Source: an optimization exercise on an open RTL-to-GDS flow (aim: small area). Production flows keep margins and buffers that such runs may drop. Only simulation tests tie the RTL to the original design; equivalence was not proved. The series may have gaps, and a smaller design here may also do less where the tests do not look.

--- design/flow/design.v ---
`timescale 1ns / 1ps
module decryption_regfile #(
            parameter addr_witdth    = 8,
            parameter reg_width      = 16
        )(
            input clk,         
            input rst_n,       
            input [addr_witdth - 1 : 0]    addr,   
            input                          read,   
            input                          write,  
            input [reg_width - 1 : 0]      wdata,  
            output reg [reg_width - 1 : 0] rdata,  
            output reg                     done,   
            output reg                     error,  
            output reg [reg_width - 1 : 0] select,     
            output reg [reg_width - 1 : 0] caesar_key,
            output reg [reg_width - 1 : 0] scytale_key,
            output reg [reg_width - 1 : 0] zigzag_key
    );
    always @(posedge clk) begin
        if (rst_n) begin
            done <= (read || write);  
            error <= (addr == 8'd0 || addr == 8'd16 || addr == 8'd18 || addr == 8'd20) ? 0 : 1;
            case (addr)
                8'd0: begin  
                    rdata <= (read)  ? select : 0;
                    select <= (write) ? {14'b0, wdata[1:0]} : select;
                end
                8'd16: begin  
                    rdata <= (read) ? caesar_key : 0;
                    caesar_key <= (write) ? wdata : caesar_key;
                end
                8'd18: begin  
                    rdata <= (read) ? scytale_key : 0;
                    scytale_key <= (write) ? wdata : scytale_key;
                end
                8'd20: begin  
                    rdata <= (read) ? zigzag_key : 0;
                    zigzag_key <= (write) ? wdata : zigzag_key;
                end
            endcase
        end
        else begin
            rdata <= 0;
            done <= 1;
            error <= 0;
            select <= 0;
            caesar_key <= 0;
            scytale_key <= 16'hFFFF;
            zigzag_key <= 16'h2;
        end
    end
endmodule
`timescale 1ns / 1ps
module demux #(
        parameter MST_DWIDTH = 32,
        parameter SYS_DWIDTH = 8
    )(
        input clk_sys,       
        input rst_n,         
        input[1:0] select,
        input [MST_DWIDTH - 1 : 0]          data_i,      
        input                               valid_i,     
        output reg [SYS_DWIDTH - 1 : 0]     data0_o,     
        output reg                          valid0_o,    
        output reg [SYS_DWIDTH - 1 : 0]     data1_o,     
        output reg                          valid1_o,    
        output reg [SYS_DWIDTH - 1 : 0]     data2_o,     
        output reg                          valid2_o     
    );
    reg [MST_DWIDTH - 1 : 0] stored_data;
    reg [1:0] state;
    always @(posedge clk_sys) begin
        if (rst_n) begin  
            case (state)  
                2'b00: begin  
                    data0_o <= (select == 2'b00 && stored_data != 0) ? stored_data[23:16] : 0;
                    valid0_o <= (select == 2'b00 && stored_data != 0) ? 1 : 0;
                    data1_o <= (select == 2'b01 && stored_data != 0) ? stored_data[23:16] : 0;
                    valid1_o <= (select == 2'b01 && stored_data != 0) ? 1 : 0;
                    data2_o <= (select == 2'b10 && stored_data != 0) ? stored_data[23:16] : 0;
                    valid2_o <= (select == 2'b10 && stored_data != 0) ? 1 : 0;
                    if (valid_i || stored_data != 0)
                        state <= state + 2'b01;  
                end
                2'b01: begin  
                    data0_o <= (select == 2'b00 && stored_data != 0) ? stored_data[15:8] : 0;
                    valid0_o <= (select == 2'b00 && stored_data != 0) ? 1 : 0;
                    data1_o <= (select == 2'b01 && stored_data != 0) ? stored_data[15:8] : 0;
                    valid1_o <= (select == 2'b01 && stored_data != 0) ? 1 : 0;
                    data2_o <= (select == 2'b10 && stored_data != 0) ? stored_data[15:8] : 0;
                    valid2_o <= (select == 2'b10 && stored_data != 0) ? 1 : 0;
                    state <= state + 2'b01;  
                end
                2'b10: begin  
                    data0_o <= (select == 2'b00 && stored_data != 0) ? stored_data[7:0] : 0;
                    valid0_o <= (select == 2'b00 && stored_data != 0) ? 1 : 0;
                    data1_o <= (select == 2'b01 && stored_data != 0) ? stored_data[7:0] : 0;
                    valid1_o <= (select == 2'b01 && stored_data != 0) ? 1 : 0;
                    data2_o <= (select == 2'b10 && stored_data != 0) ? stored_data[7:0] : 0;
                    valid2_o <= (select == 2'b10 && stored_data != 0) ? 1 : 0;
                    stored_data <= (valid_i) ? data_i : 0;  
                    state <= state + 2'b01;  
                end
                2'b11: begin  
                    data0_o <= (select == 2'b00 && stored_data != 0) ? stored_data[31:24] : 0;
                    valid0_o <= (select == 2'b00 && stored_data != 0) ? 1 : 0;
                    data1_o <= (select == 2'b01 && stored_data != 0) ? stored_data[31:24] : 0;
                    valid1_o <= (select == 2'b01 && stored_data != 0) ? 1 : 0;
                    data2_o <= (select == 2'b10 && stored_data != 0) ? stored_data[31:24] : 0;
                    valid2_o <= (select == 2'b10 && stored_data != 0) ? 1 : 0;
                    state <= state + 2'b01;  
                end
            endcase
        end else begin  
            data0_o <= 0; valid0_o <= 0;
            data1_o <= 0; valid1_o <= 0;
            data2_o <= 0; valid2_o <= 0;
            state <= 0; stored_data <= 0;
        end
    end
endmodule
`timescale 1ns / 1ps
module mux #(
        parameter D_WIDTH = 8
    )(
        input clk,       
        input rst_n,     
        input[1:0] select,
        output reg[D_WIDTH - 1 : 0] data_o,      
        output reg                  valid_o,     
        input [D_WIDTH - 1 : 0]     data0_i,     
        input                       valid0_i,    
        input [D_WIDTH - 1 : 0]     data1_i,      
        input                       valid1_i,     
        input [D_WIDTH - 1 : 0]     data2_i,     
        input                       valid2_i     
    );
    always @(posedge clk) begin
        if (!rst_n || select == 2'b11) begin
            data_o <= 0;
            valid_o <= 0;
        end else begin  
            case (select)
                2'b00: begin
                    data_o <= (valid0_i) ? data0_i : 0;
                    valid_o <= (valid0_i);
                end
                2'b01: begin  
                    data_o <= (valid1_i) ? data1_i : 0;
                    valid_o <= (valid1_i);
                end
                2'b10: begin  
                    data_o <= (valid2_i) ? data2_i : 0;
                    valid_o <= (valid2_i);
                end
            endcase
        end
    end
endmodule
`timescale 1ns / 1ps
module caesar_decryption #(
                parameter D_WIDTH = 8,
                parameter KEY_WIDTH = 16
            )(
            input clk,         
            input rst_n,       
            input[D_WIDTH - 1:0] data_i,     
            input valid_i,                   
            input[KEY_WIDTH - 1 : 0] key,    
            output reg busy,
            output reg[D_WIDTH - 1:0] data_o,    
            output reg valid_o                   
    );
    always @(posedge clk) begin
        busy <= 0;
        if (rst_n) begin
            valid_o <= valid_i;
            data_o <= (valid_i) ? data_i - key : 0;
        end 
        if (!rst_n) begin
            valid_o <= 0;
            data_o <= 0;
        end
    end
endmodule
`timescale 1ns / 1ps
module scytale_decryption#(
            parameter D_WIDTH = 8, 
            parameter KEY_WIDTH = 8, 
            parameter MAX_NOF_CHARS = 50,
            parameter START_DECRYPTION_TOKEN = 8'hFA
        )(
            input clk,       
            input rst_n,     
            input[D_WIDTH - 1:0] data_i,     
            input valid_i,                   
            input[KEY_WIDTH - 1 : 0] key_N,      
            input[KEY_WIDTH - 1 : 0] key_M,      
            output reg busy,                     
            output reg[D_WIDTH - 1:0] data_o,    
            output reg valid_o                   
    );
    reg [D_WIDTH * MAX_NOF_CHARS - 1 : 0] message;   
    reg [KEY_WIDTH - 1 : 0] n;   
    reg [KEY_WIDTH - 1 : 0] i;
    reg [KEY_WIDTH - 1 : 0] j;
    always @(posedge clk) begin
        if (rst_n && valid_i) begin  
            if (data_i != START_DECRYPTION_TOKEN && !busy) begin
                message[D_WIDTH * n +: D_WIDTH ] <= data_i;
                n <= n + 1;  
            end else begin
                i <= 0; j <= 0;
                busy <= 1;   
            end
        end
        if (busy) begin  
            if (j < n) begin
                valid_o <= 1;    
                data_o <= message[D_WIDTH * j +: D_WIDTH ];
                j <= j + key_N;
            end else begin
                valid_o <= 1;    
                i <= i + 1;  
                j <= i + 1 + key_N;
                if (i + 1 < key_N) begin
                    data_o <= message[D_WIDTH * (i+1) +: D_WIDTH ];
                end
            end
        end
        if ( rst_n == 0 || (i+1 >= key_N && j >= n)) begin
            n <= 0; i <= 0; j <= 0;
            message <= 0;
            valid_o <= 0;
            data_o <= 0;
            busy <= 0;
        end
    end
endmodule
`timescale 1ns / 1ps
module zigzag_decryption #(
                parameter D_WIDTH = 8,
                parameter KEY_WIDTH = 8,
                parameter MAX_NOF_CHARS = 50,
                parameter START_DECRYPTION_TOKEN = 8'hFA
            )(
            input clk,       
            input rst_n,     
            input[D_WIDTH - 1:0] data_i,     
            input valid_i,                   
            input[KEY_WIDTH - 1 : 0] key,
            output reg busy,                   
            output reg[D_WIDTH - 1:0] data_o,  
            output reg valid_o                 
    );
    reg [D_WIDTH * MAX_NOF_CHARS - 1 : 0] message;  
    reg [KEY_WIDTH - 1 : 0] n;  
    reg [KEY_WIDTH - 1 : 0] index_o;  
    reg [KEY_WIDTH - 1 : 0] i;
    reg [KEY_WIDTH - 1 : 0] j;
    reg [KEY_WIDTH - 1 : 0] k;
    reg [KEY_WIDTH - 1 : 0] state;  
    reg [KEY_WIDTH - 1 : 0] aux1;
    reg [KEY_WIDTH - 1 : 0] aux2;
    always @(posedge clk) begin
        if (rst_n && valid_i) begin  
            if (data_i != START_DECRYPTION_TOKEN && !busy) begin
                message[D_WIDTH * n +: D_WIDTH] <= data_i;
                n <= n + 1'b1;  
            end else begin  
                index_o <= 0;    
                busy <= 1;   
                case (key)
                    2: begin
                        aux1 <= (n>>1) + (n&1);  
                    end
                    3: begin
                        aux1 <= (n>>2) + ( ((n&3) > 0) ? 1 : 0 );
                        aux2 <= (n>>2) * 2 + ( ((n&3) > 1) ? 1 : 0 );
                    end
                endcase
            end
        end
        if (busy && index_o < n) begin  
            case (key)
                2: begin
                    valid_o <= 1;    
                    index_o <= index_o + 1;
                    case (state)
                        0: begin
                            data_o <= message[D_WIDTH * i +: D_WIDTH];
                            state <= 1;  
                        end
                        1: begin
                            data_o <= message[D_WIDTH * ( i + aux1 ) +: D_WIDTH];
                            i <= i + 1; 
                            state <= 0;  
                        end
                    endcase
                end
                3: begin
                    valid_o <= 1;    
                    index_o <= index_o + 1;
                    case (state)
                        0: begin  
                            data_o <= message[D_WIDTH * i +: D_WIDTH];
                            i <= i + 1;
                            state <= 1;
                        end
                        1: begin  
                            data_o <= message[D_WIDTH * ( j + aux1 ) +: D_WIDTH];
                            j <= j + 1;
                            state <= 2;
                        end
                        2: begin  
                            data_o <= message[D_WIDTH * ( k + aux1 + aux2 ) +: D_WIDTH];
                            k <= k + 1;
                            state <= 3;
                        end
                        3: begin 
                            data_o <= message[D_WIDTH * ( j + aux1 ) +: D_WIDTH];
                            j <= j + 1;
                            state <= 0;
                        end
                    endcase
                end
                default: begin
                    valid_o <= 1;
                    data_o <= message[D_WIDTH * index_o +: D_WIDTH];
                    index_o <= index_o + 1;
                end
            endcase
        end
        if ( (busy && index_o >= n) || rst_n == 0) begin
            valid_o <= 0;
            data_o <= 0;
            busy <= 0;
            message <= 0;
            n <= 0;
            index_o <= 0;
            i <= 0; j <= 0; k <= 0;
            state <= 0;
            aux1 <= 0;
            aux2 <= 0;
        end
    end
endmodule
`timescale 1ns / 1ps
module decryption_top#(
            parameter addr_witdth   = 8,
            parameter reg_width     = 16,
            parameter MST_DWIDTH    = 32,
            parameter SYS_DWIDTH    = 8
        )(
        input clk_sys,       
        input rst_n,         
        input [MST_DWIDTH -1 : 0]   data_i,      
        input                       valid_i,     
        output                      busy,        
        output [SYS_DWIDTH - 1 : 0] data_o,      
        output                      valid_o,     
        input[addr_witdth - 1:0]    addr,    
        input                       read,    
        input                       write,   
        input [reg_width - 1 : 0]   wdata,   
        output[reg_width - 1 : 0]   rdata,   
        output                      done,    
        output                      error    
    );
    wire                        caesar_busy;
    wire [reg_width - 1 : 0]    caesar_key;
    wire                        caesar_valid_o;
    wire [SYS_DWIDTH - 1 : 0]   caesar_data_o;
    wire                        caesar_valid_i;
    wire [SYS_DWIDTH - 1 : 0]   caesar_data_i;
    wire                        scytale_busy;
    wire [reg_width - 1 : 0]    scytale_key;
    wire                        scytale_valid_o;
    wire [SYS_DWIDTH - 1 : 0]   scytale_data_o;
    wire                        scytale_valid_i;
    wire [SYS_DWIDTH - 1 : 0]   scytale_data_i;
    wire                        zigzag_busy;
    wire [reg_width - 1 : 0]    zigzag_key;
    wire                        zigzag_valid_o;
    wire [SYS_DWIDTH - 1 : 0]   zigzag_data_o;
    wire                        zigzag_valid_i;
    wire [SYS_DWIDTH - 1 : 0]   zigzag_data_i;
    wire [reg_width - 1 : 0] mux_select;
    decryption_regfile regfile(
        .clk(clk_sys),
        .rst_n(rst_n),
        .addr(addr),
        .read(read),
        .write(write),
        .rdata(rdata),
        .wdata(wdata),
        .done(done),
        .error(error),
        .select(mux_select),
        .caesar_key(caesar_key),
        .scytale_key(scytale_key),
        .zigzag_key(zigzag_key)
    );
    demux dmx(
        .clk_sys(clk_sys),
        .rst_n(rst_n),
        .select(mux_select[1:0]),
        .data_i(data_i),
        .valid_i(valid_i),
        .data0_o(caesar_data_i),
        .valid0_o(caesar_valid_i),
        .data1_o(scytale_data_i),
        .valid1_o(scytale_valid_i),
        .data2_o(zigzag_data_i),
        .valid2_o(zigzag_valid_i)
    );
    mux mx(
        .clk(clk_sys),
        .rst_n(rst_n),
        .select(mux_select[1:0]),
        .data_o(data_o),
        .valid_o(valid_o),
        .data0_i(caesar_data_o),
        .valid0_i(caesar_valid_o),
        .data1_i(scytale_data_o),
        .valid1_i(scytale_valid_o),
        .data2_i(zigzag_data_o),
        .valid2_i(zigzag_valid_o)
    );
    caesar_decryption cd(
        .clk(clk_sys),
        .rst_n(rst_n),
        .data_i(caesar_data_i),
        .valid_i(caesar_valid_i),
        .key(caesar_key),
        .busy(caesar_busy),
        .data_o(caesar_data_o),
        .valid_o(caesar_valid_o)
    );
    scytale_decryption sd(
        .clk(clk_sys),
        .rst_n(rst_n),
        .data_i(scytale_data_i),
        .valid_i(scytale_valid_i),
        .key_M(scytale_key[7:0]),
        .key_N(scytale_key[15:8]),
        .busy(scytale_busy),
        .data_o(scytale_data_o),
        .valid_o(scytale_valid_o)
    );
    zigzag_decryption zd(
        .clk(clk_sys),
        .rst_n(rst_n),
        .data_i(zigzag_data_i),
        .valid_i(zigzag_valid_i),
        .key(zigzag_key[7:0]),
        .busy(zigzag_busy),
        .data_o(zigzag_data_o),
        .valid_o(zigzag_valid_o)
    );
    assign busy = (caesar_busy || scytale_busy || zigzag_busy);
endmodule
--- design/flow/run.sh ---
#!/bin/bash
# synth_recipe.tcl (not shown) runs the flow's synth.tcl, then flattens the netlist and writes it again
# the make line also repeats each setting of config.mk as NAME=value (left out here)
make -C /OpenROAD-flow-scripts/flow DESIGN_CONFIG=/design/flow/config.mk WORK_HOME=/design/flow/orfs CLKGATE_MAP_FILE= SYNTH_SCRIPT=/design/flow/synth_recipe.tcl finish
--- design/flow/config.mk ---
export PLATFORM = sky130hd
export DESIGN_NAME = decryption_top
export DESIGN_NICKNAME = decryption_top
export VERILOG_FILES = /design/flow/design.v
export SDC_FILE = /design/flow/constraint.sdc
export NUM_CORES = 4
export LEC_CHECK = 0
export CAP_MARGIN = 20
export CORE_MARGIN = 2
export CORE_UTILIZATION = 40
export PLACE_DENSITY = 0.6
export SLEW_MARGIN = 20
--- design/flow/constraint.sdc ---
create_clock -name core_clock -period 7.5 [get_ports {clk_sys}]
set_input_delay 1.5000 -clock core_clock [delete_from_list [all_inputs] [get_ports {clk_sys}]]
set_output_delay 1.5000 -clock core_clock [all_outputs]
set_load 0.01 [all_outputs]
Run 1, path with the least slack:
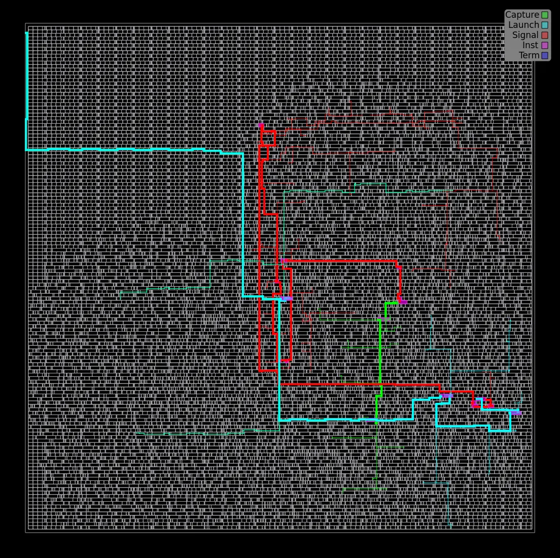
Finished Layout Cells: 8442
Final WS setup: 2170 ps
min Tclk post-route: 5330 ps
setup TNS: 0 ps
final core utilization: 44.3%

Run 1, signal wires on met2:
Scale bar: 100 um.
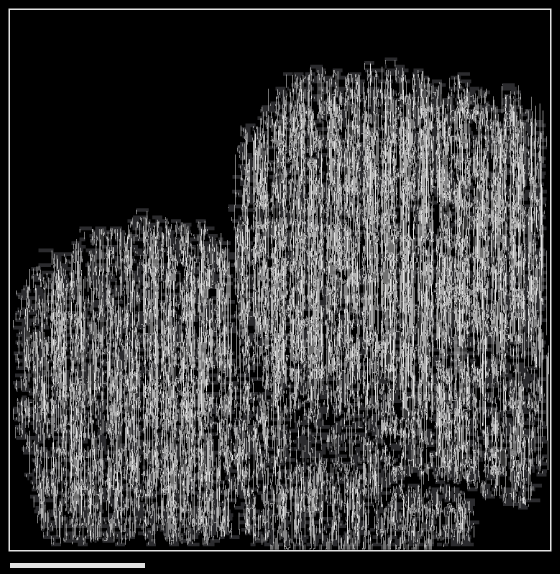
share of all routed wire: 45%
longest straight run: 140 um
wire length on this layer: 105 mm
DRT Wirelength: 231000 um
grt met2 use: 44.4%
vias: 53800

Run 1, register map, names as in the netlist:
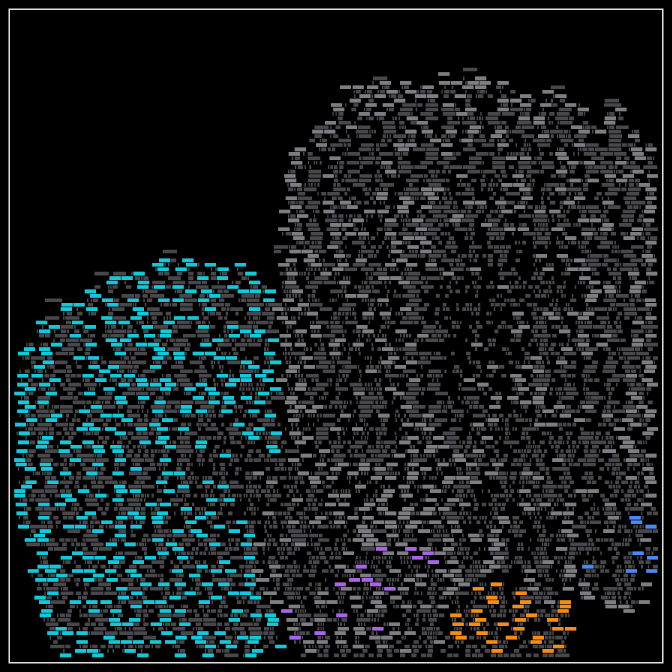
[mx.data_o] blue | placed flops: 8 | where: lower right
[regfile.zigzag_key] purple | placed flops: 16 | where: bottom centre
[dmx.stored_data] orange | placed flops: 32 | where: lower right
[sd.message] cyan | placed flops: 400
not coloured: 592
register area: 21000 sq um
Seq area share: 30.5%

==> flow_metrics.py, run 1 <==
metrics = {
    "outcome": {
        "status": "no timing/DRC/antenna violations",
    },
    "final_layout": {
        "multi_input_area_share_pct": 56.5,
        "inverters": 65,
        "layout_commonest_cell": "dfxtp_1",
        "layout-drive-gt1-share_pct": 15.7,
        "clock_buffers": 174,
        "final-clk-cell-share_pct": 6.13,
        "largestClassByArea": "multi-input combinational cells",
        "multi_input_gates": 4834,
        "nets": 6444,
        "design.seq.count": 1048,
        "nNonClkBuffers": 215,
        "layout.nonclk_buf_share_pct": 2.78,
        "fill_cells": 14800,
        "layout_common_cells": "dfxtp_1 (1017), nor2_1 (921), mux2i_1 (897)",
        "antennaDiodeCount": 3,
        "fin_area_sq_um": 69000,
        "multi_input_area_sq_um": 39000,
    },
    "timing": {
        "finalClockSkew_ps": 61.4,
        "post-route-period-util_pct": 71.1,
        "rsz0062_at_grt": "no",
        "worst_pin_slew_ps": 1390,
        "drv_slew": 0,
        "fmaxAchievable_ghz": 0.188,
        "maxSlewHeadroom_pct": 7.20,
        "holdWs_ps": 452,
        "hold_violations": 0,
        "finalSetupViolCount": 0,
    },
    "placement": {
        "dp_worst_setup_slack_ps": 2220,
        "gp_congestion": 1.00,
        "place_inst": 8220,
        "port_buffers": 88,
        "dp_hpwl_um": 154000,
    },
    "grt": {
        "grt_pass1_vias": 50800,
        "grt_start_max_net_pins": 230,
        "grt_overflow": 0,
        "grt_pass1_wl_um": 343000,
        "antenna_found_initial": 8,
    },
    "yosys": {
        "yosysTopAreaCell": "dfxtp_1",
        "yosys-top-cells-count": "dfxtp_1 (1048), nor2_1 (922), mux2i_1 (901)",
        "synth_edf_count": 0,
        "syn_nets": 6708,
        "yosysMostFrequentCell": "dfxtp_1",
        "ys_seq_area_share_pct": 33.5,
        "ys_async_sr_fraction_pct": 0,
        "ys_types": 96,
        "synth_mux_area_share_pct": 32.3,
        "synthAdderAreaFrac_pct": 2.09,
        "syn_inst": 6546,
        "netlist_top_cells_area": "dfxtp_1 (34%), mux4_2 (17%), mux2i_1 (14%), nor2_1 (5.5%), nand2_1 (3.5%)",
        "yosysWarnings": 6,
        "synth_flop_cell": "dfxtp_1",
        "synth_top_area_share_pct": 33.5,
        "synth_top_family_by_area": "multiplexers",
        "synth_compound_area_share_pct": 11.6,
        "synth_area_sq_um": 62600,
    },
    "worst_setup_path": {
        "cp_slowest_cell": "nand2_4",
        "worst-setup-path-type": "register to register",
        "required_ps": 8180,
        "worst-path-buf-inv": 1,
        "r2r_slack_ps": 2170,
        "cp_top_family": "simple AND/OR/NAND/NOR gates",
        "cp.arrival_ps": 6010,
        "rr_worst_depth": 11,
        "cp-end-kind": "register",
        "cp_max_fo": 54,
        "r2r-start": "zd.aux1[0]",
        "r2r-end": "zd.data_o[1]",
        "crit_path_start_kind": "register",
        "max_stage_delay_ps": 810,
    },
    "die": {
        "core_sq_um": 156000,
        "dieArea_sq_um": 160000,
        "ioPinCount": 89,
        "die_w_um": 400,
        "tap_cells": 2058,
        "initial_core_util_pct": 40.2,
        "die-height_um": 400,
        "row_count": 145,
    },
    "clock_tree": {
        "root_buffer": "clkbuf_16",
        "cts_hold_buf": 0,
        "cts_buffers": 118,
        "cts_tree": "yes",
        "cts.clk_slew.worst_paths_ps": 70,
        "cts_htree_levels": 3,
        "cts_buffer_depth": 3,
        "cts.repair.resized": 0,
        "cts.sinks": 1048,
        "cts_setup_buffers": 0,
    },
    "flow_run": {
        "drv_cap": 0,
    },
    "hold_path": {
        "hold_class": "register to register",
        "worstHoldStart": "regfile.rdata[13]",
        "hold_path_end": "regfile.rdata[13]",
        "holdPathStages": 2,
    },
    "routing": {
        "top_layer_used": "met5",
        "wl_met1_um": 91000,
        "drt-wirelength-per-cell_um": 27.4,
        "ant_nets": 0,
        "vias_per_cell": 6.37,
        "drt_iter0_drc": 6550,
        "wl_met2_um": 105000,
        "wl_met3_um": 20800,
        "drt_pass1_iterations": 6,
        "drc": 0,
    },
}
[run 1: worst max-delay path by stage]
stage / from / endpoint / slack [ps] / depth (start not counted)
after floorplan: sd.j[0] / sd.j[7] / 3120 / 22
after global placement: rst_n / sd.message[31] / 2310 / 9
after detailed placement: rst_n / sd.message[31] / 2220 / 9
after CTS: zd.aux1[0] / zd.data_o[0] / 2300 / 14
after global routing: zd.aux1[0] / zd.data_o[0] / 2130 / 14
final: zd.aux1[0] / zd.data_o[1] / 2170 / 11
[run 1: routing by layer]
layer | up-vias | track usage [%]
met4 | 8 | 15.4
met2 | 2888 | 44.4
met5 | - | 0
met3 | 739 | 5.77
met1 | 26700 | 36.4
li1 | 23500 | -
[run 1: registers in the layout, indices dropped and copies added (netlist names), 16 cells and up]
register and cells:
sd.message 400, regfile.caesar_key 16, dmx.stored_data 32, regfile.rdata 16, regfile.zigzag_key 16, zd.message 400, regfile.scytale_key 16
==> run 2: a larger rewrite; changed files in full <==
==> design/flow/design.v <==
`timescale 1ns / 1ps
module decryption_top #(
            parameter addr_witdth   = 8,
            parameter reg_width     = 16,
            parameter MST_DWIDTH    = 32,
            parameter SYS_DWIDTH    = 8
        )(
        input clk_sys,
        input rst_n,
        input [MST_DWIDTH -1 : 0]   data_i,
        input                       valid_i,
        output                      busy,
        output reg [SYS_DWIDTH - 1 : 0] data_o,
        output reg                      valid_o,
        input [addr_witdth - 1:0]   addr,
        input                       read,
        input                       write,
        input [reg_width - 1 : 0]   wdata,
        output reg [reg_width - 1 : 0] rdata,
        output reg                  done,
        output reg                  error
    );
    localparam [7:0] TOKEN = 8'hFA;
    reg [1:0]  sel;
    reg [15:0] ckey, skey, zkey;
    wire a0  = (addr == 8'd0);
    wire a16 = (addr == 8'd16);
    wire a18 = (addr == 8'd18);
    wire a20 = (addr == 8'd20);
    wire hit = a0 | a16 | a18 | a20;
    always @(posedge clk_sys) begin
        if (!rst_n) begin
            rdata <= 0; done <= 1; error <= 0;
            sel <= 0; ckey <= 0; skey <= 16'hFFFF; zkey <= 16'h0002;
        end else begin
            done  <= read | write;
            error <= ~hit;
            if (hit)
                rdata <= read ? (({16{a0}}  & {14'b0, sel}) |
                                 ({16{a16}} & ckey) |
                                 ({16{a18}} & skey) |
                                 ({16{a20}} & zkey)) : 16'd0;
            if (write & a0)  sel  <= wdata[1:0];
            if (write & a16) ckey <= wdata;
            if (write & a18) skey <= wdata;
            if (write & a20) zkey <= wdata;
        end
    end
    reg [1:0]  st;
    reg        nz;
    reg [31:0] sh;
    always @(posedge clk_sys) begin
        if (!rst_n) begin
            st <= 0; nz <= 0;
        end else begin
            if (st != 2'd0 || valid_i || nz) st <= st + 2'd1;
            if (st == 2'd3) nz <= valid_i & (|data_i);
        end
        sh[31:8] <= (st == 2'd3) ? data_i[31:8] : sh[23:0];
        sh[7:0]  <= data_i[7:0];
    end
    wire [7:0] db = sh[31:24];
    wire vc  = nz & (sel == 2'd0);
    wire scy = (sel == 2'd1);
    wire zig = (sel == 2'd2);
    wire vp  = nz & (scy | zig);           
    reg        bsy;
    reg [5:0]  ns, nzz;                    
    reg [5:0]  ci;                         
    reg [6:0]  cp;                         
    reg [7:0]  xd;                         
    reg        xv;
    wire [7:0] kn   = skey[15:8];
    wire [7:0] zk   = zkey[7:0];
    wire [5:0] nact = scy ? ns : nzz;
    wire wr  = vp & (db != TOKEN) & ~bsy;
    wire tok = vp & ~wr;
    wire [6:0] ci1 = {1'b0, ci} + 7'd1;
    wire cp_lt_n   = (cp < {1'b0, nact});
    wire clr_s = ({1'b0, ci1} >= {1'b0, kn}) & ~cp_lt_n;
    wire clr   = scy ? clr_s : (zig & bsy & ~cp_lt_n);
    wire act   = bsy & ~clr;
    wire [5:0] m   = cp[5:0];
    wire [5:0] h2  = nzz[5:1] + {5'd0, nzz[0]};                
    wire [5:0] a31 = {2'd0, nzz[5:2]} + {5'd0, |nzz[1:0]};      
    wire [5:0] a32 = {1'b0, nzz[5:2], 1'b0} + {5'd0, (nzz[1:0] > 2'd1)};
    wire [5:0] q   = {2'd0, m[5:2]};
    reg  [6:0] za;
    always @(*) begin
        if (zk == 8'd2)
            za = {2'd0, m[5:1]} + (m[0] ? {1'b0, h2} : 7'd0);
        else if (zk == 8'd3)
            case (m[1:0])
                2'd0: za = {1'b0, q};
                2'd1: za = {q, 1'b0} + {1'b0, a31};
                2'd2: za = {1'b0, q} + {1'b0, a31} + {1'b0, a32};
                default: za = {q, 1'b1} + {1'b0, a31};
            endcase
        else
            za = {1'b0, m};
    end
    wire [6:0] sa = cp_lt_n ? cp : ci1;
    wire [6:0] ra = scy ? sa : za;
    wire       rin = (ra < {1'b0, nact});
    reg [7:0] mem [0:54];
    function [5:0] phys(input z, input [5:0] p);
        phys = (z && p < 6'd3) ? (6'd52 + p) : p;
    endfunction
    wire [5:0] wa = phys(zig, nact);
    wire [5:0] pa = phys(zig, ra[5:0]);
    wire [7:0] rd = rin ? mem[pa] : 8'd0;
    always @(posedge clk_sys) begin
        if (wr) mem[wa] <= db;
    end
    always @(posedge clk_sys) begin
        if (!rst_n) begin
            bsy <= 0; ns <= 0; nzz <= 0; ci <= 0; cp <= 0;
            xd <= 0; xv <= 0; data_o <= 0; valid_o <= 0;
        end else begin
            data_o  <= xd;
            valid_o <= xv;
            xd <= act ? rd : (vc ? db - ckey[7:0] : 8'd0);
            xv <= act | vc;
            if (clr) begin
                bsy <= 0; ci <= 0; cp <= 0;
                if (scy) ns <= 0; else nzz <= 0;
            end else begin
                if (tok) bsy <= 1;
                if (wr) begin
                    if (scy) ns <= ns + 6'd1; else nzz <= nzz + 6'd1;
                end
                if (bsy) begin
                    if (scy) begin
                        if (cp_lt_n) begin
                            cp <= cp + kn[6:0];
                            if (tok) ci <= 0;
                        end else begin
                            ci <= ci1[5:0];
                            cp <= ci1 + kn[6:0];
                        end
                    end else begin
                        cp <= cp + 7'd1;
                    end
                end else if (tok) begin
                    ci <= 0; cp <= 0;
                end
            end
        end
    end
    assign busy = bsy;
endmodule
==> design/flow/config.mk <==
export PLATFORM = sky130hd
export DESIGN_NAME = decryption_top
export DESIGN_NICKNAME = decryption_top
export VERILOG_FILES = /design/flow/design.v
export SDC_FILE = /design/flow/constraint.sdc
export NUM_CORES = 4
export LEC_CHECK = 0
export CAP_MARGIN = 20
export CORE_MARGIN = 2
export CORE_UTILIZATION = 40
export CTS_BUF_LIST = sky130_fd_sc_hd__clkbuf_4 sky130_fd_sc_hd__clkbuf_8
export CTS_CLUSTER_SIZE = 24
export PLACE_DENSITY = 0.6
export SLEW_MARGIN = 20
Run 2, logic cells by family:
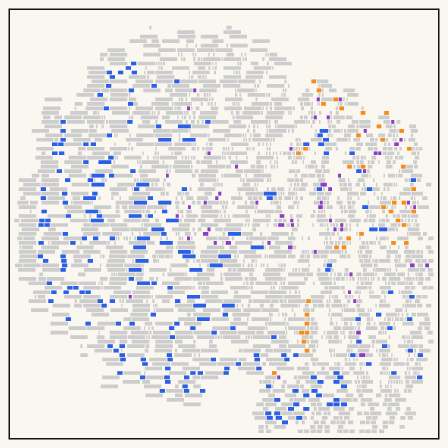
[xor and xnor cells] orange | cells: 39 | most used: xor2_1
[and/or cells] purple | cells: 55 | most used: and2_1
[mux cells] blue | cells: 212 | most used: mux2i_1

Run 2, register map, names as in the netlist:
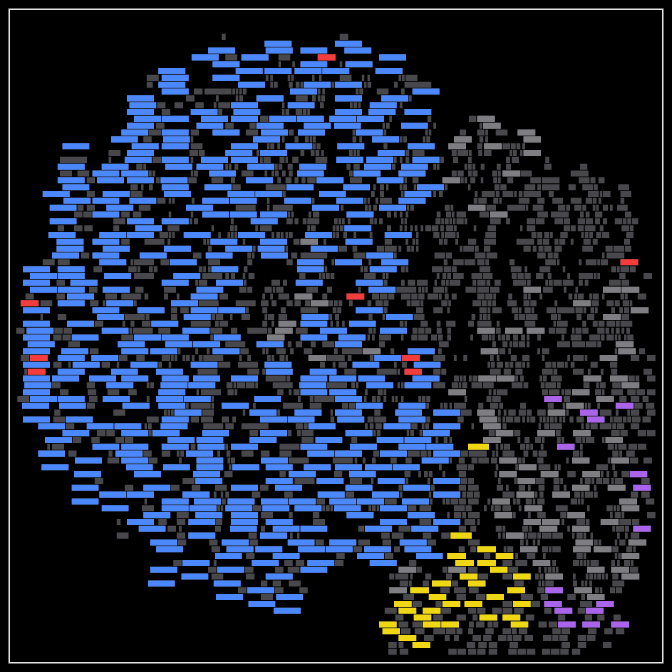
[rdata] purple | placed flops: 16 | where: lower right
[sh] yellow | placed flops: 32
[data_o] red | placed flops: 8
[mem] blue | placed flops: 440
final core utilization: 46.5%
register area: 16200 sq um

==> flow_metrics.py, run 2 <==
metrics = {
    "outcome": {
        "status": "no timing/DRC/antenna violations",
    },
    "grt": {
        "met2_usage_pct": 34.3,
        "grt_pass1_wl_um": 106000,
        "top_usage_layer": "met2",
        "grt_usage_pct": 20.7,
        "grt_util_met3_pct": 3.42,
        "grt_pass1_vias": 17200,
        "grt_overflow": 0,
        "grt_start_max_net_pins": 79,
        "antenna_found_initial": 1,
        "grt_use_met1_pct": 27.8,
    },
    "placement": {
        "dp_worst_setup_slack_ps": 1090,
        "gp_congestion": 0.893,
        "dp_hpwl_um": 46000,
        "place_area_sq_um": 27900,
        "place_inst": 2970,
    },
    "worst_setup_path": {
        "cp.arrival_ps": 7070,
        "cpMostUsedCell": "ha_1",
        "crit_chain": "inv_1 -> ha_1 -> inv_1 -> ha_1 -> ha_1 -> xor2_1 -> fa_1 -> fa_1 -> xor2_1 -> a22o_1 -> o221ai_1 -> a31oi_1 -> mux2i_1 -> ha_1 -> nand2_1 -> a41o_2 -> or4_4 -> nand2_2 -> buf_4 -> mux4_2 -> mux2i_1 -> a221oi_1 -> a2111o_1",
        "cp_slowest_cell": "fa_1",
        "startpoint": "nzz[0]",
        "cp_top_family": "adder cells",
        "required_ps": 8080,
        "cp_max_fo": 18,
        "rr_worst_depth": 23,
        "r2r-start": "nzz[0]",
        "worst-path-buf-inv": 3,
        "max_stage_delay_ps": 520,
        "worst-setup-path-type": "register to register",
        "crit_cells": 23,
        "cp-end-kind": "register",
        "crit_path_start_kind": "register",
    },
    "clock_tree": {
        "cts_tree": "yes",
        "cts_setup_buffers": 0,
        "cts_htree_levels": 3,
        "cts_buffers": 98,
        "cts_buffer_depth": 3,
        "cts.sinks": 587,
        "cts.repair.resized": 0,
        "root_buffer": "clkbuf_8",
        "cts.clk_slew.worst_paths_ps": 60,
        "cts_hold_buf": 0,
        "worstSkewPairLatency_ps": 700,
    },
    "flow_run": {
        "drv_cap": 0,
    },
    "yosys": {
        "yosysWarnings": 1,
        "ys_seq_elements": 587,
        "synth_area_sq_um": 26100,
        "syn_nets": 2237,
        "avgSynthCellArea_sq_um": 12.4,
        "yosysMostFrequentCell": "edfxtp_1",
        "synth_flop_cell": "edfxtp_1",
        "synth_top_area_share_pct": 50.6,
        "synth_edf_count": 440,
        "ys_async_sr_fraction_pct": 0,
        "yosys-top-cells-count": "edfxtp_1 (440), nand2_1 (342), mux2i_1 (148)",
        "netlist_top_cells_area": "edfxtp_1 (51%), dfxtp_1 (11%), mux2i_1 (5.7%), nand2_1 (4.9%), ha_1 (3.2%)",
        "yosysTopAreaCell": "edfxtp_1",
        "syn_inst": 2100,
        "ys_types": 87,
        "ys_seq_area_share_pct": 61.8,
    },
    "final_layout": {
        "layout_commonest_cell": "edfxtp_1",
        "area_delta_synth_final_pct": 14.7,
        "final_cells": 3149,
        "antennaDiodeCount": 0,
        "regMostFlops": "mem",
        "layout_common_cells": "edfxtp_1 (440), nand2_1 (341), mux2i_1 (147)",
        "largest_reg_flops": 440,
        "nets": 2352,
        "reg_top3": "mem x440, sh x32",
        "layout-drive-gt1-share_pct": 13.0,
        "fin_area_sq_um": 30000,
        "fill_cells": 5798,
    },
    "die": {
        "die-height_um": 260,
        "core_sq_um": 64500,
        "dieArea_sq_um": 67400,
        "row_count": 93,
        "initial_core_util_pct": 40.5,
        "die_w_um": 260,
    },
    "timing": {
        "hold_violations": 0,
        "post-route-period-util_pct": 86.5,
        "worst_pin_slew_ps": 1040,
        "finalSetupTns_ps": 0,
        "period_needed_ps": 6490,
        "finalClockSkew_ps": 45.8,
        "finalWorstSetupSlack_ps": 1010,
        "drv_slew": 0,
        "rsz0062_at_grt": "no",
        "finalSetupViolCount": 0,
        "maxSlewHeadroom_pct": 30.2,
        "fmaxAchievable_ghz": 0.154,
        "holdWs_ps": 446,
    },
    "routing": {
        "vias_per_cell": 5.52,
        "routed_wl_um": 70100,
        "wl_met1_um": 30100,
        "ant_nets": 0,
        "wl_met2_um": 33700,
        "vias": 17400,
        "drt-wirelength-per-cell_um": 22.3,
        "drt_pass1_iterations": 5,
        "wl_met3_um": 4460,
        "drc": 0,
        "top_layer_used": "met4",
        "drt_iter0_drc": 1614,
    },
    "hold_path": {
        "worstHoldStart": "sh[21]",
        "hold_class": "register to register",
        "holdPathStages": 1,
    },
}
Run 2, port wiring:
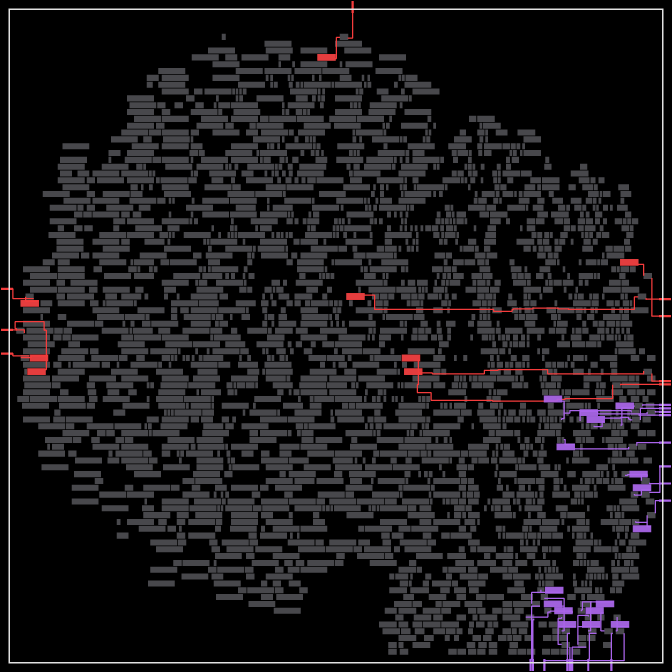
[rdata] purple | bits: 16 | direction: output | edge: 8 right, 8 bottom | end cells: 16 | buffers: 16 | wire: 526 um
[data_o] red | bits: 8 | direction: output | edge: 4 right, 3 left, 1 top | end cells: 8 | buffers: 8 | wire: 477 um
io pins: 89
IO Port Bufs: 88

-- run 2: layout make-up --
class | count | area, sq um | area share, %
sequential | 587 | 16200 | 54.0
multi-input combinational | 1364 | 9380 | 31.3
clock buffer | 137 | 1700 | 5.69
timing repair buffer | 117 | 1120 | 3.73
tap | 855 | 1070 | 3.57
clock inverter | 42 | 337 | 1.12
inverter | 47 | 176 | 0.589
-- run 2: cells by family (layout without fill, tap and decap cells) --
logic type	count (synthesis)	count (layout)	synth area share [%]
xor gates and xnor gates	39	39	1.31
muxes	212	212	9.85
DFF	587	587	61.8
AOI/OAI and AO/OA	294	294	7.85
adders and majority gates	77	77	3.96
and+or+nand+nor	742	742	12.8
buffers and inverters	149	343	2.44
-- run 2: path summary, 6_finish.rpt --
| kind | end | slack (ps) |
|---|---|---|
| worst max-delay path | xd[0] | 1010 |
| worst min-delay path | sh[29] | 450 |
| worst max register to register | xd[0] | 1010 |
| worst min register to register | sh[29] | 450 |
==> run 2 -> run 3 <==
--- a/design/flow/config.mk
+++ b/design/flow/config.mk
@@ -9,6 +9,4 @@
 export CORE_MARGIN = 2
 export CORE_UTILIZATION = 40
-export CTS_BUF_LIST = sky130_fd_sc_hd__clkbuf_4 sky130_fd_sc_hd__clkbuf_8
-export CTS_CLUSTER_SIZE = 24
 export PLACE_DENSITY = 0.6
 export SLEW_MARGIN = 20
Run 3, logic cells by family:
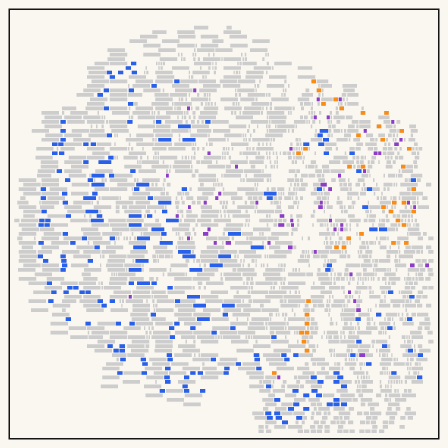
[xor and xnor cells] orange | cells: 39 | most used: xor2_1
[mux cells] blue | cells: 212 | most used: mux2i_1
[and/or cells] purple | cells: 55 | most used: and2_1
Finished Layout Cells: 3088
multi-input combinational area share: 31.2%
most common cell after layout, fill and taps aside: edfxtp_1

Run 3, port wiring:
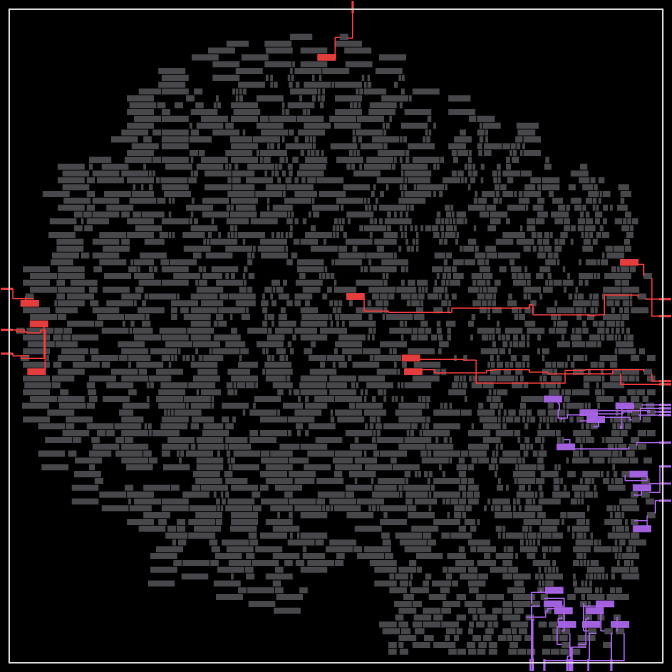

==> flow_metrics.py, run 3 <==
metrics = {
    "hold_path": {
        "holdPathStages": 1,
        "hold_class": "register to register",
    },
    "timing": {
        "fmaxAchievable_ghz": 0.154,
        "drv_slew": 0,
        "rsz0062_at_grt": "no",
        "post-route-period-util_pct": 86.9,
        "finalWorstSetupSlack_ps": 985,
        "finalSetupViolCount": 0,
        "period_needed_ps": 6510,
        "worst_pin_slew_ps": 1050,
        "finalSetupTns_ps": 0,
        "hold_violations": 0,
        "holdWs_ps": 445,
        "finalClockSkew_ps": 25.9,
        "maxSlewHeadroom_pct": 29.8,
    },
    "routing": {
        "drt-wirelength-per-cell_um": 22.4,
        "drt_pass1_iterations": 6,
        "ant_nets": 0,
        "drt_iter0_drc": 1717,
        "drc": 0,
        "vias_per_cell": 5.54,
    },
    "final_layout": {
        "multi_input_gates": 1364,
        "final-clk-cell-share_pct": 7.14,
        "fin_area_sq_um": 30100,
        "inverters": 47,
        "nNonClkBuffers": 118,
        "layout-drive-gt1-share_pct": 10.6,
        "area_delta_synth_final_pct": 15.1,
        "register_area_sq_um": 16200,
        "reg_top3": "mem x440, sh x32",
        "design.seq.count": 587,
        "layout.nonclk_buf_share_pct": 3.74,
        "fill_cells": 5749,
        "largest_reg_flops": 440,
        "layout_common_cells": "edfxtp_1 (440), nand2_1 (341), mux2i_1 (147)",
        "nets": 2321,
        "sh_seq_area_pct": 53.8,
        "multi_input_area_sq_um": 9380,
        "largestClassByArea": "flip-flops and latches",
        "regMostFlops": "mem",
        "post-route-util_pct": 46.6,
        "clock_buffers": 86,
        "antennaDiodeCount": 0,
    },
    "clock_tree": {
        "cts_setup_buffers": 0,
        "cts.clk_slew.worst_paths_ps": 60,
        "cts_buffer_depth": 3,
        "cts_hold_buf": 0,
        "root_buffer": "clkbuf_16",
        "cts_buffers": 66,
        "cts_tree": "yes",
        "cts.repair.resized": 0,
        "cts.sinks": 587,
        "worstSkewPairLatency_ps": 610,
        "cts_htree_levels": 3,
    },
    "worst_setup_path": {
        "cp_max_fo": 18,
        "crit_chain": "inv_1 -> ha_1 -> inv_1 -> ha_1 -> ha_1 -> xor2_1 -> fa_1 -> fa_1 -> xor2_1 -> a22o_1 -> o221ai_1 -> a31oi_1 -> mux2i_1 -> ha_1 -> nand2_1 -> a41o_2 -> or4_4 -> nand2_2 -> buf_4 -> mux4_2 -> mux2i_1 -> a221oi_1 -> a2111o_1",
        "required_ps": 7980,
        "max_stage_delay_ps": 520,
        "r2r_slack_ps": 990,
        "cp-end-kind": "register",
        "cpMostUsedCell": "ha_1",
        "rr_worst_depth": 23,
        "crit_path_start_kind": "register",
        "worst-path-buf-inv": 3,
        "worst-setup-path-type": "register to register",
        "cp_top_family": "adder cells",
        "cp_slowest_cell": "fa_1",
        "crit_cells": 23,
        "cp.arrival_ps": 7000,
    },
    "yosys": {
        "ys_seq_elements": 587,
        "netlist_top_cells_area": "edfxtp_1 (51%), dfxtp_1 (11%), mux2i_1 (5.7%), nand2_1 (4.9%), ha_1 (3.2%)",
        "ys_async_sr_fraction_pct": 0,
        "syn_inst": 2100,
        "ys_types": 87,
        "ys_seq_area_share_pct": 61.8,
        "synth_area_sq_um": 26100,
        "synth_flop_cell": "edfxtp_1",
        "yosys-top-cells-count": "edfxtp_1 (440), nand2_1 (342), mux2i_1 (148)",
        "yosysTopAreaCell": "edfxtp_1",
        "yosysWarnings": 1,
        "synth_edf_count": 440,
        "avgSynthCellArea_sq_um": 12.4,
        "yosysMostFrequentCell": "edfxtp_1",
        "synth_top_area_share_pct": 50.6,
        "syn_nets": 2237,
    },
    "grt": {
        "grt_overflow": 0,
        "grt_pass1_vias": 16800,
        "grt_start_max_net_pins": 79,
        "grt_usage_pct": 20.6,
        "grt_pass1_wl_um": 105000,
        "antenna_found_initial": 1,
    },
    "die": {
        "die_w_um": 260,
        "ioPinCount": 89,
        "core_sq_um": 64500,
        "initial_core_util_pct": 40.5,
        "die-height_um": 260,
        "row_count": 93,
        "tap_cells": 855,
        "dieArea_sq_um": 67400,
    },
    "flow_run": {
        "drv_cap": 0,
    },
    "placement": {
        "place_inst": 2970,
        "dp_hpwl_um": 46000,
        "gp_congestion": 0.893,
        "dp_worst_setup_slack_ps": 1090,
        "port_buffers": 88,
        "place_area_sq_um": 27900,
    },
    "outcome": {
        "status": "no timing/DRC/antenna violations",
    },
}
Run 3, signal wires on met2:
Scale bar: 100 um.
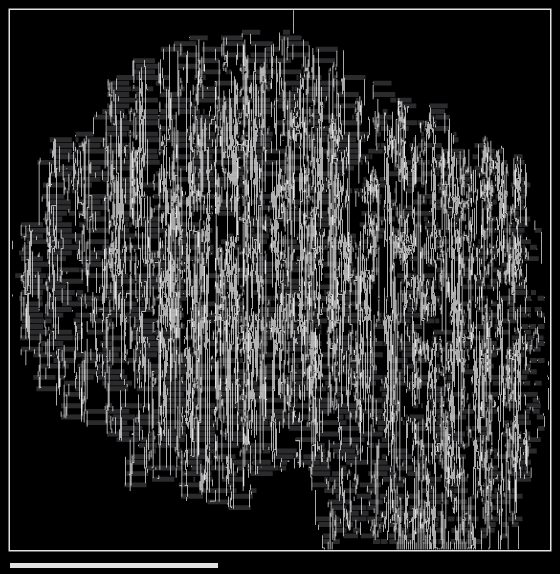
main direction: vertical
wire length on this layer: 33.4 mm
nets with wire on the layer: 1900
longest straight run: 103 um
share of all routed wire: 48%
grt met2 use: 34.1%
vias: 17100
DRT Wirelength: 69300 um

-- run 3: cell types whose count changed in the layout (fill, tap and decap cells not counted), sizes merged --
cell      change
buf           +1
clkbuf       -51
clkinvlp      -2
clkinv        -9
-- run 3: worst register-to-register path: cells and delay by family, from the launching register on --
family	cells	cell delay (ps)
AOI/OAI and AO/OA	6	1320
xor gates and xnor gates	2	510
adders and majority gates	6	1760
buffers and inverters	3	530
DFF	1	410
muxes	3	990
and+or+nand+nor	3	870
-- run 3: layer usage --
metal	vias up	share of wire, %	track usage [%]
li1	7918	-	-
met4	0	2.7	5.95
met2	559	48	34.1
met1	8513	43	28.2
met3	128	5.5	3.09
met5	-	0	0
-- run 3: logic make-up (layout without fill, tap and decap cells) --
group | Yosys count | count (layout) | synth area share (%)
simple gates | 742 | 742 | 12.8
mux | 212 | 212 | 9.85
fa+ha+maj | 77 | 77 | 3.96
flops | 587 | 587 | 61.8
compound gates | 294 | 294 | 7.85
xor+xnor | 39 | 39 | 1.31
buf+inv | 149 | 282 | 2.44
-- run 3: final timing paths --
check	from	end
hold reg to reg	sh[21]	sh[29]
setup reg to reg	nzz[0]	xd[0]
setup / recovery	nzz[0]	xd[0]
hold / removal	sh[21]	sh[29]
==> run 3 -> run 4 <==
--- a/design/flow/design.v
+++ b/design/flow/design.v
@@ -82,32 +82,47 @@
     wire act   = bsy & ~clr;
     wire [5:0] m   = cp[5:0];
-    wire [5:0] h2  = nzz[5:1] + {5'd0, nzz[0]};                
-    wire [5:0] a31 = {2'd0, nzz[5:2]} + {5'd0, |nzz[1:0]};      
-    wire [5:0] a32 = {1'b0, nzz[5:2], 1'b0} + {5'd0, (nzz[1:0] > 2'd1)};
     wire [5:0] q   = {2'd0, m[5:2]};
-    reg  [6:0] za;
+    wire [5:0] h2  = nzz[5:1] + {5'd0, nzz[0]};                 
+    wire [5:0] a31 = {2'd0, nzz[5:2]} + {5'd0, |nzz[1:0]};       
+    wire [5:0] a3s = {2'd0, nzz[5:2]} + {1'b0, nzz[5:2], 1'b0}
+                   + {4'd0, nzz[1], ~nzz[1] & nzz[0]};        
+    reg  [5:0] zb, zo;
     always @(*) begin
-        if (zk == 8'd2)
-            za = {2'd0, m[5:1]} + (m[0] ? {1'b0, h2} : 7'd0);
-        else if (zk == 8'd3)
+        zb = m; zo = 6'd0;
+        if (zk == 8'd2) begin
+            zb = {1'b0, m[5:1]};
+            zo = m[0] ? h2 : 6'd0;
+        end else if (zk == 8'd3) begin
             case (m[1:0])
-                2'd0: za = {1'b0, q};
-                2'd1: za = {q, 1'b0} + {1'b0, a31};
-                2'd2: za = {1'b0, q} + {1'b0, a31} + {1'b0, a32};
-                default: za = {q, 1'b1} + {1'b0, a31};
+                2'd0: begin zb = q;                  zo = 6'd0; end
+                2'd1: begin zb = {q[4:0], 1'b0};     zo = a31;  end
+                2'd2: begin zb = q;                  zo = a3s;  end
+                default: begin zb = {q[4:0], 1'b1};  zo = a31;  end
             endcase
-        else
-            za = {1'b0, m};
+        end
     end
-    wire [6:0] sa = cp_lt_n ? cp : ci1;
-    wire [6:0] ra = scy ? sa : za;
-    wire       rin = (ra < {1'b0, nact});
-    reg [7:0] mem [0:54];
+    wire [5:0] za = zb + zo;
+    wire [6:0] sa  = cp_lt_n ? cp : ci1;
+    wire [5:0] ra  = scy ? sa[5:0] : za;
+    wire       rin = ~scy | cp_lt_n | (ci1 < {1'b0, ns});
+    reg [7:0] mem [0:53];
     function [5:0] phys(input z, input [5:0] p);
-        phys = (z && p < 6'd3) ? (6'd52 + p) : p;
+        phys = (z && p < 6'd2) ? {4'b1101, p[1:0]} : p;
     endfunction
     wire [5:0] wa = phys(zig, nact);
-    wire [5:0] pa = phys(zig, ra[5:0]);
-    wire [7:0] rd = rin ? mem[pa] : 8'd0;
+    wire [5:0] pa = phys(zig, ra);
+    wire [7:0] rlo = 8'd1 << pa[2:0];
+    wire [7:0] rhi = {7'd0, rin} << pa[5:3];
+    reg  [7:0] rgrp [0:6];
+    reg  [7:0] rd;
+    integer k;
+    always @(*) begin
+        for (k = 0; k < 7; k = k + 1) rgrp[k] = 8'd0;
+        for (k = 0; k < 54; k = k + 1)
+            if (k < 49 || k > 51)
+                rgrp[k / 8] = rgrp[k / 8] | (mem[k] & {8{rlo[k % 8]}});
+        rd = 8'd0;
+        for (k = 0; k < 7; k = k + 1) rd = rd | (rgrp[k] & {8{rhi[k]}});
+    end
     always @(posedge clk_sys) begin
         if (wr) mem[wa] <= db;
@@ -132,10 +147,9 @@
                 if (bsy) begin
                     if (scy) begin
+                        cp <= sa + kn[6:0];
                         if (cp_lt_n) begin
-                            cp <= cp + kn[6:0];
                             if (tok) ci <= 0;
                         end else begin
                             ci <= ci1[5:0];
-                            cp <= ci1 + kn[6:0];
                         end
                     end else begin
==> design/flow/flow/run.sh (new file) <==
#!/bin/bash
# Standard ORFS layout (standard.sh) with two changes:
#  - clock tree synthesis without dummy loads, built from small clock buffers
#  - port buffers use the smallest buffer cell
set -euo pipefail
export CTS_ARGS="-sink_clustering_enable -repair_clock_nets -dont_use_dummy_load -buf_list {sky130_fd_sc_hd__clkbuf_4 sky130_fd_sc_hd__clkbuf_8}"
export BUFFER_PORTS_ARGS="-buffer_cell sky130_fd_sc_hd__buf_1"
bash standard.sh > standard.log 2>&1
==> design/flow/standard.sh (new file) <==
#!/bin/bash
# synth_recipe.tcl (not shown) runs the flow's synth.tcl, then flattens the netlist and writes it again
# the make line also repeats each setting of config.mk as NAME=value (left out here)
make -C /OpenROAD-flow-scripts/flow DESIGN_CONFIG=/design/flow/config.mk WORK_HOME=/design/flow/orfs CLKGATE_MAP_FILE= SYNTH_SCRIPT=/design/flow/synth_recipe.tcl "${@:-finish}"
removed: design/flow/run.sh
Run 4, signal wires on met2:
Scale bar: 50 um.
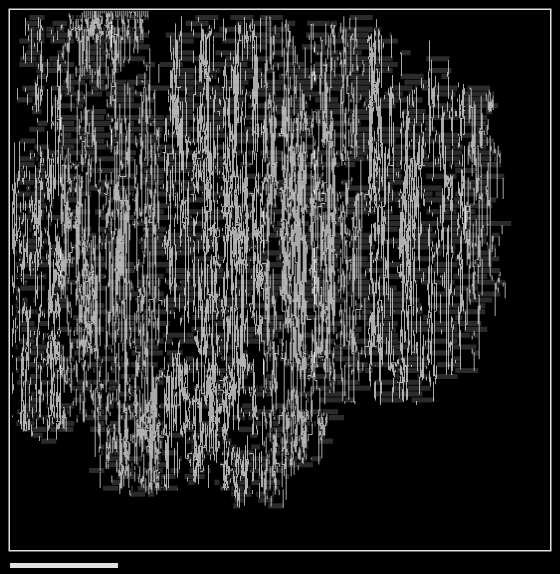
DRT Wirelength: 65700 um
grt met2 use: 33.2%
vias: 16300

Run 4, register map, names as in the netlist:
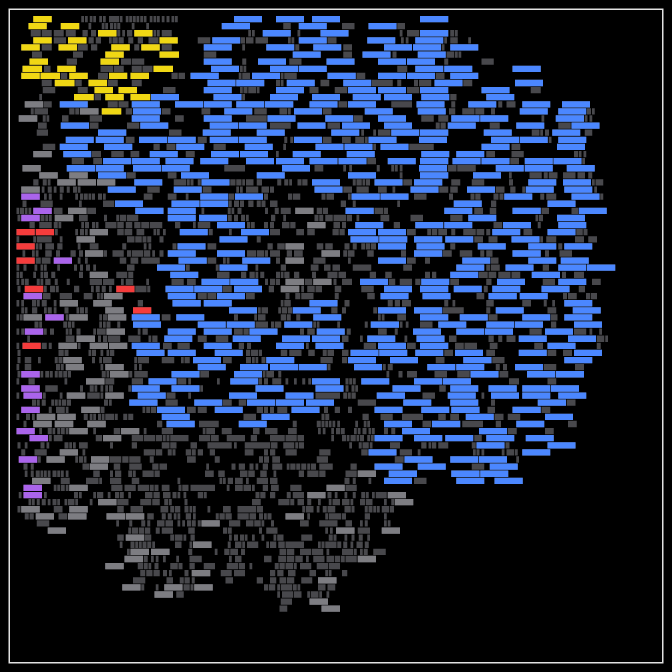
[data_o] red | placed flops: 8 | where: middle left
[mem] blue | placed flops: 408
[sh] yellow | placed flops: 32 | where: upper left
[rdata] purple | placed flops: 16
not coloured: 91
final core utilization: 44.2%

==> flow_metrics.py, run 4 <==
metrics = {
    "yosys": {
        "netlist_top_cells_area": "edfxtp_1 (51%), dfxtp_1 (12%), mux2i_1 (4.7%), nand2_1 (4.2%), ha_1 (3.1%)",
        "yosysWarnings": 2,
        "synth_top_family_by_area": "compound AO/OA/AOI/OAI gates",
        "ys_seq_elements": 555,
        "synth_xor_area_share_pct": 1.27,
        "yosysMostFrequentCell": "edfxtp_1",
        "ys_seq_area_share_pct": 63.0,
        "synth_area_sq_um": 24100,
        "avgSynthCellArea_sq_um": 12.4,
        "yosys-top-cells-count": "edfxtp_1 (408), nand2_1 (268), dfxtp_1 (147)",
        "syn_inst": 1941,
        "synth_mux_area_share_pct": 7.39,
        "synth_edf_count": 408,
        "ys_async_sr_fraction_pct": 0,
    },
    "placement": {
        "dp_hpwl_um": 43400,
        "port_buffers": 88,
        "gp_congestion": 0.913,
    },
    "outcome": {
        "status": "no timing/DRC/antenna violations",
    },
    "grt": {
        "grt_pass1_vias": 16000,
        "grt_start_max_net_pins": 89,
        "top_usage_layer": "met2",
        "antenna_found_initial": 1,
        "grt_overflow": 0,
    },
    "worst_setup_path": {
        "worst-setup-path-type": "register to register",
        "required_ps": 8110,
        "cp_max_fo": 9,
        "max_stage_delay_ps": 530,
        "crit_path_start_kind": "register",
        "cp-end-kind": "register",
        "cp.arrival_ps": 6240,
        "r2r-start": "nzz[2]",
        "rr_worst_depth": 19,
    },
    "routing": {
        "ant_nets": 0,
        "drc": 0,
        "top_layer_used": "met4",
        "drt_pass1_iterations": 5,
        "vias_per_cell": 5.75,
        "drt-wirelength-per-cell_um": 23.2,
        "wl_met3_um": 4840,
        "drt_iter0_drc": 1731,
        "wl_met2_um": 30000,
    },
    "hold_path": {
        "hold_path_end": "valid_o",
        "hold_class": "register to register",
        "worstHoldStart": "xv",
    },
    "clock_tree": {
        "cts_buffers": 95,
        "cts_buffer_depth": 3,
        "worstSkewPairLatency_ps": 690,
        "cts_hold_buf": 0,
        "root_buffer": "clkbuf_8",
        "cts.clk_slew.worst_paths_ps": 60,
        "cts.repair.resized": 0,
    },
    "die": {
        "die-height_um": 250,
        "core_sq_um": 60000,
        "dieArea_sq_um": 62300,
        "ioPinCount": 89,
    },
    "timing": {
        "maxSlewHeadroom_pct": 34.5,
        "finalSetupViolCount": 0,
        "fmaxAchievable_ghz": 0.177,
        "finalClockSkew_ps": 85.0,
        "finalSetupTns_ps": 0,
        "drv_slew": 0,
    },
    "flow_run": {
        "drv_cap": 0,
    },
    "final_layout": {
        "final_cells": 2831,
        "layout-drive-gt1-share_pct": 10.0,
        "area_delta_synth_final_pct": 9.97,
        "fin_area_sq_um": 26500,
        "largest_reg_flops": 408,
        "fill_cells": 5460,
        "layout_commonest_cell": "edfxtp_1",
        "reg_top3": "mem x408, sh x32",
    },
}
Run 4, port wiring:
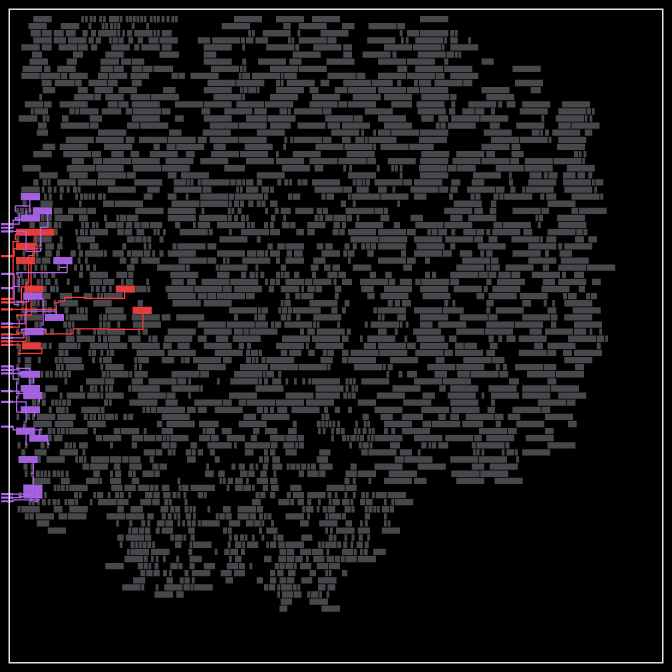
[rdata] purple | bits: 16 | direction: output | edge: left | end cells: 16 | buffers: 16 | wire: 387 um
[data_o] red | bits: 8 | direction: output | edge: left | end cells: 8 | buffers: 8 | wire: 296 um

## run 4: cell types whose count changed in the layout (fill, tap and decap cells not counted), sizes merged, moves of 23 or more
cell / delta
nand3: -103
o22ai: +36
clkinv: -23
clkdlybuf4s50: -87
a21boi: -33
buf: +85
edfxtp: -32
a21oi: +78
nand2: -76
mux2i: -34
## run 4: final cells by class
cell class                      instances  area [sq um]  area share [%]
Tap cell                              782           978            3.69
Timing Repair Buffer                  116           591            2.23
Multi-Input combinational cell       1231          8260            31.1
Sequential cell                       555         15200            57.3
Clock buffer                           95          1310            4.93
Inverter                               52           195           0.735
## run 4: how the worst max path moves through the flow
stage,startpoint,to,depth (start not counted)
after floorplan,sel[1],xd[5],21
after global placement,nzz[2],xd[6],20
after detailed placement,nzz[2],xd[6],20
after CTS,nzz[2],xd[6],20
after global routing,sel[1],xd[6],16
final,nzz[2],xd[1],19
==> run 4 -> run 5 <==
==> design/flow/flow/run.sh (replaced) <==
#!/bin/bash
# Standard ORFS layout (standard.sh) with two changes:
#  - clock tree synthesis without dummy loads, built from one small clock buffer type in larger clusters
#  - port buffers use the smallest buffer cell
set -euo pipefail
export CTS_ARGS="-sink_clustering_enable -repair_clock_nets -dont_use_dummy_load -buf_list {sky130_fd_sc_hd__clkbuf_8} -sink_clustering_size 16 -sink_clustering_max_diameter 60"
export BUFFER_PORTS_ARGS="-buffer_cell sky130_fd_sc_hd__buf_1"
bash standard.sh > standard.log 2>&1
Run 5, logic cells by family:
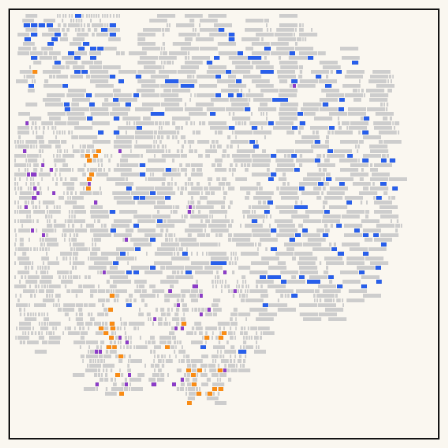
[mux cells] blue | cells: 160 | most used: mux2i_1
[and/or cells] purple | cells: 43 | most used: and2_1
[xor and xnor cells] orange | cells: 35 | most used: xnor2_1
multi-input combinational area share: 32.0%
Finished Layout Cells: 2780

Run 5, path with the least slack:
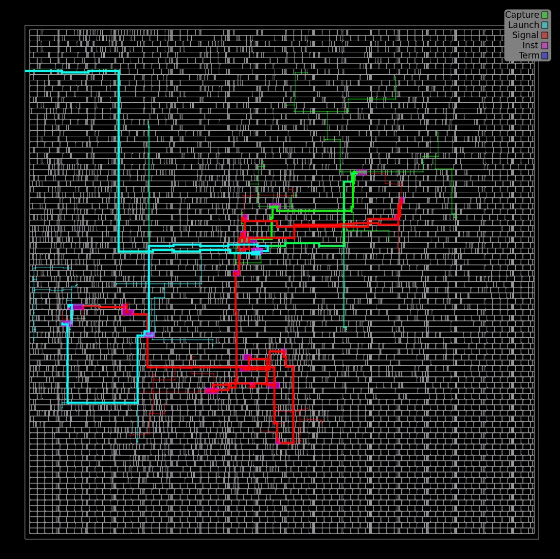
final core utilization: 43.0%
min Tclk post-route: 5860 ps
Final WS setup: 1640 ps

==> flow_metrics.py, run 5 <==
metrics = {
    "clock_tree": {
        "cts_buffer_depth": 3,
        "worstSkewPairLatency_ps": 660,
        "cts.sinks": 555,
        "cts_htree_levels": 2,
        "cts.clk_slew.worst_paths_ps": 100,
        "root_buffer": "clkbuf_8",
        "cts_setup_buffers": 0,
        "cts_hold_buf": 0,
        "cts_buffers": 44,
        "cts_tree": "yes",
        "cts.repair.resized": 0,
    },
    "yosys": {
        "yosysWarnings": 2,
        "ys_seq_elements": 555,
        "synth_mux_area_share_pct": 7.39,
        "ys_types": 79,
        "syn_nets": 2067,
        "ys_async_sr_fraction_pct": 0,
        "synth_area_sq_um": 24100,
        "synth_flop_cell": "edfxtp_1",
        "synth_edf_count": 408,
        "yosys-top-cells-count": "edfxtp_1 (408), nand2_1 (268), dfxtp_1 (147)",
        "yosysMostFrequentCell": "edfxtp_1",
        "synthAdderAreaFrac_pct": 3.53,
        "synth_top_family_by_area": "compound AO/OA/AOI/OAI gates",
        "netlist_top_cells_area": "edfxtp_1 (51%), dfxtp_1 (12%), mux2i_1 (4.7%), nand2_1 (4.2%), ha_1 (3.1%)",
        "ys_seq_area_share_pct": 63.0,
        "synth_compound_area_share_pct": 12.1,
        "synth_xor_area_share_pct": 1.27,
        "avgSynthCellArea_sq_um": 12.4,
        "syn_inst": 1941,
        "synth_top_area_share_pct": 50.8,
        "synth-simple-area-share_pct": 9.73,
        "yosysTopAreaCell": "edfxtp_1",
    },
    "grt": {
        "grt_pass1_vias": 15600,
        "grt_usage_pct": 20.5,
        "grt_pass1_wl_um": 97700,
        "top_usage_layer": "met2",
        "grt_start_max_net_pins": 89,
        "grt_util_met3_pct": 4.39,
        "grt_overflow": 0,
        "met2_usage_pct": 32.7,
        "antenna_found_initial": 2,
        "grt_use_met1_pct": 28.5,
    },
    "outcome": {
        "status": "no timing/DRC/antenna violations",
    },
    "die": {
        "die-height_um": 250,
        "ioPinCount": 89,
        "core_sq_um": 60000,
        "die_w_um": 250,
        "dieArea_sq_um": 62300,
        "row_count": 90,
        "initial_core_util_pct": 40.2,
    },
    "final_layout": {
        "antennaDiodeCount": 0,
        "layout-drive-gt1-share_pct": 7.71,
        "layout_commonest_cell": "edfxtp_1",
        "nets": 2126,
        "layout_common_cells": "edfxtp_1 (408), nand2_1 (268), dfxtp_1 (139)",
        "register_area_sq_um": 15200,
        "fill_cells": 5502,
        "largest_reg_flops": 408,
        "reg_top3": "mem x408, sh x32",
        "multi_input_area_sq_um": 8260,
        "fin_area_sq_um": 25800,
        "regMostFlops": "mem",
        "area_delta_synth_final_pct": 7.06,
    },
    "timing": {
        "maxSlewHeadroom_pct": 29.6,
        "finalClockSkew_ps": 82.6,
        "worst_pin_slew_ps": 1030,
        "drv_slew": 0,
        "finalSetupTns_ps": 0,
        "fmaxAchievable_ghz": 0.171,
        "holdWs_ps": 452,
        "hold_violations": 0,
        "post-route-period-util_pct": 78.2,
        "rsz0062_at_grt": "no",
        "finalSetupViolCount": 0,
    },
    "routing": {
        "drt_iter0_drc": 1580,
        "wl_met2_um": 29800,
        "wl_met1_um": 28700,
        "ant_nets": 0,
        "drt-wirelength-per-cell_um": 23.4,
        "vias": 15900,
        "drc": 0,
        "drt_pass1_iterations": 6,
        "wl_met3_um": 5010,
        "vias_per_cell": 5.72,
        "routed_wl_um": 64900,
        "top_layer_used": "met4",
    },
    "worst_setup_path": {
        "required_ps": 8030,
        "cp_max_fo": 18,
        "crit_path_start_kind": "register",
        "rr_worst_depth": 16,
        "cp-end-kind": "register",
        "worst-setup-path-type": "register to register",
        "r2r-start": "sel[1]",
        "r2r-end": "xd[6]",
        "r2r_slack_ps": 1640,
        "cp.arrival_ps": 6390,
    },
    "hold_path": {
        "hold_path_end": "valid_o",
        "holdPathStages": 1,
        "hold_class": "register to register",
        "worstHoldStart": "xv",
    },
    "placement": {
        "place_inst": 2736,
        "dp_worst_setup_slack_ps": 1780,
        "gp_congestion": 0.913,
        "place_area_sq_um": 25200,
        "port_buffers": 88,
        "dp_hpwl_um": 43400,
    },
    "flow_run": {
        "drv_cap": 0,
    },
}
Run 5, port wiring:
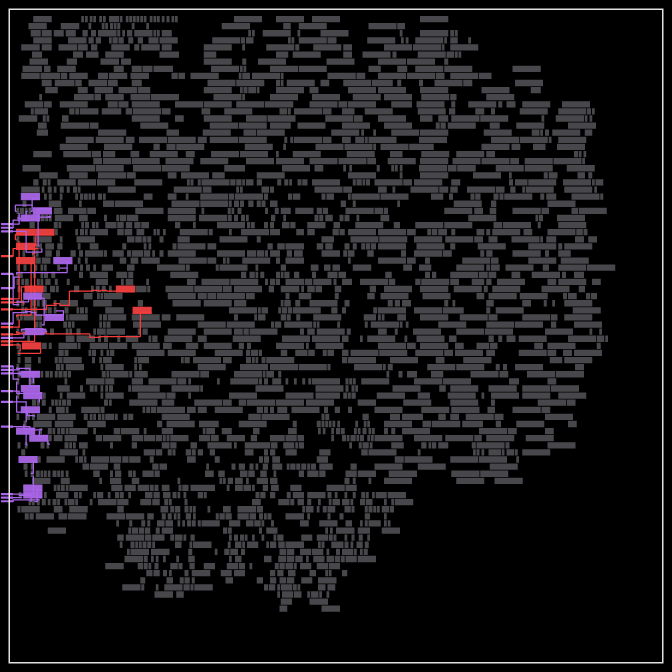

[run 5: cell counts after synthesis]
Identical to the previous run, type by type.
[run 5: critical path, stage by stage (launching register included)]
cell	delay, ps
dfxtp_1	410
inv_1	90
ha_2	320
o21ai_0	610
inv_1	210
ha_1	330
and4b_1	260
o2111ai_2	120
nand3_1	530
o21a_1	420
a2111oi_0	930
buf_4	250
nor2b_1	70
nand3_1	410
a21oi_1	90
nor3_1	530
a31oi_1	170
[run 5: worst max path at each step]
| stage | start | to | slack [ps] |
|---|---|---|---|
| 3_5_place_dp | nzz[2] | xd[6] | 1780 |
| 6_report | sel[1] | xd[6] | 1640 |
| 4_1_cts | nzz[2] | xd[6] | 1830 |
| 2_1_floorplan | sel[1] | xd[5] | 2660 |
| 3_3_place_gp | nzz[2] | xd[6] | 1820 |
| 5_1_grt | sel[1] | xd[6] | 1450 |
[run 5: final cells by class]
class	instances	area share, %
Timing Repair Buffer	116	2.29
Tap cell	782	3.79
Sequential cell	555	58.8
Inverter	52	0.755
Clock buffer	44	2.34
Multi-Input combinational cell	1231	32.0
==> run 5 -> run 6 <==
==> design/flow/run.sh (new file) <==
#!/bin/bash
# synth_recipe.tcl (not shown) runs the flow's synth.tcl, then flattens the netlist and writes it again
# the make line also repeats each setting of config.mk as NAME=value (left out here)
make -C /OpenROAD-flow-scripts/flow DESIGN_CONFIG=/design/flow/config.mk WORK_HOME=/design/flow/orfs CLKGATE_MAP_FILE= SYNTH_SCRIPT=/design/flow/synth_recipe.tcl finish
removed: design/flow/flow/run.sh
removed: design/flow/standard.sh
Run 6, path with the least slack:
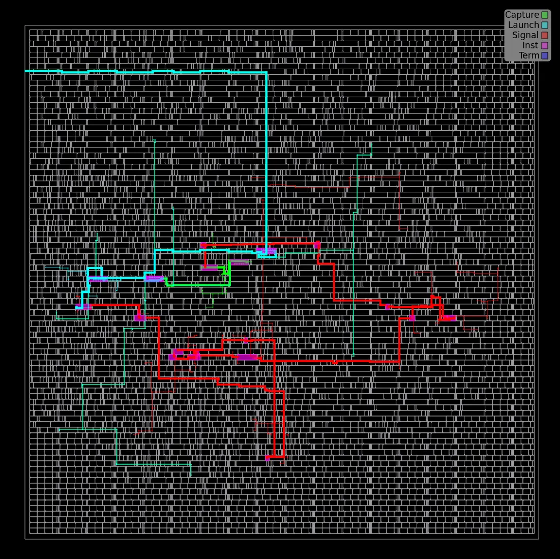
final core utilization: 46.3%
Final WS setup: 1340 ps
min Tclk post-route: 6160 ps

Run 6, register map, names as in the netlist:
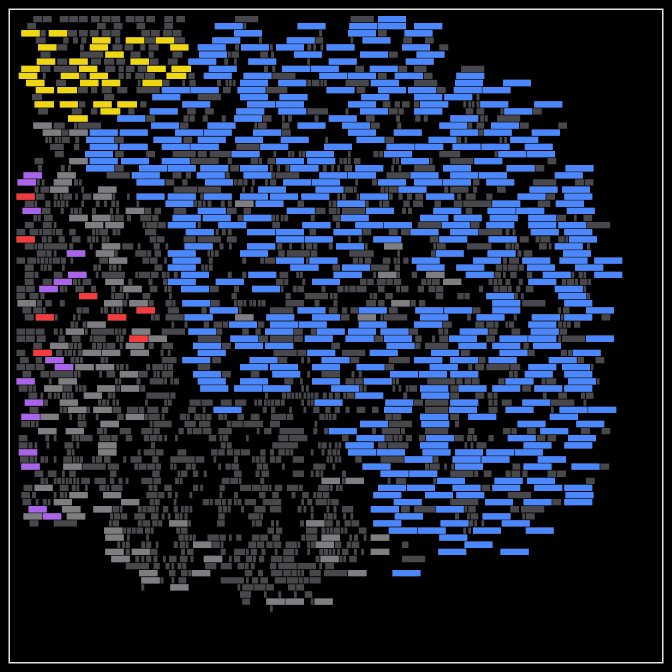
[mem] blue | placed flops: 408
[rdata] purple | placed flops: 16
[sh] yellow | placed flops: 32 | where: upper left
[data_o] red | placed flops: 8 | where: middle left
not coloured: 91
register area: 15200 sq um
Seq area share: 54.7%

==> flow_metrics.py, run 6 <==
metrics = {
    "outcome": {
        "status": "no timing/DRC/antenna violations",
    },
    "timing": {
        "finalClockSkew_ps": 11.9,
        "drv_slew": 0,
        "post-route-period-util_pct": 82.1,
        "rsz0062_at_grt": "no",
        "finalSetupViolCount": 0,
        "holdWs_ps": 451,
        "hold_violations": 0,
        "worst_pin_slew_ps": 1210,
        "fmaxAchievable_ghz": 0.162,
        "maxSlewHeadroom_pct": 19.6,
        "finalSetupTns_ps": 0,
    },
    "worst_setup_path": {
        "cp_top_family": "compound AO/OA/AOI/OAI gates",
        "max_stage_delay_ps": 1070,
        "cp_max_fo": 20,
        "cp_slowest_cell": "a311oi_4",
        "worst-setup-path-type": "register to register",
        "cp.arrival_ps": 6640,
        "crit_path_start_kind": "register",
        "worst-path-buf-inv": 3,
        "cp-end-kind": "register",
        "required_ps": 7980,
        "crit_chain": "inv_1 -> ha_2 -> o21ai_0 -> inv_1 -> ha_1 -> and4b_1 -> o2111ai_2 -> nand3_1 -> a311oi_4 -> buf_4 -> mux2_2 -> o21ai_0 -> a21oi_1 -> a211oi_1 -> a31oi_1",
    },
    "placement": {
        "port_buffers": 88,
        "place_inst": 2752,
        "place_area_sq_um": 25900,
        "gp_congestion": 0.953,
        "dp_hpwl_um": 44100,
        "dp_worst_setup_slack_ps": 1560,
    },
    "die": {
        "die_w_um": 250,
        "dieArea_sq_um": 62300,
        "core_sq_um": 60000,
        "initial_core_util_pct": 40.2,
        "ioPinCount": 89,
        "die-height_um": 250,
        "row_count": 90,
    },
    "routing": {
        "wl_met1_um": 29100,
        "drt_pass1_iterations": 7,
        "drt-wirelength-per-cell_um": 23.3,
        "wl_met3_um": 5230,
        "wl_met2_um": 30600,
        "drt_iter0_drc": 1713,
        "vias": 16400,
        "top_layer_used": "met5",
        "routed_wl_um": 66600,
        "vias_per_cell": 5.74,
        "drc": 0,
        "ant_nets": 0,
    },
    "yosys": {
        "yosys-top-cells-count": "edfxtp_1 (408), nand2_1 (268), dfxtp_1 (147)",
        "netlist_top_cells_area": "edfxtp_1 (51%), dfxtp_1 (12%), mux2i_1 (4.7%), nand2_1 (4.2%), ha_1 (3.1%)",
        "ys_async_sr_fraction_pct": 0,
        "syn_nets": 2067,
        "synth_flop_cell": "edfxtp_1",
        "synth_area_sq_um": 24100,
        "synth_xor_area_share_pct": 1.27,
        "ys_types": 79,
        "synth_edf_count": 408,
        "synth_top_family_by_area": "compound AO/OA/AOI/OAI gates",
        "yosysTopAreaCell": "edfxtp_1",
        "ys_seq_area_share_pct": 63.0,
        "yosysMostFrequentCell": "edfxtp_1",
        "synth_top_area_share_pct": 50.8,
        "synth_compound_area_share_pct": 12.1,
        "synth-simple-area-share_pct": 9.73,
        "avgSynthCellArea_sq_um": 12.4,
        "ys_seq_elements": 555,
        "synth_mux_area_share_pct": 7.39,
        "yosysWarnings": 2,
        "synthAdderAreaFrac_pct": 3.53,
        "syn_inst": 1941,
    },
    "grt": {
        "grt_usage_pct": 21.0,
        "grt_start_max_net_pins": 55,
        "grt_pass1_wl_um": 99900,
        "grt_overflow": 0,
        "antenna_found_initial": 2,
        "grt_pass1_vias": 15800,
    },
    "final_layout": {
        "final_cells": 2859,
        "antennaDiodeCount": 0,
        "area_delta_synth_final_pct": 15.2,
        "regMostFlops": "mem",
        "largest_reg_flops": 408,
        "layout-drive-gt1-share_pct": 10.0,
        "layout_common_cells": "edfxtp_1 (408), nand2_1 (268), dfxtp_1 (139)",
        "nets": 2155,
        "layout_commonest_cell": "edfxtp_1",
        "reg_top3": "mem x408, sh x32",
        "fin_area_sq_um": 27800,
    },
    "hold_path": {
        "hold_class": "register to register",
    },
    "clock_tree": {
        "cts.sinks": 555,
        "cts_buffers": 57,
        "worstSkewPairLatency_ps": 620,
        "cts_hold_buf": 0,
        "cts_setup_buffers": 0,
        "cts.clk_slew.worst_paths_ps": 60,
        "cts_htree_levels": 2,
        "cts_buffer_depth": 3,
        "cts.repair.resized": 0,
        "cts_tree": "yes",
        "root_buffer": "clkbuf_16",
    },
    "flow_run": {
        "drv_cap": 0,
    },
}
Run 6, port wiring:
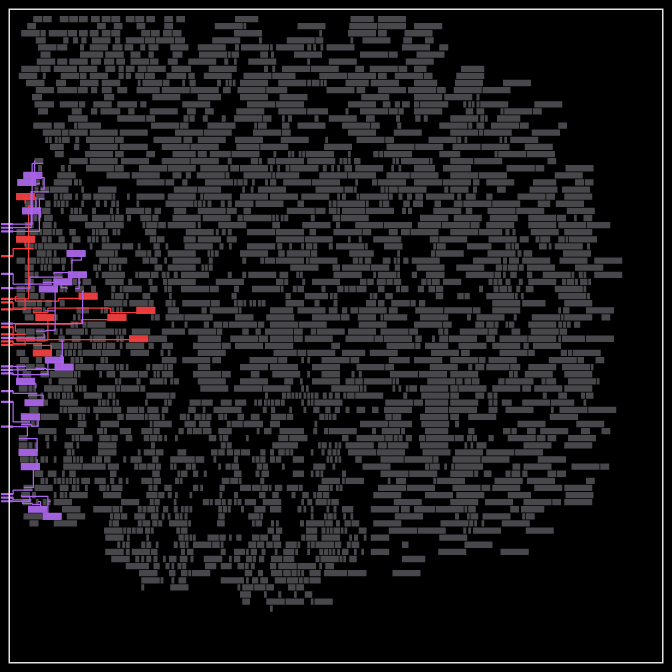
[rdata] purple | bits: 16 | direction: output | edge: left | end cells: 16 | buffers: 16 | wire: 521 um
[data_o] red | bits: 8 | direction: output | edge: left | end cells: 8 | buffers: 8 | wire: 339 um

==> run 6: cell counts after synthesis <==
No cell type changed its count.
==> run 6: worst paths after layout <==
check | start | end | slack, ps | depth (start not counted)
setup / recovery | sel[1] | xd[3] | 1340 | 15
hold / removal | xv | valid_o | 450 | 1
setup reg to reg | sel[1] | xd[3] | 1340 | 15
hold reg to reg | xv | valid_o | 450 | 1
==> run 6: layout make-up <==
| type | instances | area (sq um) |
|---|---|---|
| Fill cell | 5370 | 32200 |
| Tap cell | 782 | 978 |
| Timing Repair Buffer | 132 | 1270 |
| Clock inverter | 19 | 225 |
| Sequential cell | 555 | 15200 |
| Multi-Input combinational cell | 1231 | 8260 |
| Inverter | 52 | 195 |
| Clock buffer | 88 | 1660 |
==> run 6: metal layers <==
metal / vias to the layer above / GRT usage, %
li1: 7462 / -
met5: - / 0
met3: 123 / 4.58
met1: 8151 / 29.6
met4: 4 / 5.99
met2: 676 / 32.8
==> run 6 -> run 7 <==
--- a/design/flow/design.v
+++ b/design/flow/design.v
@@ -106,12 +106,8 @@
     wire [5:0] ra  = scy ? sa[5:0] : za;
     wire       rin = ~scy | cp_lt_n | (ci1 < {1'b0, ns});
-    reg [7:0] mem [0:53];
-    function [5:0] phys(input z, input [5:0] p);
-        phys = (z && p < 6'd2) ? {4'b1101, p[1:0]} : p;
-    endfunction
-    wire [5:0] wa = phys(zig, nact);
-    wire [5:0] pa = phys(zig, ra);
-    wire [7:0] rlo = 8'd1 << pa[2:0];
-    wire [7:0] rhi = {7'd0, rin} << pa[5:3];
+    reg [7:0] mems [0:48];
+    reg [7:0] memz [0:48];
+    wire [7:0] rlo = 8'd1 << ra[2:0];
+    wire [7:0] rhi = {7'd0, rin} << ra[5:3];
     reg  [7:0] rgrp [0:6];
     reg  [7:0] rd;
@@ -119,12 +115,12 @@
     always @(*) begin
         for (k = 0; k < 7; k = k + 1) rgrp[k] = 8'd0;
-        for (k = 0; k < 54; k = k + 1)
-            if (k < 49 || k > 51)
-                rgrp[k / 8] = rgrp[k / 8] | (mem[k] & {8{rlo[k % 8]}});
+        for (k = 0; k < 49; k = k + 1)
+            rgrp[k / 8] = rgrp[k / 8] | ((scy ? mems[k] : memz[k]) & {8{rlo[k % 8]}});
         rd = 8'd0;
         for (k = 0; k < 7; k = k + 1) rd = rd | (rgrp[k] & {8{rhi[k]}});
     end
     always @(posedge clk_sys) begin
-        if (wr) mem[wa] <= db;
+        if (wr & scy) mems[ns] <= db;
+        if (wr & zig) memz[nzz] <= db;
     end
     always @(posedge clk_sys) begin
Run 7, port wiring:
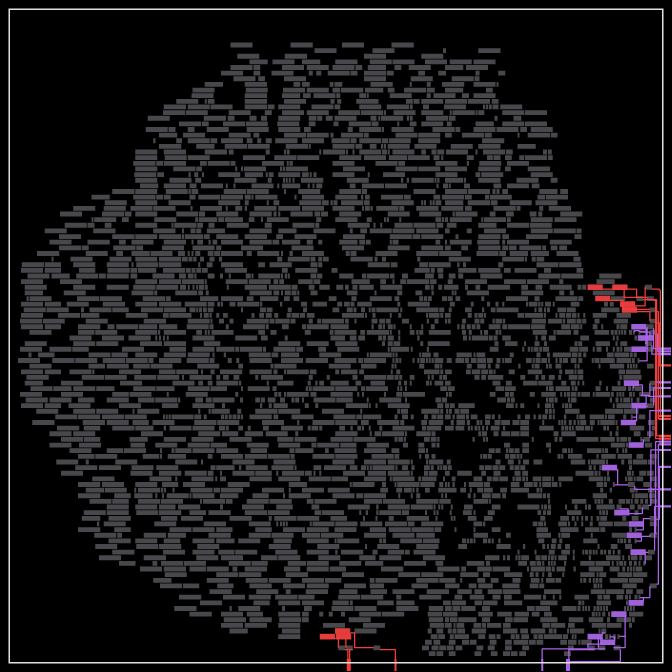
[data_o] red | bits: 8 | direction: output | edge: 5 right, 3 bottom | end cells: 8 | buffers: 8 | wire: 430 um
[rdata] purple | bits: 16 | direction: output | edge: 13 right, 3 bottom | end cells: 16 | buffers: 16 | wire: 577 um

Run 7, path with the least slack:
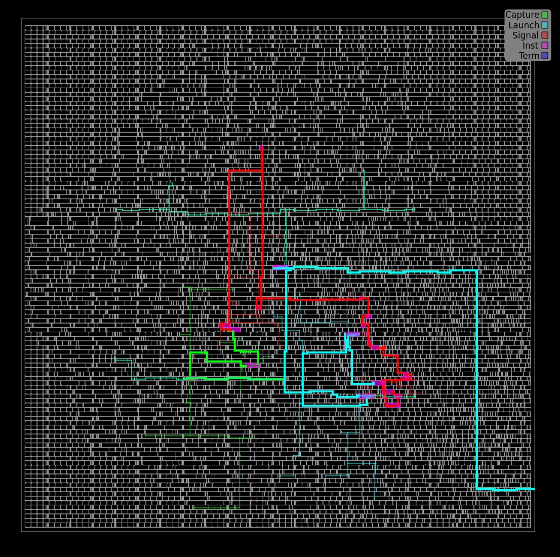
min Tclk post-route: 6200 ps
Finished Layout Cells: 4076
Final WS setup: 1300 ps
final core utilization: 46.4%

==> flow_metrics.py, run 7 <==
metrics = {
    "die": {
        "die-height_um": 315,
        "initial_core_util_pct": 40.5,
        "die_w_um": 315,
        "dieArea_sq_um": 99000,
        "ioPinCount": 89,
        "core_sq_um": 95300,
        "row_count": 113,
    },
    "yosys": {
        "ys_seq_area_share_pct": 68.6,
        "synth_edf_count": 784,
        "ys_async_sr_fraction_pct": 0,
        "ys_seq_elements": 931,
        "synth_top_area_share_pct": 61.0,
        "synth-simple-area-share_pct": 8.08,
        "synth_compound_area_share_pct": 9.49,
        "netlist_top_cells_area": "edfxtp_1 (61%), dfxtp_1 (7.6%), mux4_2 (4.3%), mux2i_1 (2.8%), nand2_1 (2.4%)",
        "synth_flop_cell": "edfxtp_1",
        "syn_nets": 2765,
        "synth_mux_area_share_pct": 8.51,
        "synth_xor_area_share_pct": 0.794,
        "yosysMostFrequentCell": "edfxtp_1",
        "synth_area_sq_um": 38600,
        "avgSynthCellArea_sq_um": 14.7,
        "syn_inst": 2633,
        "yosys-top-cells-count": "edfxtp_1 (784), nand2_1 (242), nor2_1 (213)",
        "synth_top_family_by_area": "compound AO/OA/AOI/OAI gates",
        "yosysWarnings": 2,
        "yosysTopAreaCell": "edfxtp_1",
    },
    "final_layout": {
        "area_delta_synth_final_pct": 14.4,
        "layout-drive-gt1-share_pct": 12.7,
        "layout_commonest_cell": "edfxtp_1",
        "fin_area_sq_um": 44200,
        "fill_cells": 8289,
        "antennaDiodeCount": 0,
        "multi_input_area_sq_um": 11400,
        "reg_top3": "mems x392, memz x392, sh x32",
        "nets": 2865,
        "layout_common_cells": "edfxtp_1 (784), nand2_1 (241), nor2_1 (210)",
    },
    "routing": {
        "routed_wl_um": 121000,
        "vias_per_cell": 6.04,
        "vias": 24600,
        "drt-wirelength-per-cell_um": 29.8,
        "drt_pass1_iterations": 8,
        "drt_iter0_drc": 3090,
        "drc": 0,
        "ant_nets": 0,
    },
    "worst_setup_path": {
        "worst-setup-path-type": "register to register",
        "max_stage_delay_ps": 760,
        "crit_path_start_kind": "register",
        "crit_chain": "inv_1 -> fa_1 -> inv_1 -> ha_1 -> fa_1 -> xor2_1 -> a22o_1 -> a22oi_1 -> nor2_1 -> ha_1 -> o21ai_0 -> o21ai_0 -> a21o_1 -> mux2i_1 -> nor2_1 -> and2_0 -> o21ai_0 -> o2111a_1 -> a31oi_1",
        "worst-path-buf-inv": 2,
        "cp_slowest_cell": "nor2_1",
        "required_ps": 8110,
        "cp_top_family": "compound AO/OA/AOI/OAI gates",
        "cp_max_fo": 10,
        "cp-end-kind": "register",
        "cp.arrival_ps": 6800,
    },
    "grt": {
        "grt_pass1_vias": 24200,
        "grt_usage_pct": 24.3,
        "antenna_found_initial": 4,
        "grt_start_max_net_pins": 102,
        "grt_overflow": 0,
        "grt_pass1_wl_um": 174000,
    },
    "timing": {
        "drv_slew": 0,
        "holdWs_ps": 438,
        "rsz0062_at_grt": "no",
        "fmaxAchievable_ghz": 0.161,
        "finalSetupViolCount": 0,
        "post-route-period-util_pct": 82.6,
        "finalSetupTns_ps": 0,
        "hold_violations": 0,
    },
    "clock_tree": {
        "cts_htree_levels": 3,
        "cts_tree": "yes",
        "cts.sinks": 931,
        "cts_setup_buffers": 0,
        "cts.repair.resized": 0,
        "cts_buffer_depth": 3,
        "worstSkewPairLatency_ps": 690,
        "root_buffer": "clkbuf_16",
        "cts.clk_slew.worst_paths_ps": 70,
        "cts_hold_buf": 0,
    },
    "hold_path": {
        "hold_class": "register to register",
    },
    "placement": {
        "port_buffers": 88,
        "place_inst": 3900,
        "dp_hpwl_um": 81900,
        "place_area_sq_um": 41000,
        "dp_worst_setup_slack_ps": 1420,
        "gp_congestion": 0.996,
    },
    "outcome": {
        "status": "no timing/DRC/antenna violations",
    },
    "flow_run": {
        "drv_cap": 0,
    },
}
Run 7, logic cells by family:
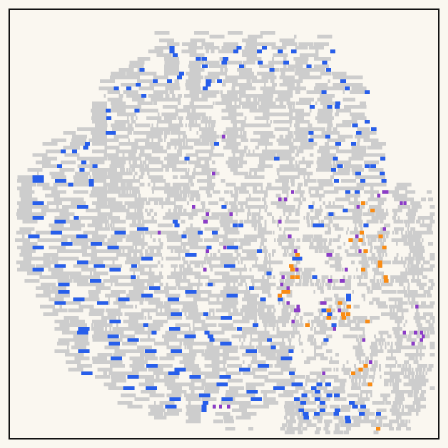
[mux cells] blue | cells: 230 | most used: mux2i_1 | where: widely spread
[and/or cells] purple | cells: 55 | most used: and2_1
[xor and xnor cells] orange | cells: 35 | most used: xnor2_1

run 7: path summary, 6_finish.rpt:
check / start / to / slack, ps / cells past startpoint
worst max-delay path: nzz[3] / xd[3] / 1300 / 19
worst min-delay path: xv / valid_o / 440 / 1
worst max register to register: nzz[3] / xd[3] / 1300 / 19
worst min register to register: xv / valid_o / 440 / 1
run 7: area by class of cell:
class / count / area share [%]
Sequential cell: 931 / 60.0
Multi-Input combinational cell: 1505 / 25.8
Clock buffer: 113 / 5.65
Tap cell: 1265 / 3.58
Timing Repair Buffer: 142 / 3.00
Clock inverter: 62 / 1.50
Inverter: 58 / 0.493
run 7: layer usage:
metal | vias up | part of all wire [%] | wire length (um) | global-route usage (%)
li1 | 10500 | - | - | -
met1 | 12500 | 40 | 48600 | 32.4
met2 | 1341 | 46 | 55900 | 38.4
met3 | 266 | 9.0 | 11000 | 5.30
met4 | 2 | 4.8 | 5850 | 10.6
met5 | - | 0.011 | 13 | 0
==> run 7 -> run 8 <==
--- a/design/flow/design.v
+++ b/design/flow/design.v
@@ -106,8 +106,12 @@
     wire [5:0] ra  = scy ? sa[5:0] : za;
     wire       rin = ~scy | cp_lt_n | (ci1 < {1'b0, ns});
-    reg [7:0] mems [0:48];
-    reg [7:0] memz [0:48];
-    wire [7:0] rlo = 8'd1 << ra[2:0];
-    wire [7:0] rhi = {7'd0, rin} << ra[5:3];
+    reg [7:0] mem [0:53];
+    function [5:0] phys(input z, input [5:0] p);
+        phys = (z && p < 6'd2) ? {4'b1101, p[1:0]} : p;
+    endfunction
+    wire [5:0] wa = phys(zig, nact);
+    wire [5:0] pa = phys(zig, ra);
+    wire [7:0] rlo = 8'd1 << pa[2:0];
+    wire [7:0] rhi = {7'd0, rin} << pa[5:3];
     reg  [7:0] rgrp [0:6];
     reg  [7:0] rd;
@@ -115,12 +119,12 @@
     always @(*) begin
         for (k = 0; k < 7; k = k + 1) rgrp[k] = 8'd0;
-        for (k = 0; k < 49; k = k + 1)
-            rgrp[k / 8] = rgrp[k / 8] | ((scy ? mems[k] : memz[k]) & {8{rlo[k % 8]}});
+        for (k = 0; k < 54; k = k + 1)
+            if (k < 49 || k > 51)
+                rgrp[k / 8] = rgrp[k / 8] | (mem[k] & {8{rlo[k % 8]}});
         rd = 8'd0;
         for (k = 0; k < 7; k = k + 1) rd = rd | (rgrp[k] & {8{rhi[k]}});
     end
     always @(posedge clk_sys) begin
-        if (wr & scy) mems[ns] <= db;
-        if (wr & zig) memz[nzz] <= db;
+        if (wr) mem[wa] <= db;
     end
     always @(posedge clk_sys) begin
==> design/flow/flow/run.sh (new file) <==
#!/bin/bash
# Standard ORFS layout (standard.sh) with three changes:
#  - synthesis maps the logic with an area-oriented ABC script (abc_area.script)
#    instead of ORFS's delay-oriented one; everything else in the standard flow's synthesis
#    script (registers, flattening, renaming) is unchanged
#  - clock tree synthesis without dummy loads, built from clkbuf_8 in clusters
#    of up to 16 sinks
#  - port buffers use the smallest buffer cell
set -euo pipefail
cd "$(dirname "$0")/.."
here=$(pwd)
{
  echo 'proc abc {args} {'
  echo '  set i [lsearch $args -script]'
  echo "  if {\$i >= 0} { lset args [expr {\$i + 1}] $here/flow/abc_area.script }"
  echo '  yosys abc {*}$args'
  echo '}'
  cat synth_recipe.tcl
} > flow_synth.tcl
grep -q "$here/synth_recipe.tcl" standard.sh
sed "s#$here/synth_recipe.tcl#$here/flow_synth.tcl#" standard.sh > flow_standard.sh
export CTS_ARGS="-sink_clustering_enable -repair_clock_nets -dont_use_dummy_load -buf_list {sky130_fd_sc_hd__clkbuf_8} -sink_clustering_size 16 -sink_clustering_max_diameter 60"
export BUFFER_PORTS_ARGS="-buffer_cell sky130_fd_sc_hd__buf_1"
bash flow_standard.sh > standard.log 2>&1
==> design/flow/flow/abc_area.script (new file) <==
strash
&get -n
&st
&syn2
&dch -f
&nf -R 1000 -p
&put
strash
dch -f
amap
==> design/flow/standard.sh (new file) <==
#!/bin/bash
# synth_recipe.tcl (not shown) runs the flow's synth.tcl, then flattens the netlist and writes it again
# the make line also repeats each setting of config.mk as NAME=value (left out here)
make -C /OpenROAD-flow-scripts/flow DESIGN_CONFIG=/design/flow/config.mk WORK_HOME=/design/flow/orfs CLKGATE_MAP_FILE= SYNTH_SCRIPT=/design/flow/synth_recipe.tcl "${@:-finish}"
--- a/design/flow/config.mk
+++ b/design/flow/config.mk
@@ -8,5 +8,5 @@
 export CAP_MARGIN = 20
 export CORE_MARGIN = 2
-export CORE_UTILIZATION = 40
-export PLACE_DENSITY = 0.6
+export CORE_UTILIZATION = 55
+export PLACE_DENSITY = 0.7
 export SLEW_MARGIN = 20
removed: design/flow/run.sh
Run 8, path with the least slack:
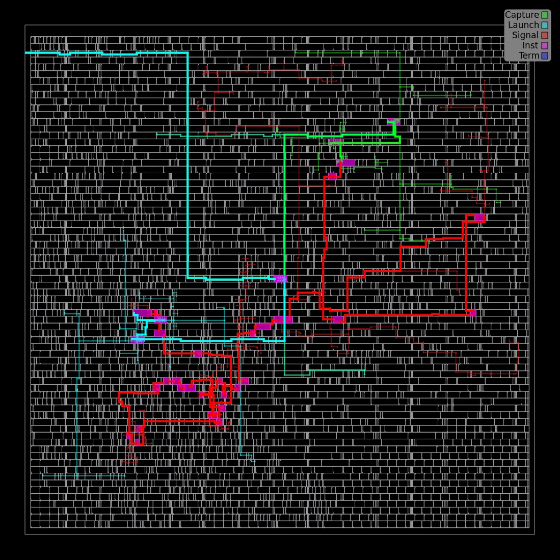
Final WS setup: 399 ps
final core utilization: 61.2%
Finished Layout Cells: 2299
min Tclk post-route: 7100 ps

Run 8, register map, names as in the netlist:
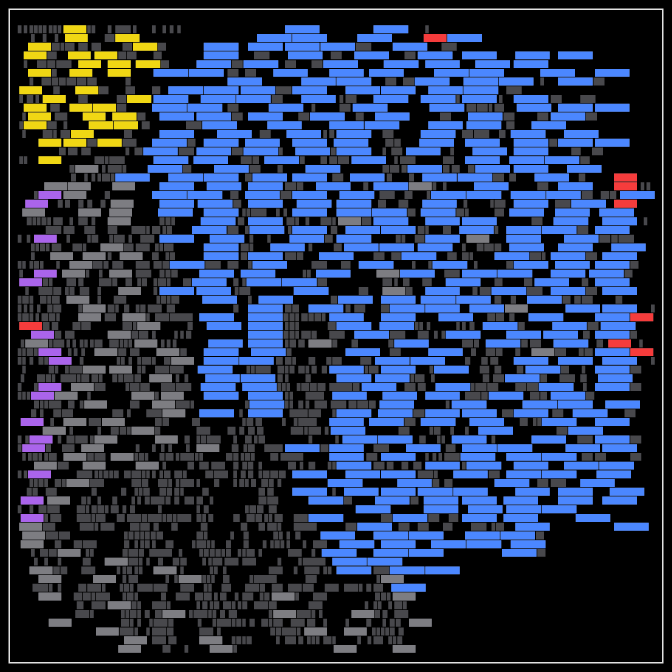
Seq area share: 63.8%

==> flow_metrics.py, run 8 <==
metrics = {
    "hold_path": {
        "hold_path_end": "sh[31]",
        "worstHoldStart": "sh[23]",
        "hold_class": "register to register",
    },
    "yosys": {
        "netlist_top_cells_area": "edfxtp_1 (56%), dfxtp_1 (13%), a222oi_1 (4.8%), ha_1 (3.4%), nor2_1 (2.9%)",
        "ys_seq_area_share_pct": 69.6,
        "ys_seq_elements": 555,
        "yosysWarnings": 2,
        "yosysMostFrequentCell": "edfxtp_1",
        "synth_top_area_share_pct": 56.1,
        "yosysTopAreaCell": "edfxtp_1",
        "synth_flop_cell": "edfxtp_1",
        "yosys-top-cells-count": "edfxtp_1 (408), nor2_1 (166), dfxtp_1 (147)",
        "synth_area_sq_um": 21800,
        "syn_nets": 1735,
        "synth_edf_count": 408,
    },
    "worst_setup_path": {
        "setup.worst_path.end": "xd[5]",
        "r2r_slack_ps": 400,
        "max_stage_delay_ps": 770,
        "cp-end-kind": "register",
        "cp_slowest_cell": "a2111oi_1",
        "r2r-start": "sel[1]",
        "rr_worst_depth": 27,
        "r2r-end": "xd[5]",
        "cp.arrival_ps": 7570,
        "required_ps": 7970,
    },
    "routing": {
        "routed_wl_um": 58100,
        "drt_iter0_drc": 2355,
        "top_layer_used": "met4",
        "drt_pass1_iterations": 7,
        "wl_met3_um": 6010,
        "drc": 0,
        "vias": 15400,
        "drt-wirelength-per-cell_um": 25.3,
    },
    "placement": {
        "gp_congestion": 0.924,
        "port_buffers": 88,
        "dp_hpwl_um": 38400,
    },
    "timing": {
        "drv_slew": 0,
        "fmaxAchievable_ghz": 0.141,
        "finalSetupViolCount": 0,
        "post-route-period-util_pct": 94.7,
        "holdWs_ps": 450,
        "finalSetupTns_ps": 0,
    },
    "clock_tree": {
        "cts.sinks": 555,
        "root_buffer": "clkbuf_8",
        "worstSkewPairLatency_ps": 640,
        "cts_hold_buf": 0,
        "cts_buffer_depth": 3,
        "cts_htree_levels": 2,
        "cts.repair.resized": 0,
    },
    "grt": {
        "grt_overflow": 0,
        "grt_pass1_wl_um": 87800,
        "grt_pass1_vias": 14300,
        "antenna_found_initial": 0,
        "grt_start_max_net_pins": 61,
        "met2_usage_pct": 45.6,
        "top_usage_layer": "met2",
        "grt_util_met3_pct": 4.01,
    },
    "die": {
        "initial_core_util_pct": 56.1,
        "row_count": 72,
        "ioPinCount": 89,
        "dieArea_sq_um": 41300,
        "die-height_um": 203,
        "core_sq_um": 38900,
        "die_w_um": 203,
        "tap_cells": 518,
    },
    "outcome": {
        "status": "no timing/DRC/antenna violations",
    },
    "final_layout": {
        "layout-drive-gt1-share_pct": 5.90,
        "largestClassByArea": "flip-flops and latches",
        "multi_input_area_share_pct": 26.2,
        "multi_input_gates": 930,
        "fill_cells": 3045,
        "nNonClkBuffers": 129,
        "antennaDiodeCount": 0,
        "reg_top3": "mem x408, sh x32",
        "layout.nonclk_buf_share_pct": 2.78,
        "multi_input_area_sq_um": 6250,
        "layout_commonest_cell": "edfxtp_1",
    },
    "flow_run": {
        "drv_cap": 0,
    },
}
Run 8, port wiring:
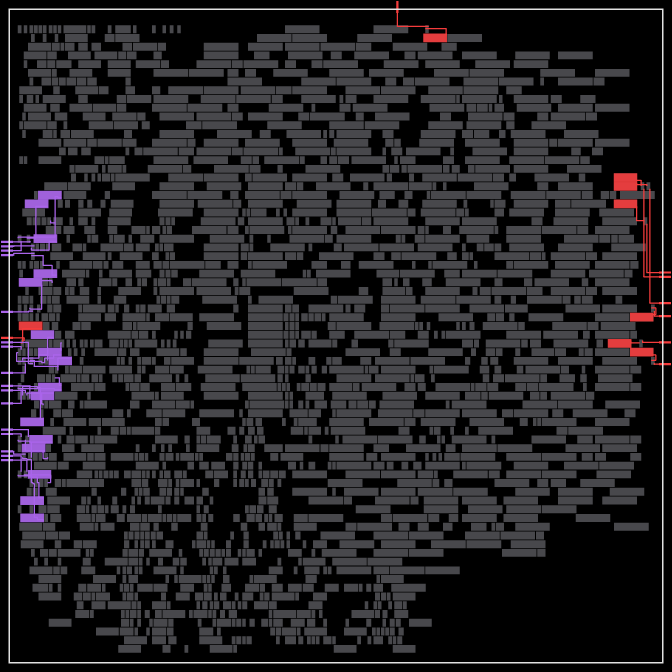
[data_o] red | bits: 8 | direction: output | edge: 6 right, 1 left, 1 top | end cells: 8 | buffers: 8 | wire: 167 um
[rdata] purple | bits: 16 | direction: output | edge: left | end cells: 16 | buffers: 16 | wire: 391 um

[run 8: per-stage QoR]
stage | setup WS, ps | instance area, sq um | std cells | util (%)
4_1_cts | 461 | 23800 | 2299 | 61.2
2_1_floorplan | 182 | 21900 | 1609 | -
3_3_place_gp | 507 | 23200 | 2256 | 59.7
5_1_grt | 21.0 | 23800 | 2299 | 61.2
6_report | 399 | 23800 | 2299 | 61.2
3_5_place_dp | 485 | 23200 | 2256 | 59.7
[run 8: kinds of logic after synthesis]
kind of cell | after synthesis | synth area share [%]
adders and majority gates | 65 | 3.90
buffers and inverters | 124 | 2.13
and+or+nand+nor | 402 | 8.17
DFF | 555 | 69.6
AOI/OAI and AO/OA | 463 | 16.2
[run 8: critical path: cells and delay by family (launching register included)]
kind            cells  cell delay (ps)
compound gates      8             2550
fa+ha+maj           2              500
buf+inv            10             1960
flops               1              320
simple gates        7             1580
==> run 8 -> run 9 <==
--- a/design/flow/design.v
+++ b/design/flow/design.v
@@ -71,4 +71,5 @@
     reg [7:0]  xd;                         
     reg        xv;
+    reg        xa;                         
     wire [7:0] kn   = skey[15:8];
     wire [7:0] zk   = zkey[7:0];
@@ -112,6 +113,6 @@
     wire [5:0] wa = phys(zig, nact);
     wire [5:0] pa = phys(zig, ra);
-    wire [7:0] rlo = 8'd1 << pa[2:0];
-    wire [7:0] rhi = {7'd0, rin} << pa[5:3];
+    wire [7:0] rlo = 8'd1 << xd[2:0];
+    wire [7:0] rhi = {7'd0, xd[6]} << xd[5:3];
     reg  [7:0] rgrp [0:6];
     reg  [7:0] rd;
@@ -131,10 +132,11 @@
         if (!rst_n) begin
             bsy <= 0; ns <= 0; nzz <= 0; ci <= 0; cp <= 0;
-            xd <= 0; xv <= 0; data_o <= 0; valid_o <= 0;
+            xd <= 0; xv <= 0; xa <= 0; data_o <= 0; valid_o <= 0;
         end else begin
-            data_o  <= xd;
+            data_o  <= xa ? rd : xd;
             valid_o <= xv;
-            xd <= act ? rd : (vc ? db - ckey[7:0] : 8'd0);
+            xd <= act ? {1'b0, rin, pa} : (vc ? db - ckey[7:0] : 8'd0);
             xv <= act | vc;
+            xa <= act;
             if (clr) begin
                 bsy <= 0; ci <= 0; cp <= 0;
Run 9, port wiring:
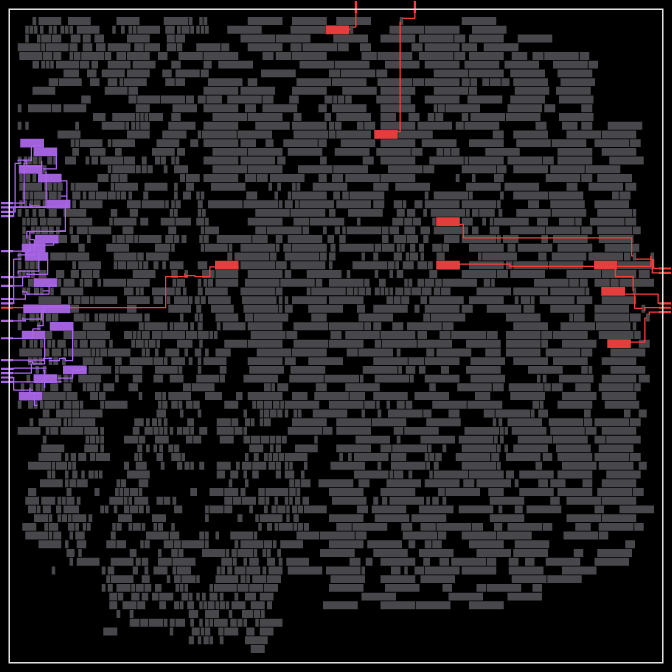
[rdata] purple | bits: 16 | direction: output | edge: left | end cells: 16 | buffers: 16 | wire: 425 um
[data_o] red | bits: 8 | direction: output | edge: 5 right, 2 top, 1 left | end cells: 8 | buffers: 8 | wire: 336 um

Run 9, signal wires on met2:
Scale bar: 50 um.
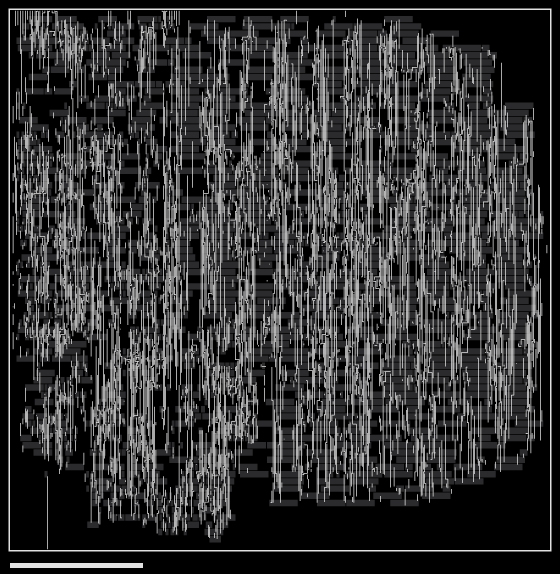
share of all routed wire: 46%
nets with wire on the layer: 1599
wire length on this layer: 26.1 mm
longest straight run: 73.1 um
grt met2 use: 42.7%
vias: 14900

==> flow_metrics.py, run 9 <==
metrics = {
    "final_layout": {
        "post-route-util_pct": 60.2,
        "layout-drive-gt1-share_pct": 5.54,
        "final_cells": 2294,
        "antennaDiodeCount": 0,
        "fin_area_sq_um": 23800,
        "layout_commonest_cell": "edfxtp_1",
        "reg_top3": "mem x408, sh x32",
    },
    "worst_setup_path": {
        "rr_worst_depth": 30,
        "cp-end-kind": "register",
        "max_stage_delay_ps": 420,
        "required_ps": 7960,
        "cp.arrival_ps": 6830,
    },
    "yosys": {
        "synth_edf_count": 408,
        "synthAdderAreaFrac_pct": 3.89,
        "synth_mux_area_share_pct": 0,
        "synth_area_sq_um": 21900,
        "yosysMostFrequentCell": "edfxtp_1",
        "synth_xor_area_share_pct": 0.0401,
        "ys_seq_elements": 556,
        "synth-simple-area-share_pct": 7.61,
        "synth_top_area_share_pct": 56.0,
        "yosysWarnings": 2,
        "syn_nets": 1732,
        "netlist_top_cells_area": "edfxtp_1 (56%), dfxtp_1 (14%), a222oi_1 (4.3%), ha_1 (3.4%), nor2_1 (3.0%)",
        "yosysTopAreaCell": "edfxtp_1",
        "ys_seq_area_share_pct": 69.6,
        "synth_compound_area_share_pct": 16.8,
        "synth_flop_cell": "edfxtp_1",
    },
    "die": {
        "die_w_um": 203,
        "ioPinCount": 89,
        "dieArea_sq_um": 41400,
        "initial_core_util_pct": 55.4,
        "core_sq_um": 39500,
        "row_count": 73,
        "die-height_um": 203,
    },
    "grt": {
        "grt_overflow": 0,
        "grt_util_met3_pct": 4.14,
        "top_usage_layer": "met2",
        "grt_pass1_vias": 14300,
        "antenna_found_initial": 0,
        "grt_start_max_net_pins": 55,
        "grt_pass1_wl_um": 86400,
    },
    "placement": {
        "gp_congestion": 0.928,
        "dp_worst_setup_slack_ps": 1240,
        "place_area_sq_um": 23200,
        "port_buffers": 88,
        "place_inst": 2252,
        "dp_hpwl_um": 36500,
    },
    "timing": {
        "hold_violations": 0,
        "period_needed_ps": 6370,
        "finalWorstSetupSlack_ps": 1130,
        "holdWs_ps": 450,
        "post-route-period-util_pct": 84.9,
        "drv_slew": 0,
        "finalSetupTns_ps": 0,
        "fmaxAchievable_ghz": 0.157,
        "rsz0062_at_grt": "no",
    },
    "outcome": {
        "status": "no timing/DRC/antenna violations",
    },
    "clock_tree": {
        "root_buffer": "clkbuf_8",
        "cts_htree_levels": 2,
        "cts_hold_buf": 0,
        "worstSkewPairLatency_ps": 610,
        "cts.sinks": 556,
    },
    "routing": {
        "routed_wl_um": 56400,
        "top_layer_used": "met4",
        "drc": 0,
        "drt_pass1_iterations": 6,
        "wl_met3_um": 5240,
        "drt-wirelength-per-cell_um": 24.6,
    },
    "hold_path": {
        "hold_class": "register to register",
    },
    "flow_run": {
        "drv_cap": 0,
    },
}
Run 9, register map, names as in the netlist:
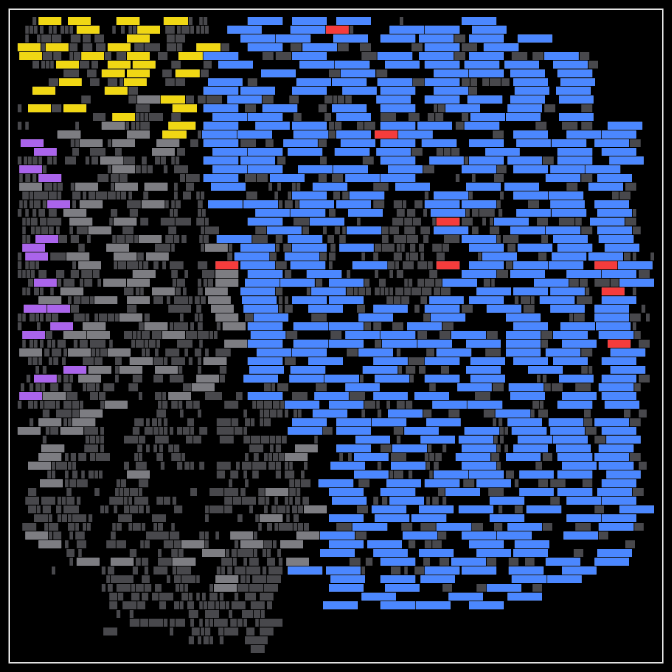
register area: 15200 sq um
Seq area share: 64.1%

==> run 9: cell types whose count changed after synthesis, sizes merged, moves of 8 or more <==
cell	delta
nor2	+8
o22ai	+19
nand2	-8
nor3	-11
a222oi	-9
o21ai	-11
o221a	-8
a21oi	-10
a22o	+12
a22oi	+20
==> run 9: worst paths after layout <==
check,startpoint,endpoint,slack (ps)
worst max-delay path,sel[1],cp[6],1130
worst min-delay path,sh[15],sh[23],450
worst max register to register,sel[1],cp[6],1130
worst min register to register,sh[15],sh[23],450
==> run 9: area by class of cell <==
| cell class | instances | area, sq um |
|---|---|---|
| clock buffers | 42 | 578 |
| fillers | 3123 | 15700 |
| inverters | 118 | 443 |
| multi-input cells | 932 | 6280 |
| flip-flops and latches | 556 | 15200 |
| well taps | 525 | 657 |
| repair buffers | 121 | 578 |
==> run 9: critical path, delay by kind of cell (launching register included) <==
| family | cells | cell delay [ps] |
|---|---|---|
| and+or+nand+nor | 7 | 610 |
| AOI/OAI and AO/OA | 10 | 2130 |
| DFF | 1 | 340 |
| buffers and inverters | 9 | 2050 |
| adders and majority gates | 4 | 1110 |
==> run 9 -> run 10 <==
==> design/flow/flow/run.sh (replaced) <==
#!/bin/bash
# Standard ORFS layout (standard.sh) with these changes:
#  - synthesis maps the logic with an area-oriented ABC script (abc_area.script)
#    instead of ORFS's delay-oriented one, leaves adders and comparators to ABC
#    (no extract_fa, no Kogge-Stone carry lookahead); everything else in
#    the standard flow's synthesis script (registers, flattening, renaming) is unchanged
#  - clock tree synthesis without dummy loads, built from clkbuf_8 in clusters
#    of up to 16 sinks
#  - port buffers use the smallest buffer cell
set -euo pipefail
cd "$(dirname "$0")/.."
here=$(pwd)
{
  echo 'proc abc {args} {'
  echo '  set i [lsearch $args -script]'
  echo "  if {\$i >= 0} { lset args [expr {\$i + 1}] $here/flow/abc_area.script }"
  echo '  yosys abc {*}$args'
  echo '}'
  echo 'proc extract_fa {args} { puts "extract_fa skipped" }'
  cat synth_recipe.tcl
} > flow_synth.tcl
grep -q "$here/synth_recipe.tcl" standard.sh
sed "s#$here/synth_recipe.tcl#$here/flow_synth.tcl#" standard.sh > flow_standard.sh
export SYNTH_OPERATIONS_ARGS=" "
export CTS_ARGS="-sink_clustering_enable -repair_clock_nets -dont_use_dummy_load -buf_list {sky130_fd_sc_hd__clkbuf_8} -sink_clustering_size 16 -sink_clustering_max_diameter 60"
export BUFFER_PORTS_ARGS="-buffer_cell sky130_fd_sc_hd__buf_1"
bash flow_standard.sh > standard.log 2>&1
==> design/flow/flow/abc_area.script (replaced) <==
strash
&get -n
&st
&syn2
&dch -f
&nf -R 1000 -p
&put
strash
dch -f
amap -F 3 -A 8
--- a/design/flow/config.mk
+++ b/design/flow/config.mk
@@ -8,5 +8,5 @@
 export CAP_MARGIN = 20
 export CORE_MARGIN = 2
-export CORE_UTILIZATION = 55
-export PLACE_DENSITY = 0.7
+export CORE_UTILIZATION = 72
+export PLACE_DENSITY = 0.85
 export SLEW_MARGIN = 20
Run 10, register map, names as in the netlist:
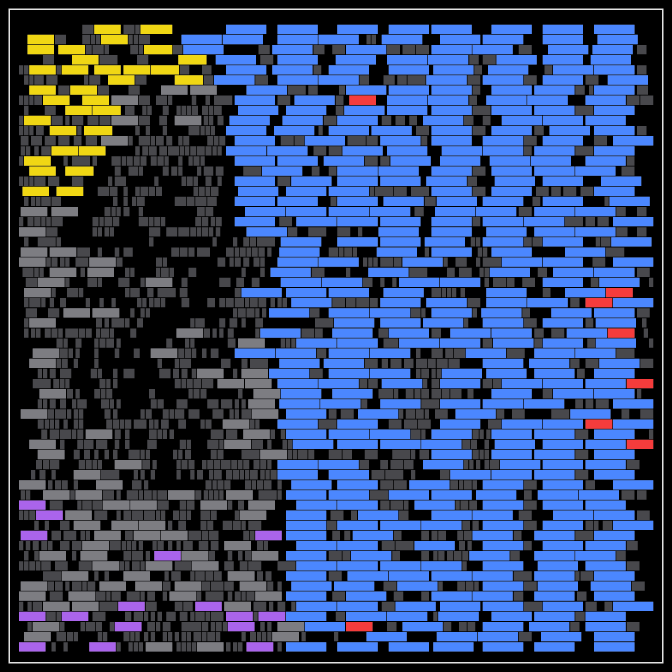
Seq area share: 66.8%

Run 10, logic cells by family:
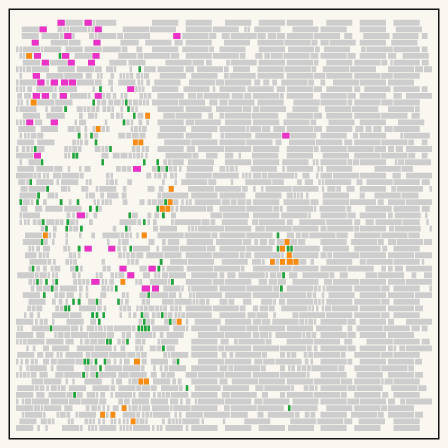
[non-inverting ao/oa cells] magenta | cells: 38 | most used: o22a_1
[inv cells] green | cells: 97 | most used: clkinv_1
[and/or cells] orange | cells: 28 | most used: or3_1
multi-input combinational area share: 24.5%
Finished Layout Cells: 2109

==> flow_metrics.py, run 10 <==
metrics = {
    "yosys": {
        "ys_seq_elements": 556,
        "synth_area_sq_um": 21100,
        "netlist_top_cells_area": "edfxtp_1 (58%), dfxtp_1 (14%), a222oi_1 (4.8%), nor2_1 (3.5%), a22oi_1 (2.8%)",
        "syn_nets": 1628,
        "yosysWarnings": 2,
        "synth_edf_count": 408,
        "synth_flop_cell": "edfxtp_1",
        "yosysMostFrequentCell": "edfxtp_1",
        "synth_top_area_share_pct": 58.1,
    },
    "placement": {
        "gp_congestion": 0.947,
        "dp_worst_setup_slack_ps": 1740,
        "place_inst": 2067,
        "place_area_sq_um": 22200,
    },
    "final_layout": {
        "register_area_sq_um": 15200,
        "design.seq.count": 556,
        "antennaDiodeCount": 0,
        "fill_cells": 1618,
        "fin_area_sq_um": 22800,
        "reg_top3": "mem x408, sh x32",
        "post-route-util_pct": 79.1,
        "layout.nonclk_buf_share_pct": 2.37,
        "layout_commonest_cell": "edfxtp_1",
        "largestClassByArea": "flip-flops and latches",
        "inverters": 97,
        "clock_buffers": 42,
        "nNonClkBuffers": 116,
        "final-clk-cell-share_pct": 2.54,
        "multi_input_area_sq_um": 5590,
        "layout-drive-gt1-share_pct": 5.22,
    },
    "worst_setup_path": {
        "cp.arrival_ps": 6350,
        "max_stage_delay_ps": 590,
        "worst-path-buf-inv": 5,
        "cp-end-kind": "register",
        "cp_top_family": "compound AO/OA/AOI/OAI gates",
    },
    "timing": {
        "finalWorstSetupSlack_ps": 1540,
        "post-route-period-util_pct": 79.5,
        "holdWs_ps": 450,
        "finalSetupTns_ps": 0,
        "rsz0062_at_grt": "no",
        "period_needed_ps": 5960,
        "hold_violations": 0,
        "drv_slew": 0,
        "fmaxAchievable_ghz": 0.168,
    },
    "die": {
        "tap_cells": 384,
        "die_w_um": 175,
        "row_count": 62,
        "core_sq_um": 28800,
        "die-height_um": 175,
        "ioPinCount": 89,
        "dieArea_sq_um": 30700,
        "initial_core_util_pct": 73.3,
    },
    "hold_path": {
        "hold_class": "register to register",
    },
    "grt": {
        "grt_pass1_wl_um": 84100,
        "grt_overflow": 0,
        "antenna_found_initial": 0,
    },
    "clock_tree": {
        "cts_htree_levels": 2,
        "root_buffer": "clkbuf_8",
        "cts.sinks": 556,
        "worstSkewPairLatency_ps": 580,
    },
    "routing": {
        "drc": 0,
    },
    "flow_run": {
        "drv_cap": 0,
    },
    "outcome": {
        "status": "no timing/DRC/antenna violations",
    },
}
Run 10, signal wires on met2:
Scale bar: 50 um.
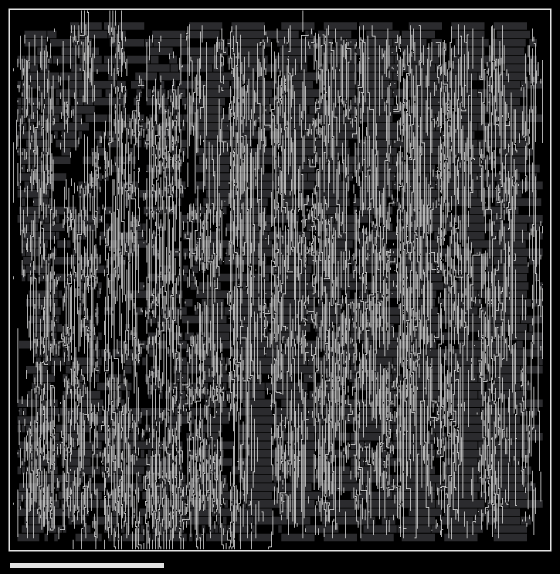
longest straight run: 65.3 um
share of all routed wire: 48%
nets with wire on the layer: 1559
main direction: vertical
vias: 15300
grt met2 use: 59.4%
DRT Wirelength: 55700 um

==> run 10: cells by family (layout without fill, tap and decap cells) <==
group | after synthesis | in the layout | synth area share [%]
XOR/XNOR | 1 | 1 | 0.0415
flip-flops | 556 | 556 | 72.1
AO/OA/AOI/OAI | 527 | 527 | 18.2
AND/OR/NAND/NOR | 386 | 386 | 7.94
buffers and inverters | 97 | 255 | 1.73
==> run 10: layer usage <==
layer,wire (um),global-route usage (%)
met1,19200,47.8
met2,26600,59.4
met3,7010,6.33
met4,2960,17.4
met5,0,0
==> run 10: path summary, 6_finish.rpt <==
check | from | cells after the start | endpoint | slack, ps
max | sel[0] | 27 | cp[6] | 1540
min | sh[21] | 1 | sh[29] | 450
max reg2reg | sel[0] | 27 | cp[6] | 1540
min reg2reg | sh[21] | 1 | sh[29] | 450

## Gallery

Signal wires on met2.
image #1
Scale bar: 100 um.
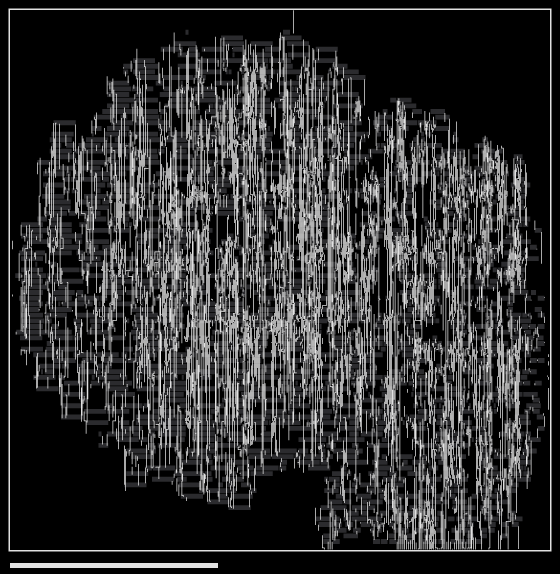
image #2
Scale bar: 50 um.
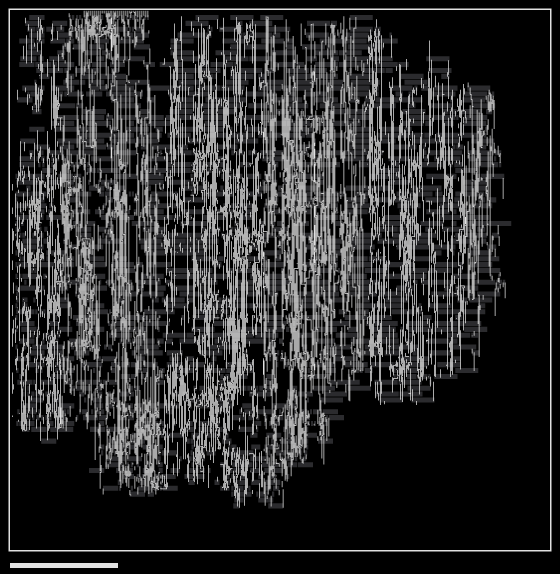
image #3
Scale bar: 100 um.
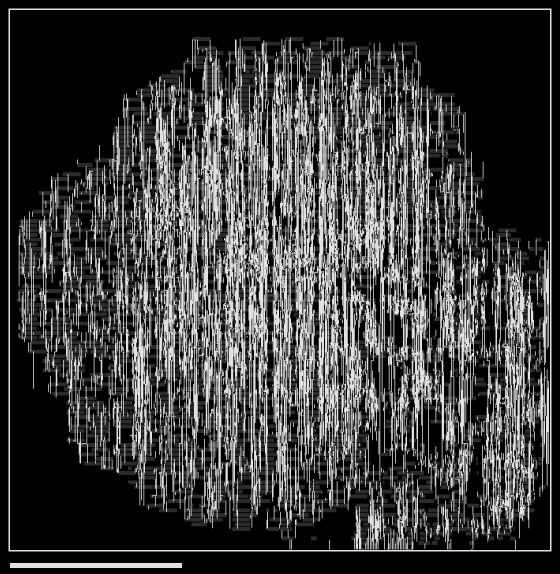
image #4
Scale bar: 50 um.
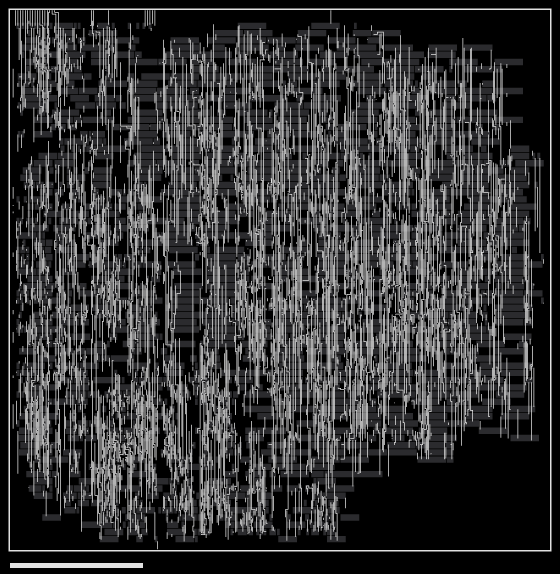
image #2 -> run 5
image #4 -> run 8
image #3 -> run 7
image #1 -> run 2

Key to image #3:
nets with wire on the layer: 2456
main direction: vertical


==> gallery <==
Path with the least slack.
panel A
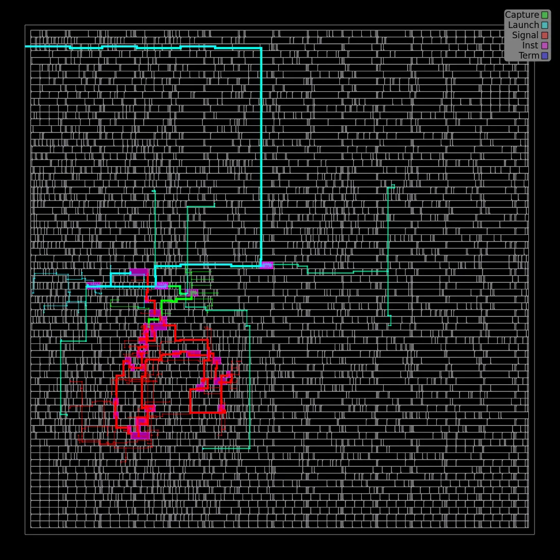
panel B
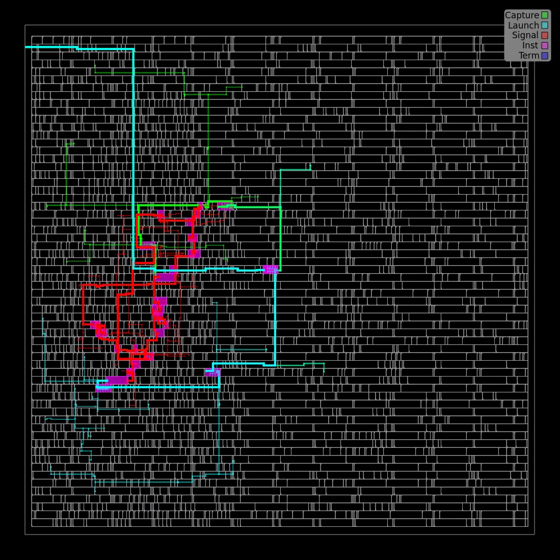
panel C
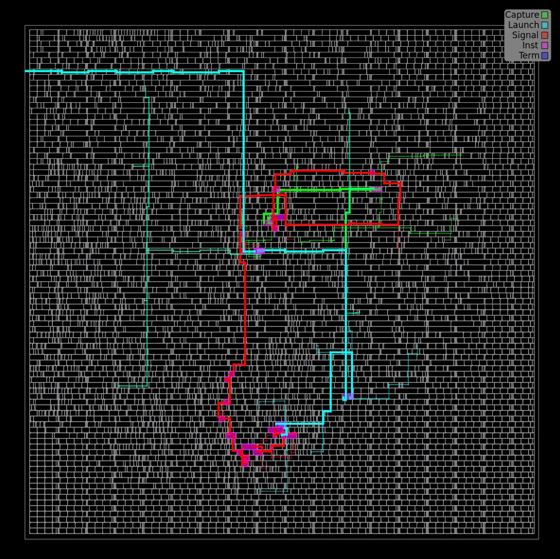
- lowest utilization: panel C
- highest utilization: panel B
Panel A comes from run 9.
Panel B comes from run 10.
Panel C comes from run 4.

## port drivers added, routing unchanged
No port has a modelled driver above. Below, the same layouts with a new extraction and two added sets of constraints.
Step 1 sets driving cells, clkbuf_16 on the clock port and buf_2 on the other inputs (assumed; they add their load-dependent delay and slew).
Step 2, shift: input delay + t, output delay - t, t = (earliest + latest rising clock arrival at the registers) / 2. This alone moves slack from input paths to output paths.
Three values: ideal, step 1, step 2; two values: the first two.
run | t (ns) | slack for setup (ns) | clock arrival spread, ns | worst register clock-pin slew, ns
run 1 | 0.847 | 2.169 / 2.169 / 2.107 | 0.062 / 0.063 | 0.07 / 0.07
run 2 | 0.735 | 1.010 / 1.010 / 1.010 | 0.052 / 0.052 | 0.07 / 0.07
run 3 | 0.653 | 0.985 / 0.985 / 0.985 | 0.026 / 0.026 | 0.06 / 0.06
run 4 | 0.702 | 1.863 / 1.863 / 1.863 | 0.085 / 0.085 | 0.06 / 0.06
run 5 | 0.671 | 1.636 / 1.636 / 1.636 | 0.084 / 0.084 | 0.11 / 0.11
run 6 | 0.672 | 1.341 / 1.341 / 1.341 | 0.014 / 0.014 | 0.06 / 0.06
run 7 | 0.750 | 1.302 / 1.302 / 1.302 | 0.052 / 0.051 | 0.07 / 0.07
run 8 | 0.664 | 0.399 / 0.399 / 0.399 | 0.057 / 0.057 | 0.10 / 0.10
run 9 | 0.630 | 1.129 / 1.129 / 1.129 | 0.070 / 0.070 | 0.10 / 0.10
run 10 | 0.605 | 1.536 / 1.536 / 1.536 | 0.050 / 0.051 | 0.10 / 0.10
After both steps every run listed still meets setup and hold. The setup slack of run 1, which loses most, moves by 0.000 ns with the drivers and by -0.062 ns with both steps.
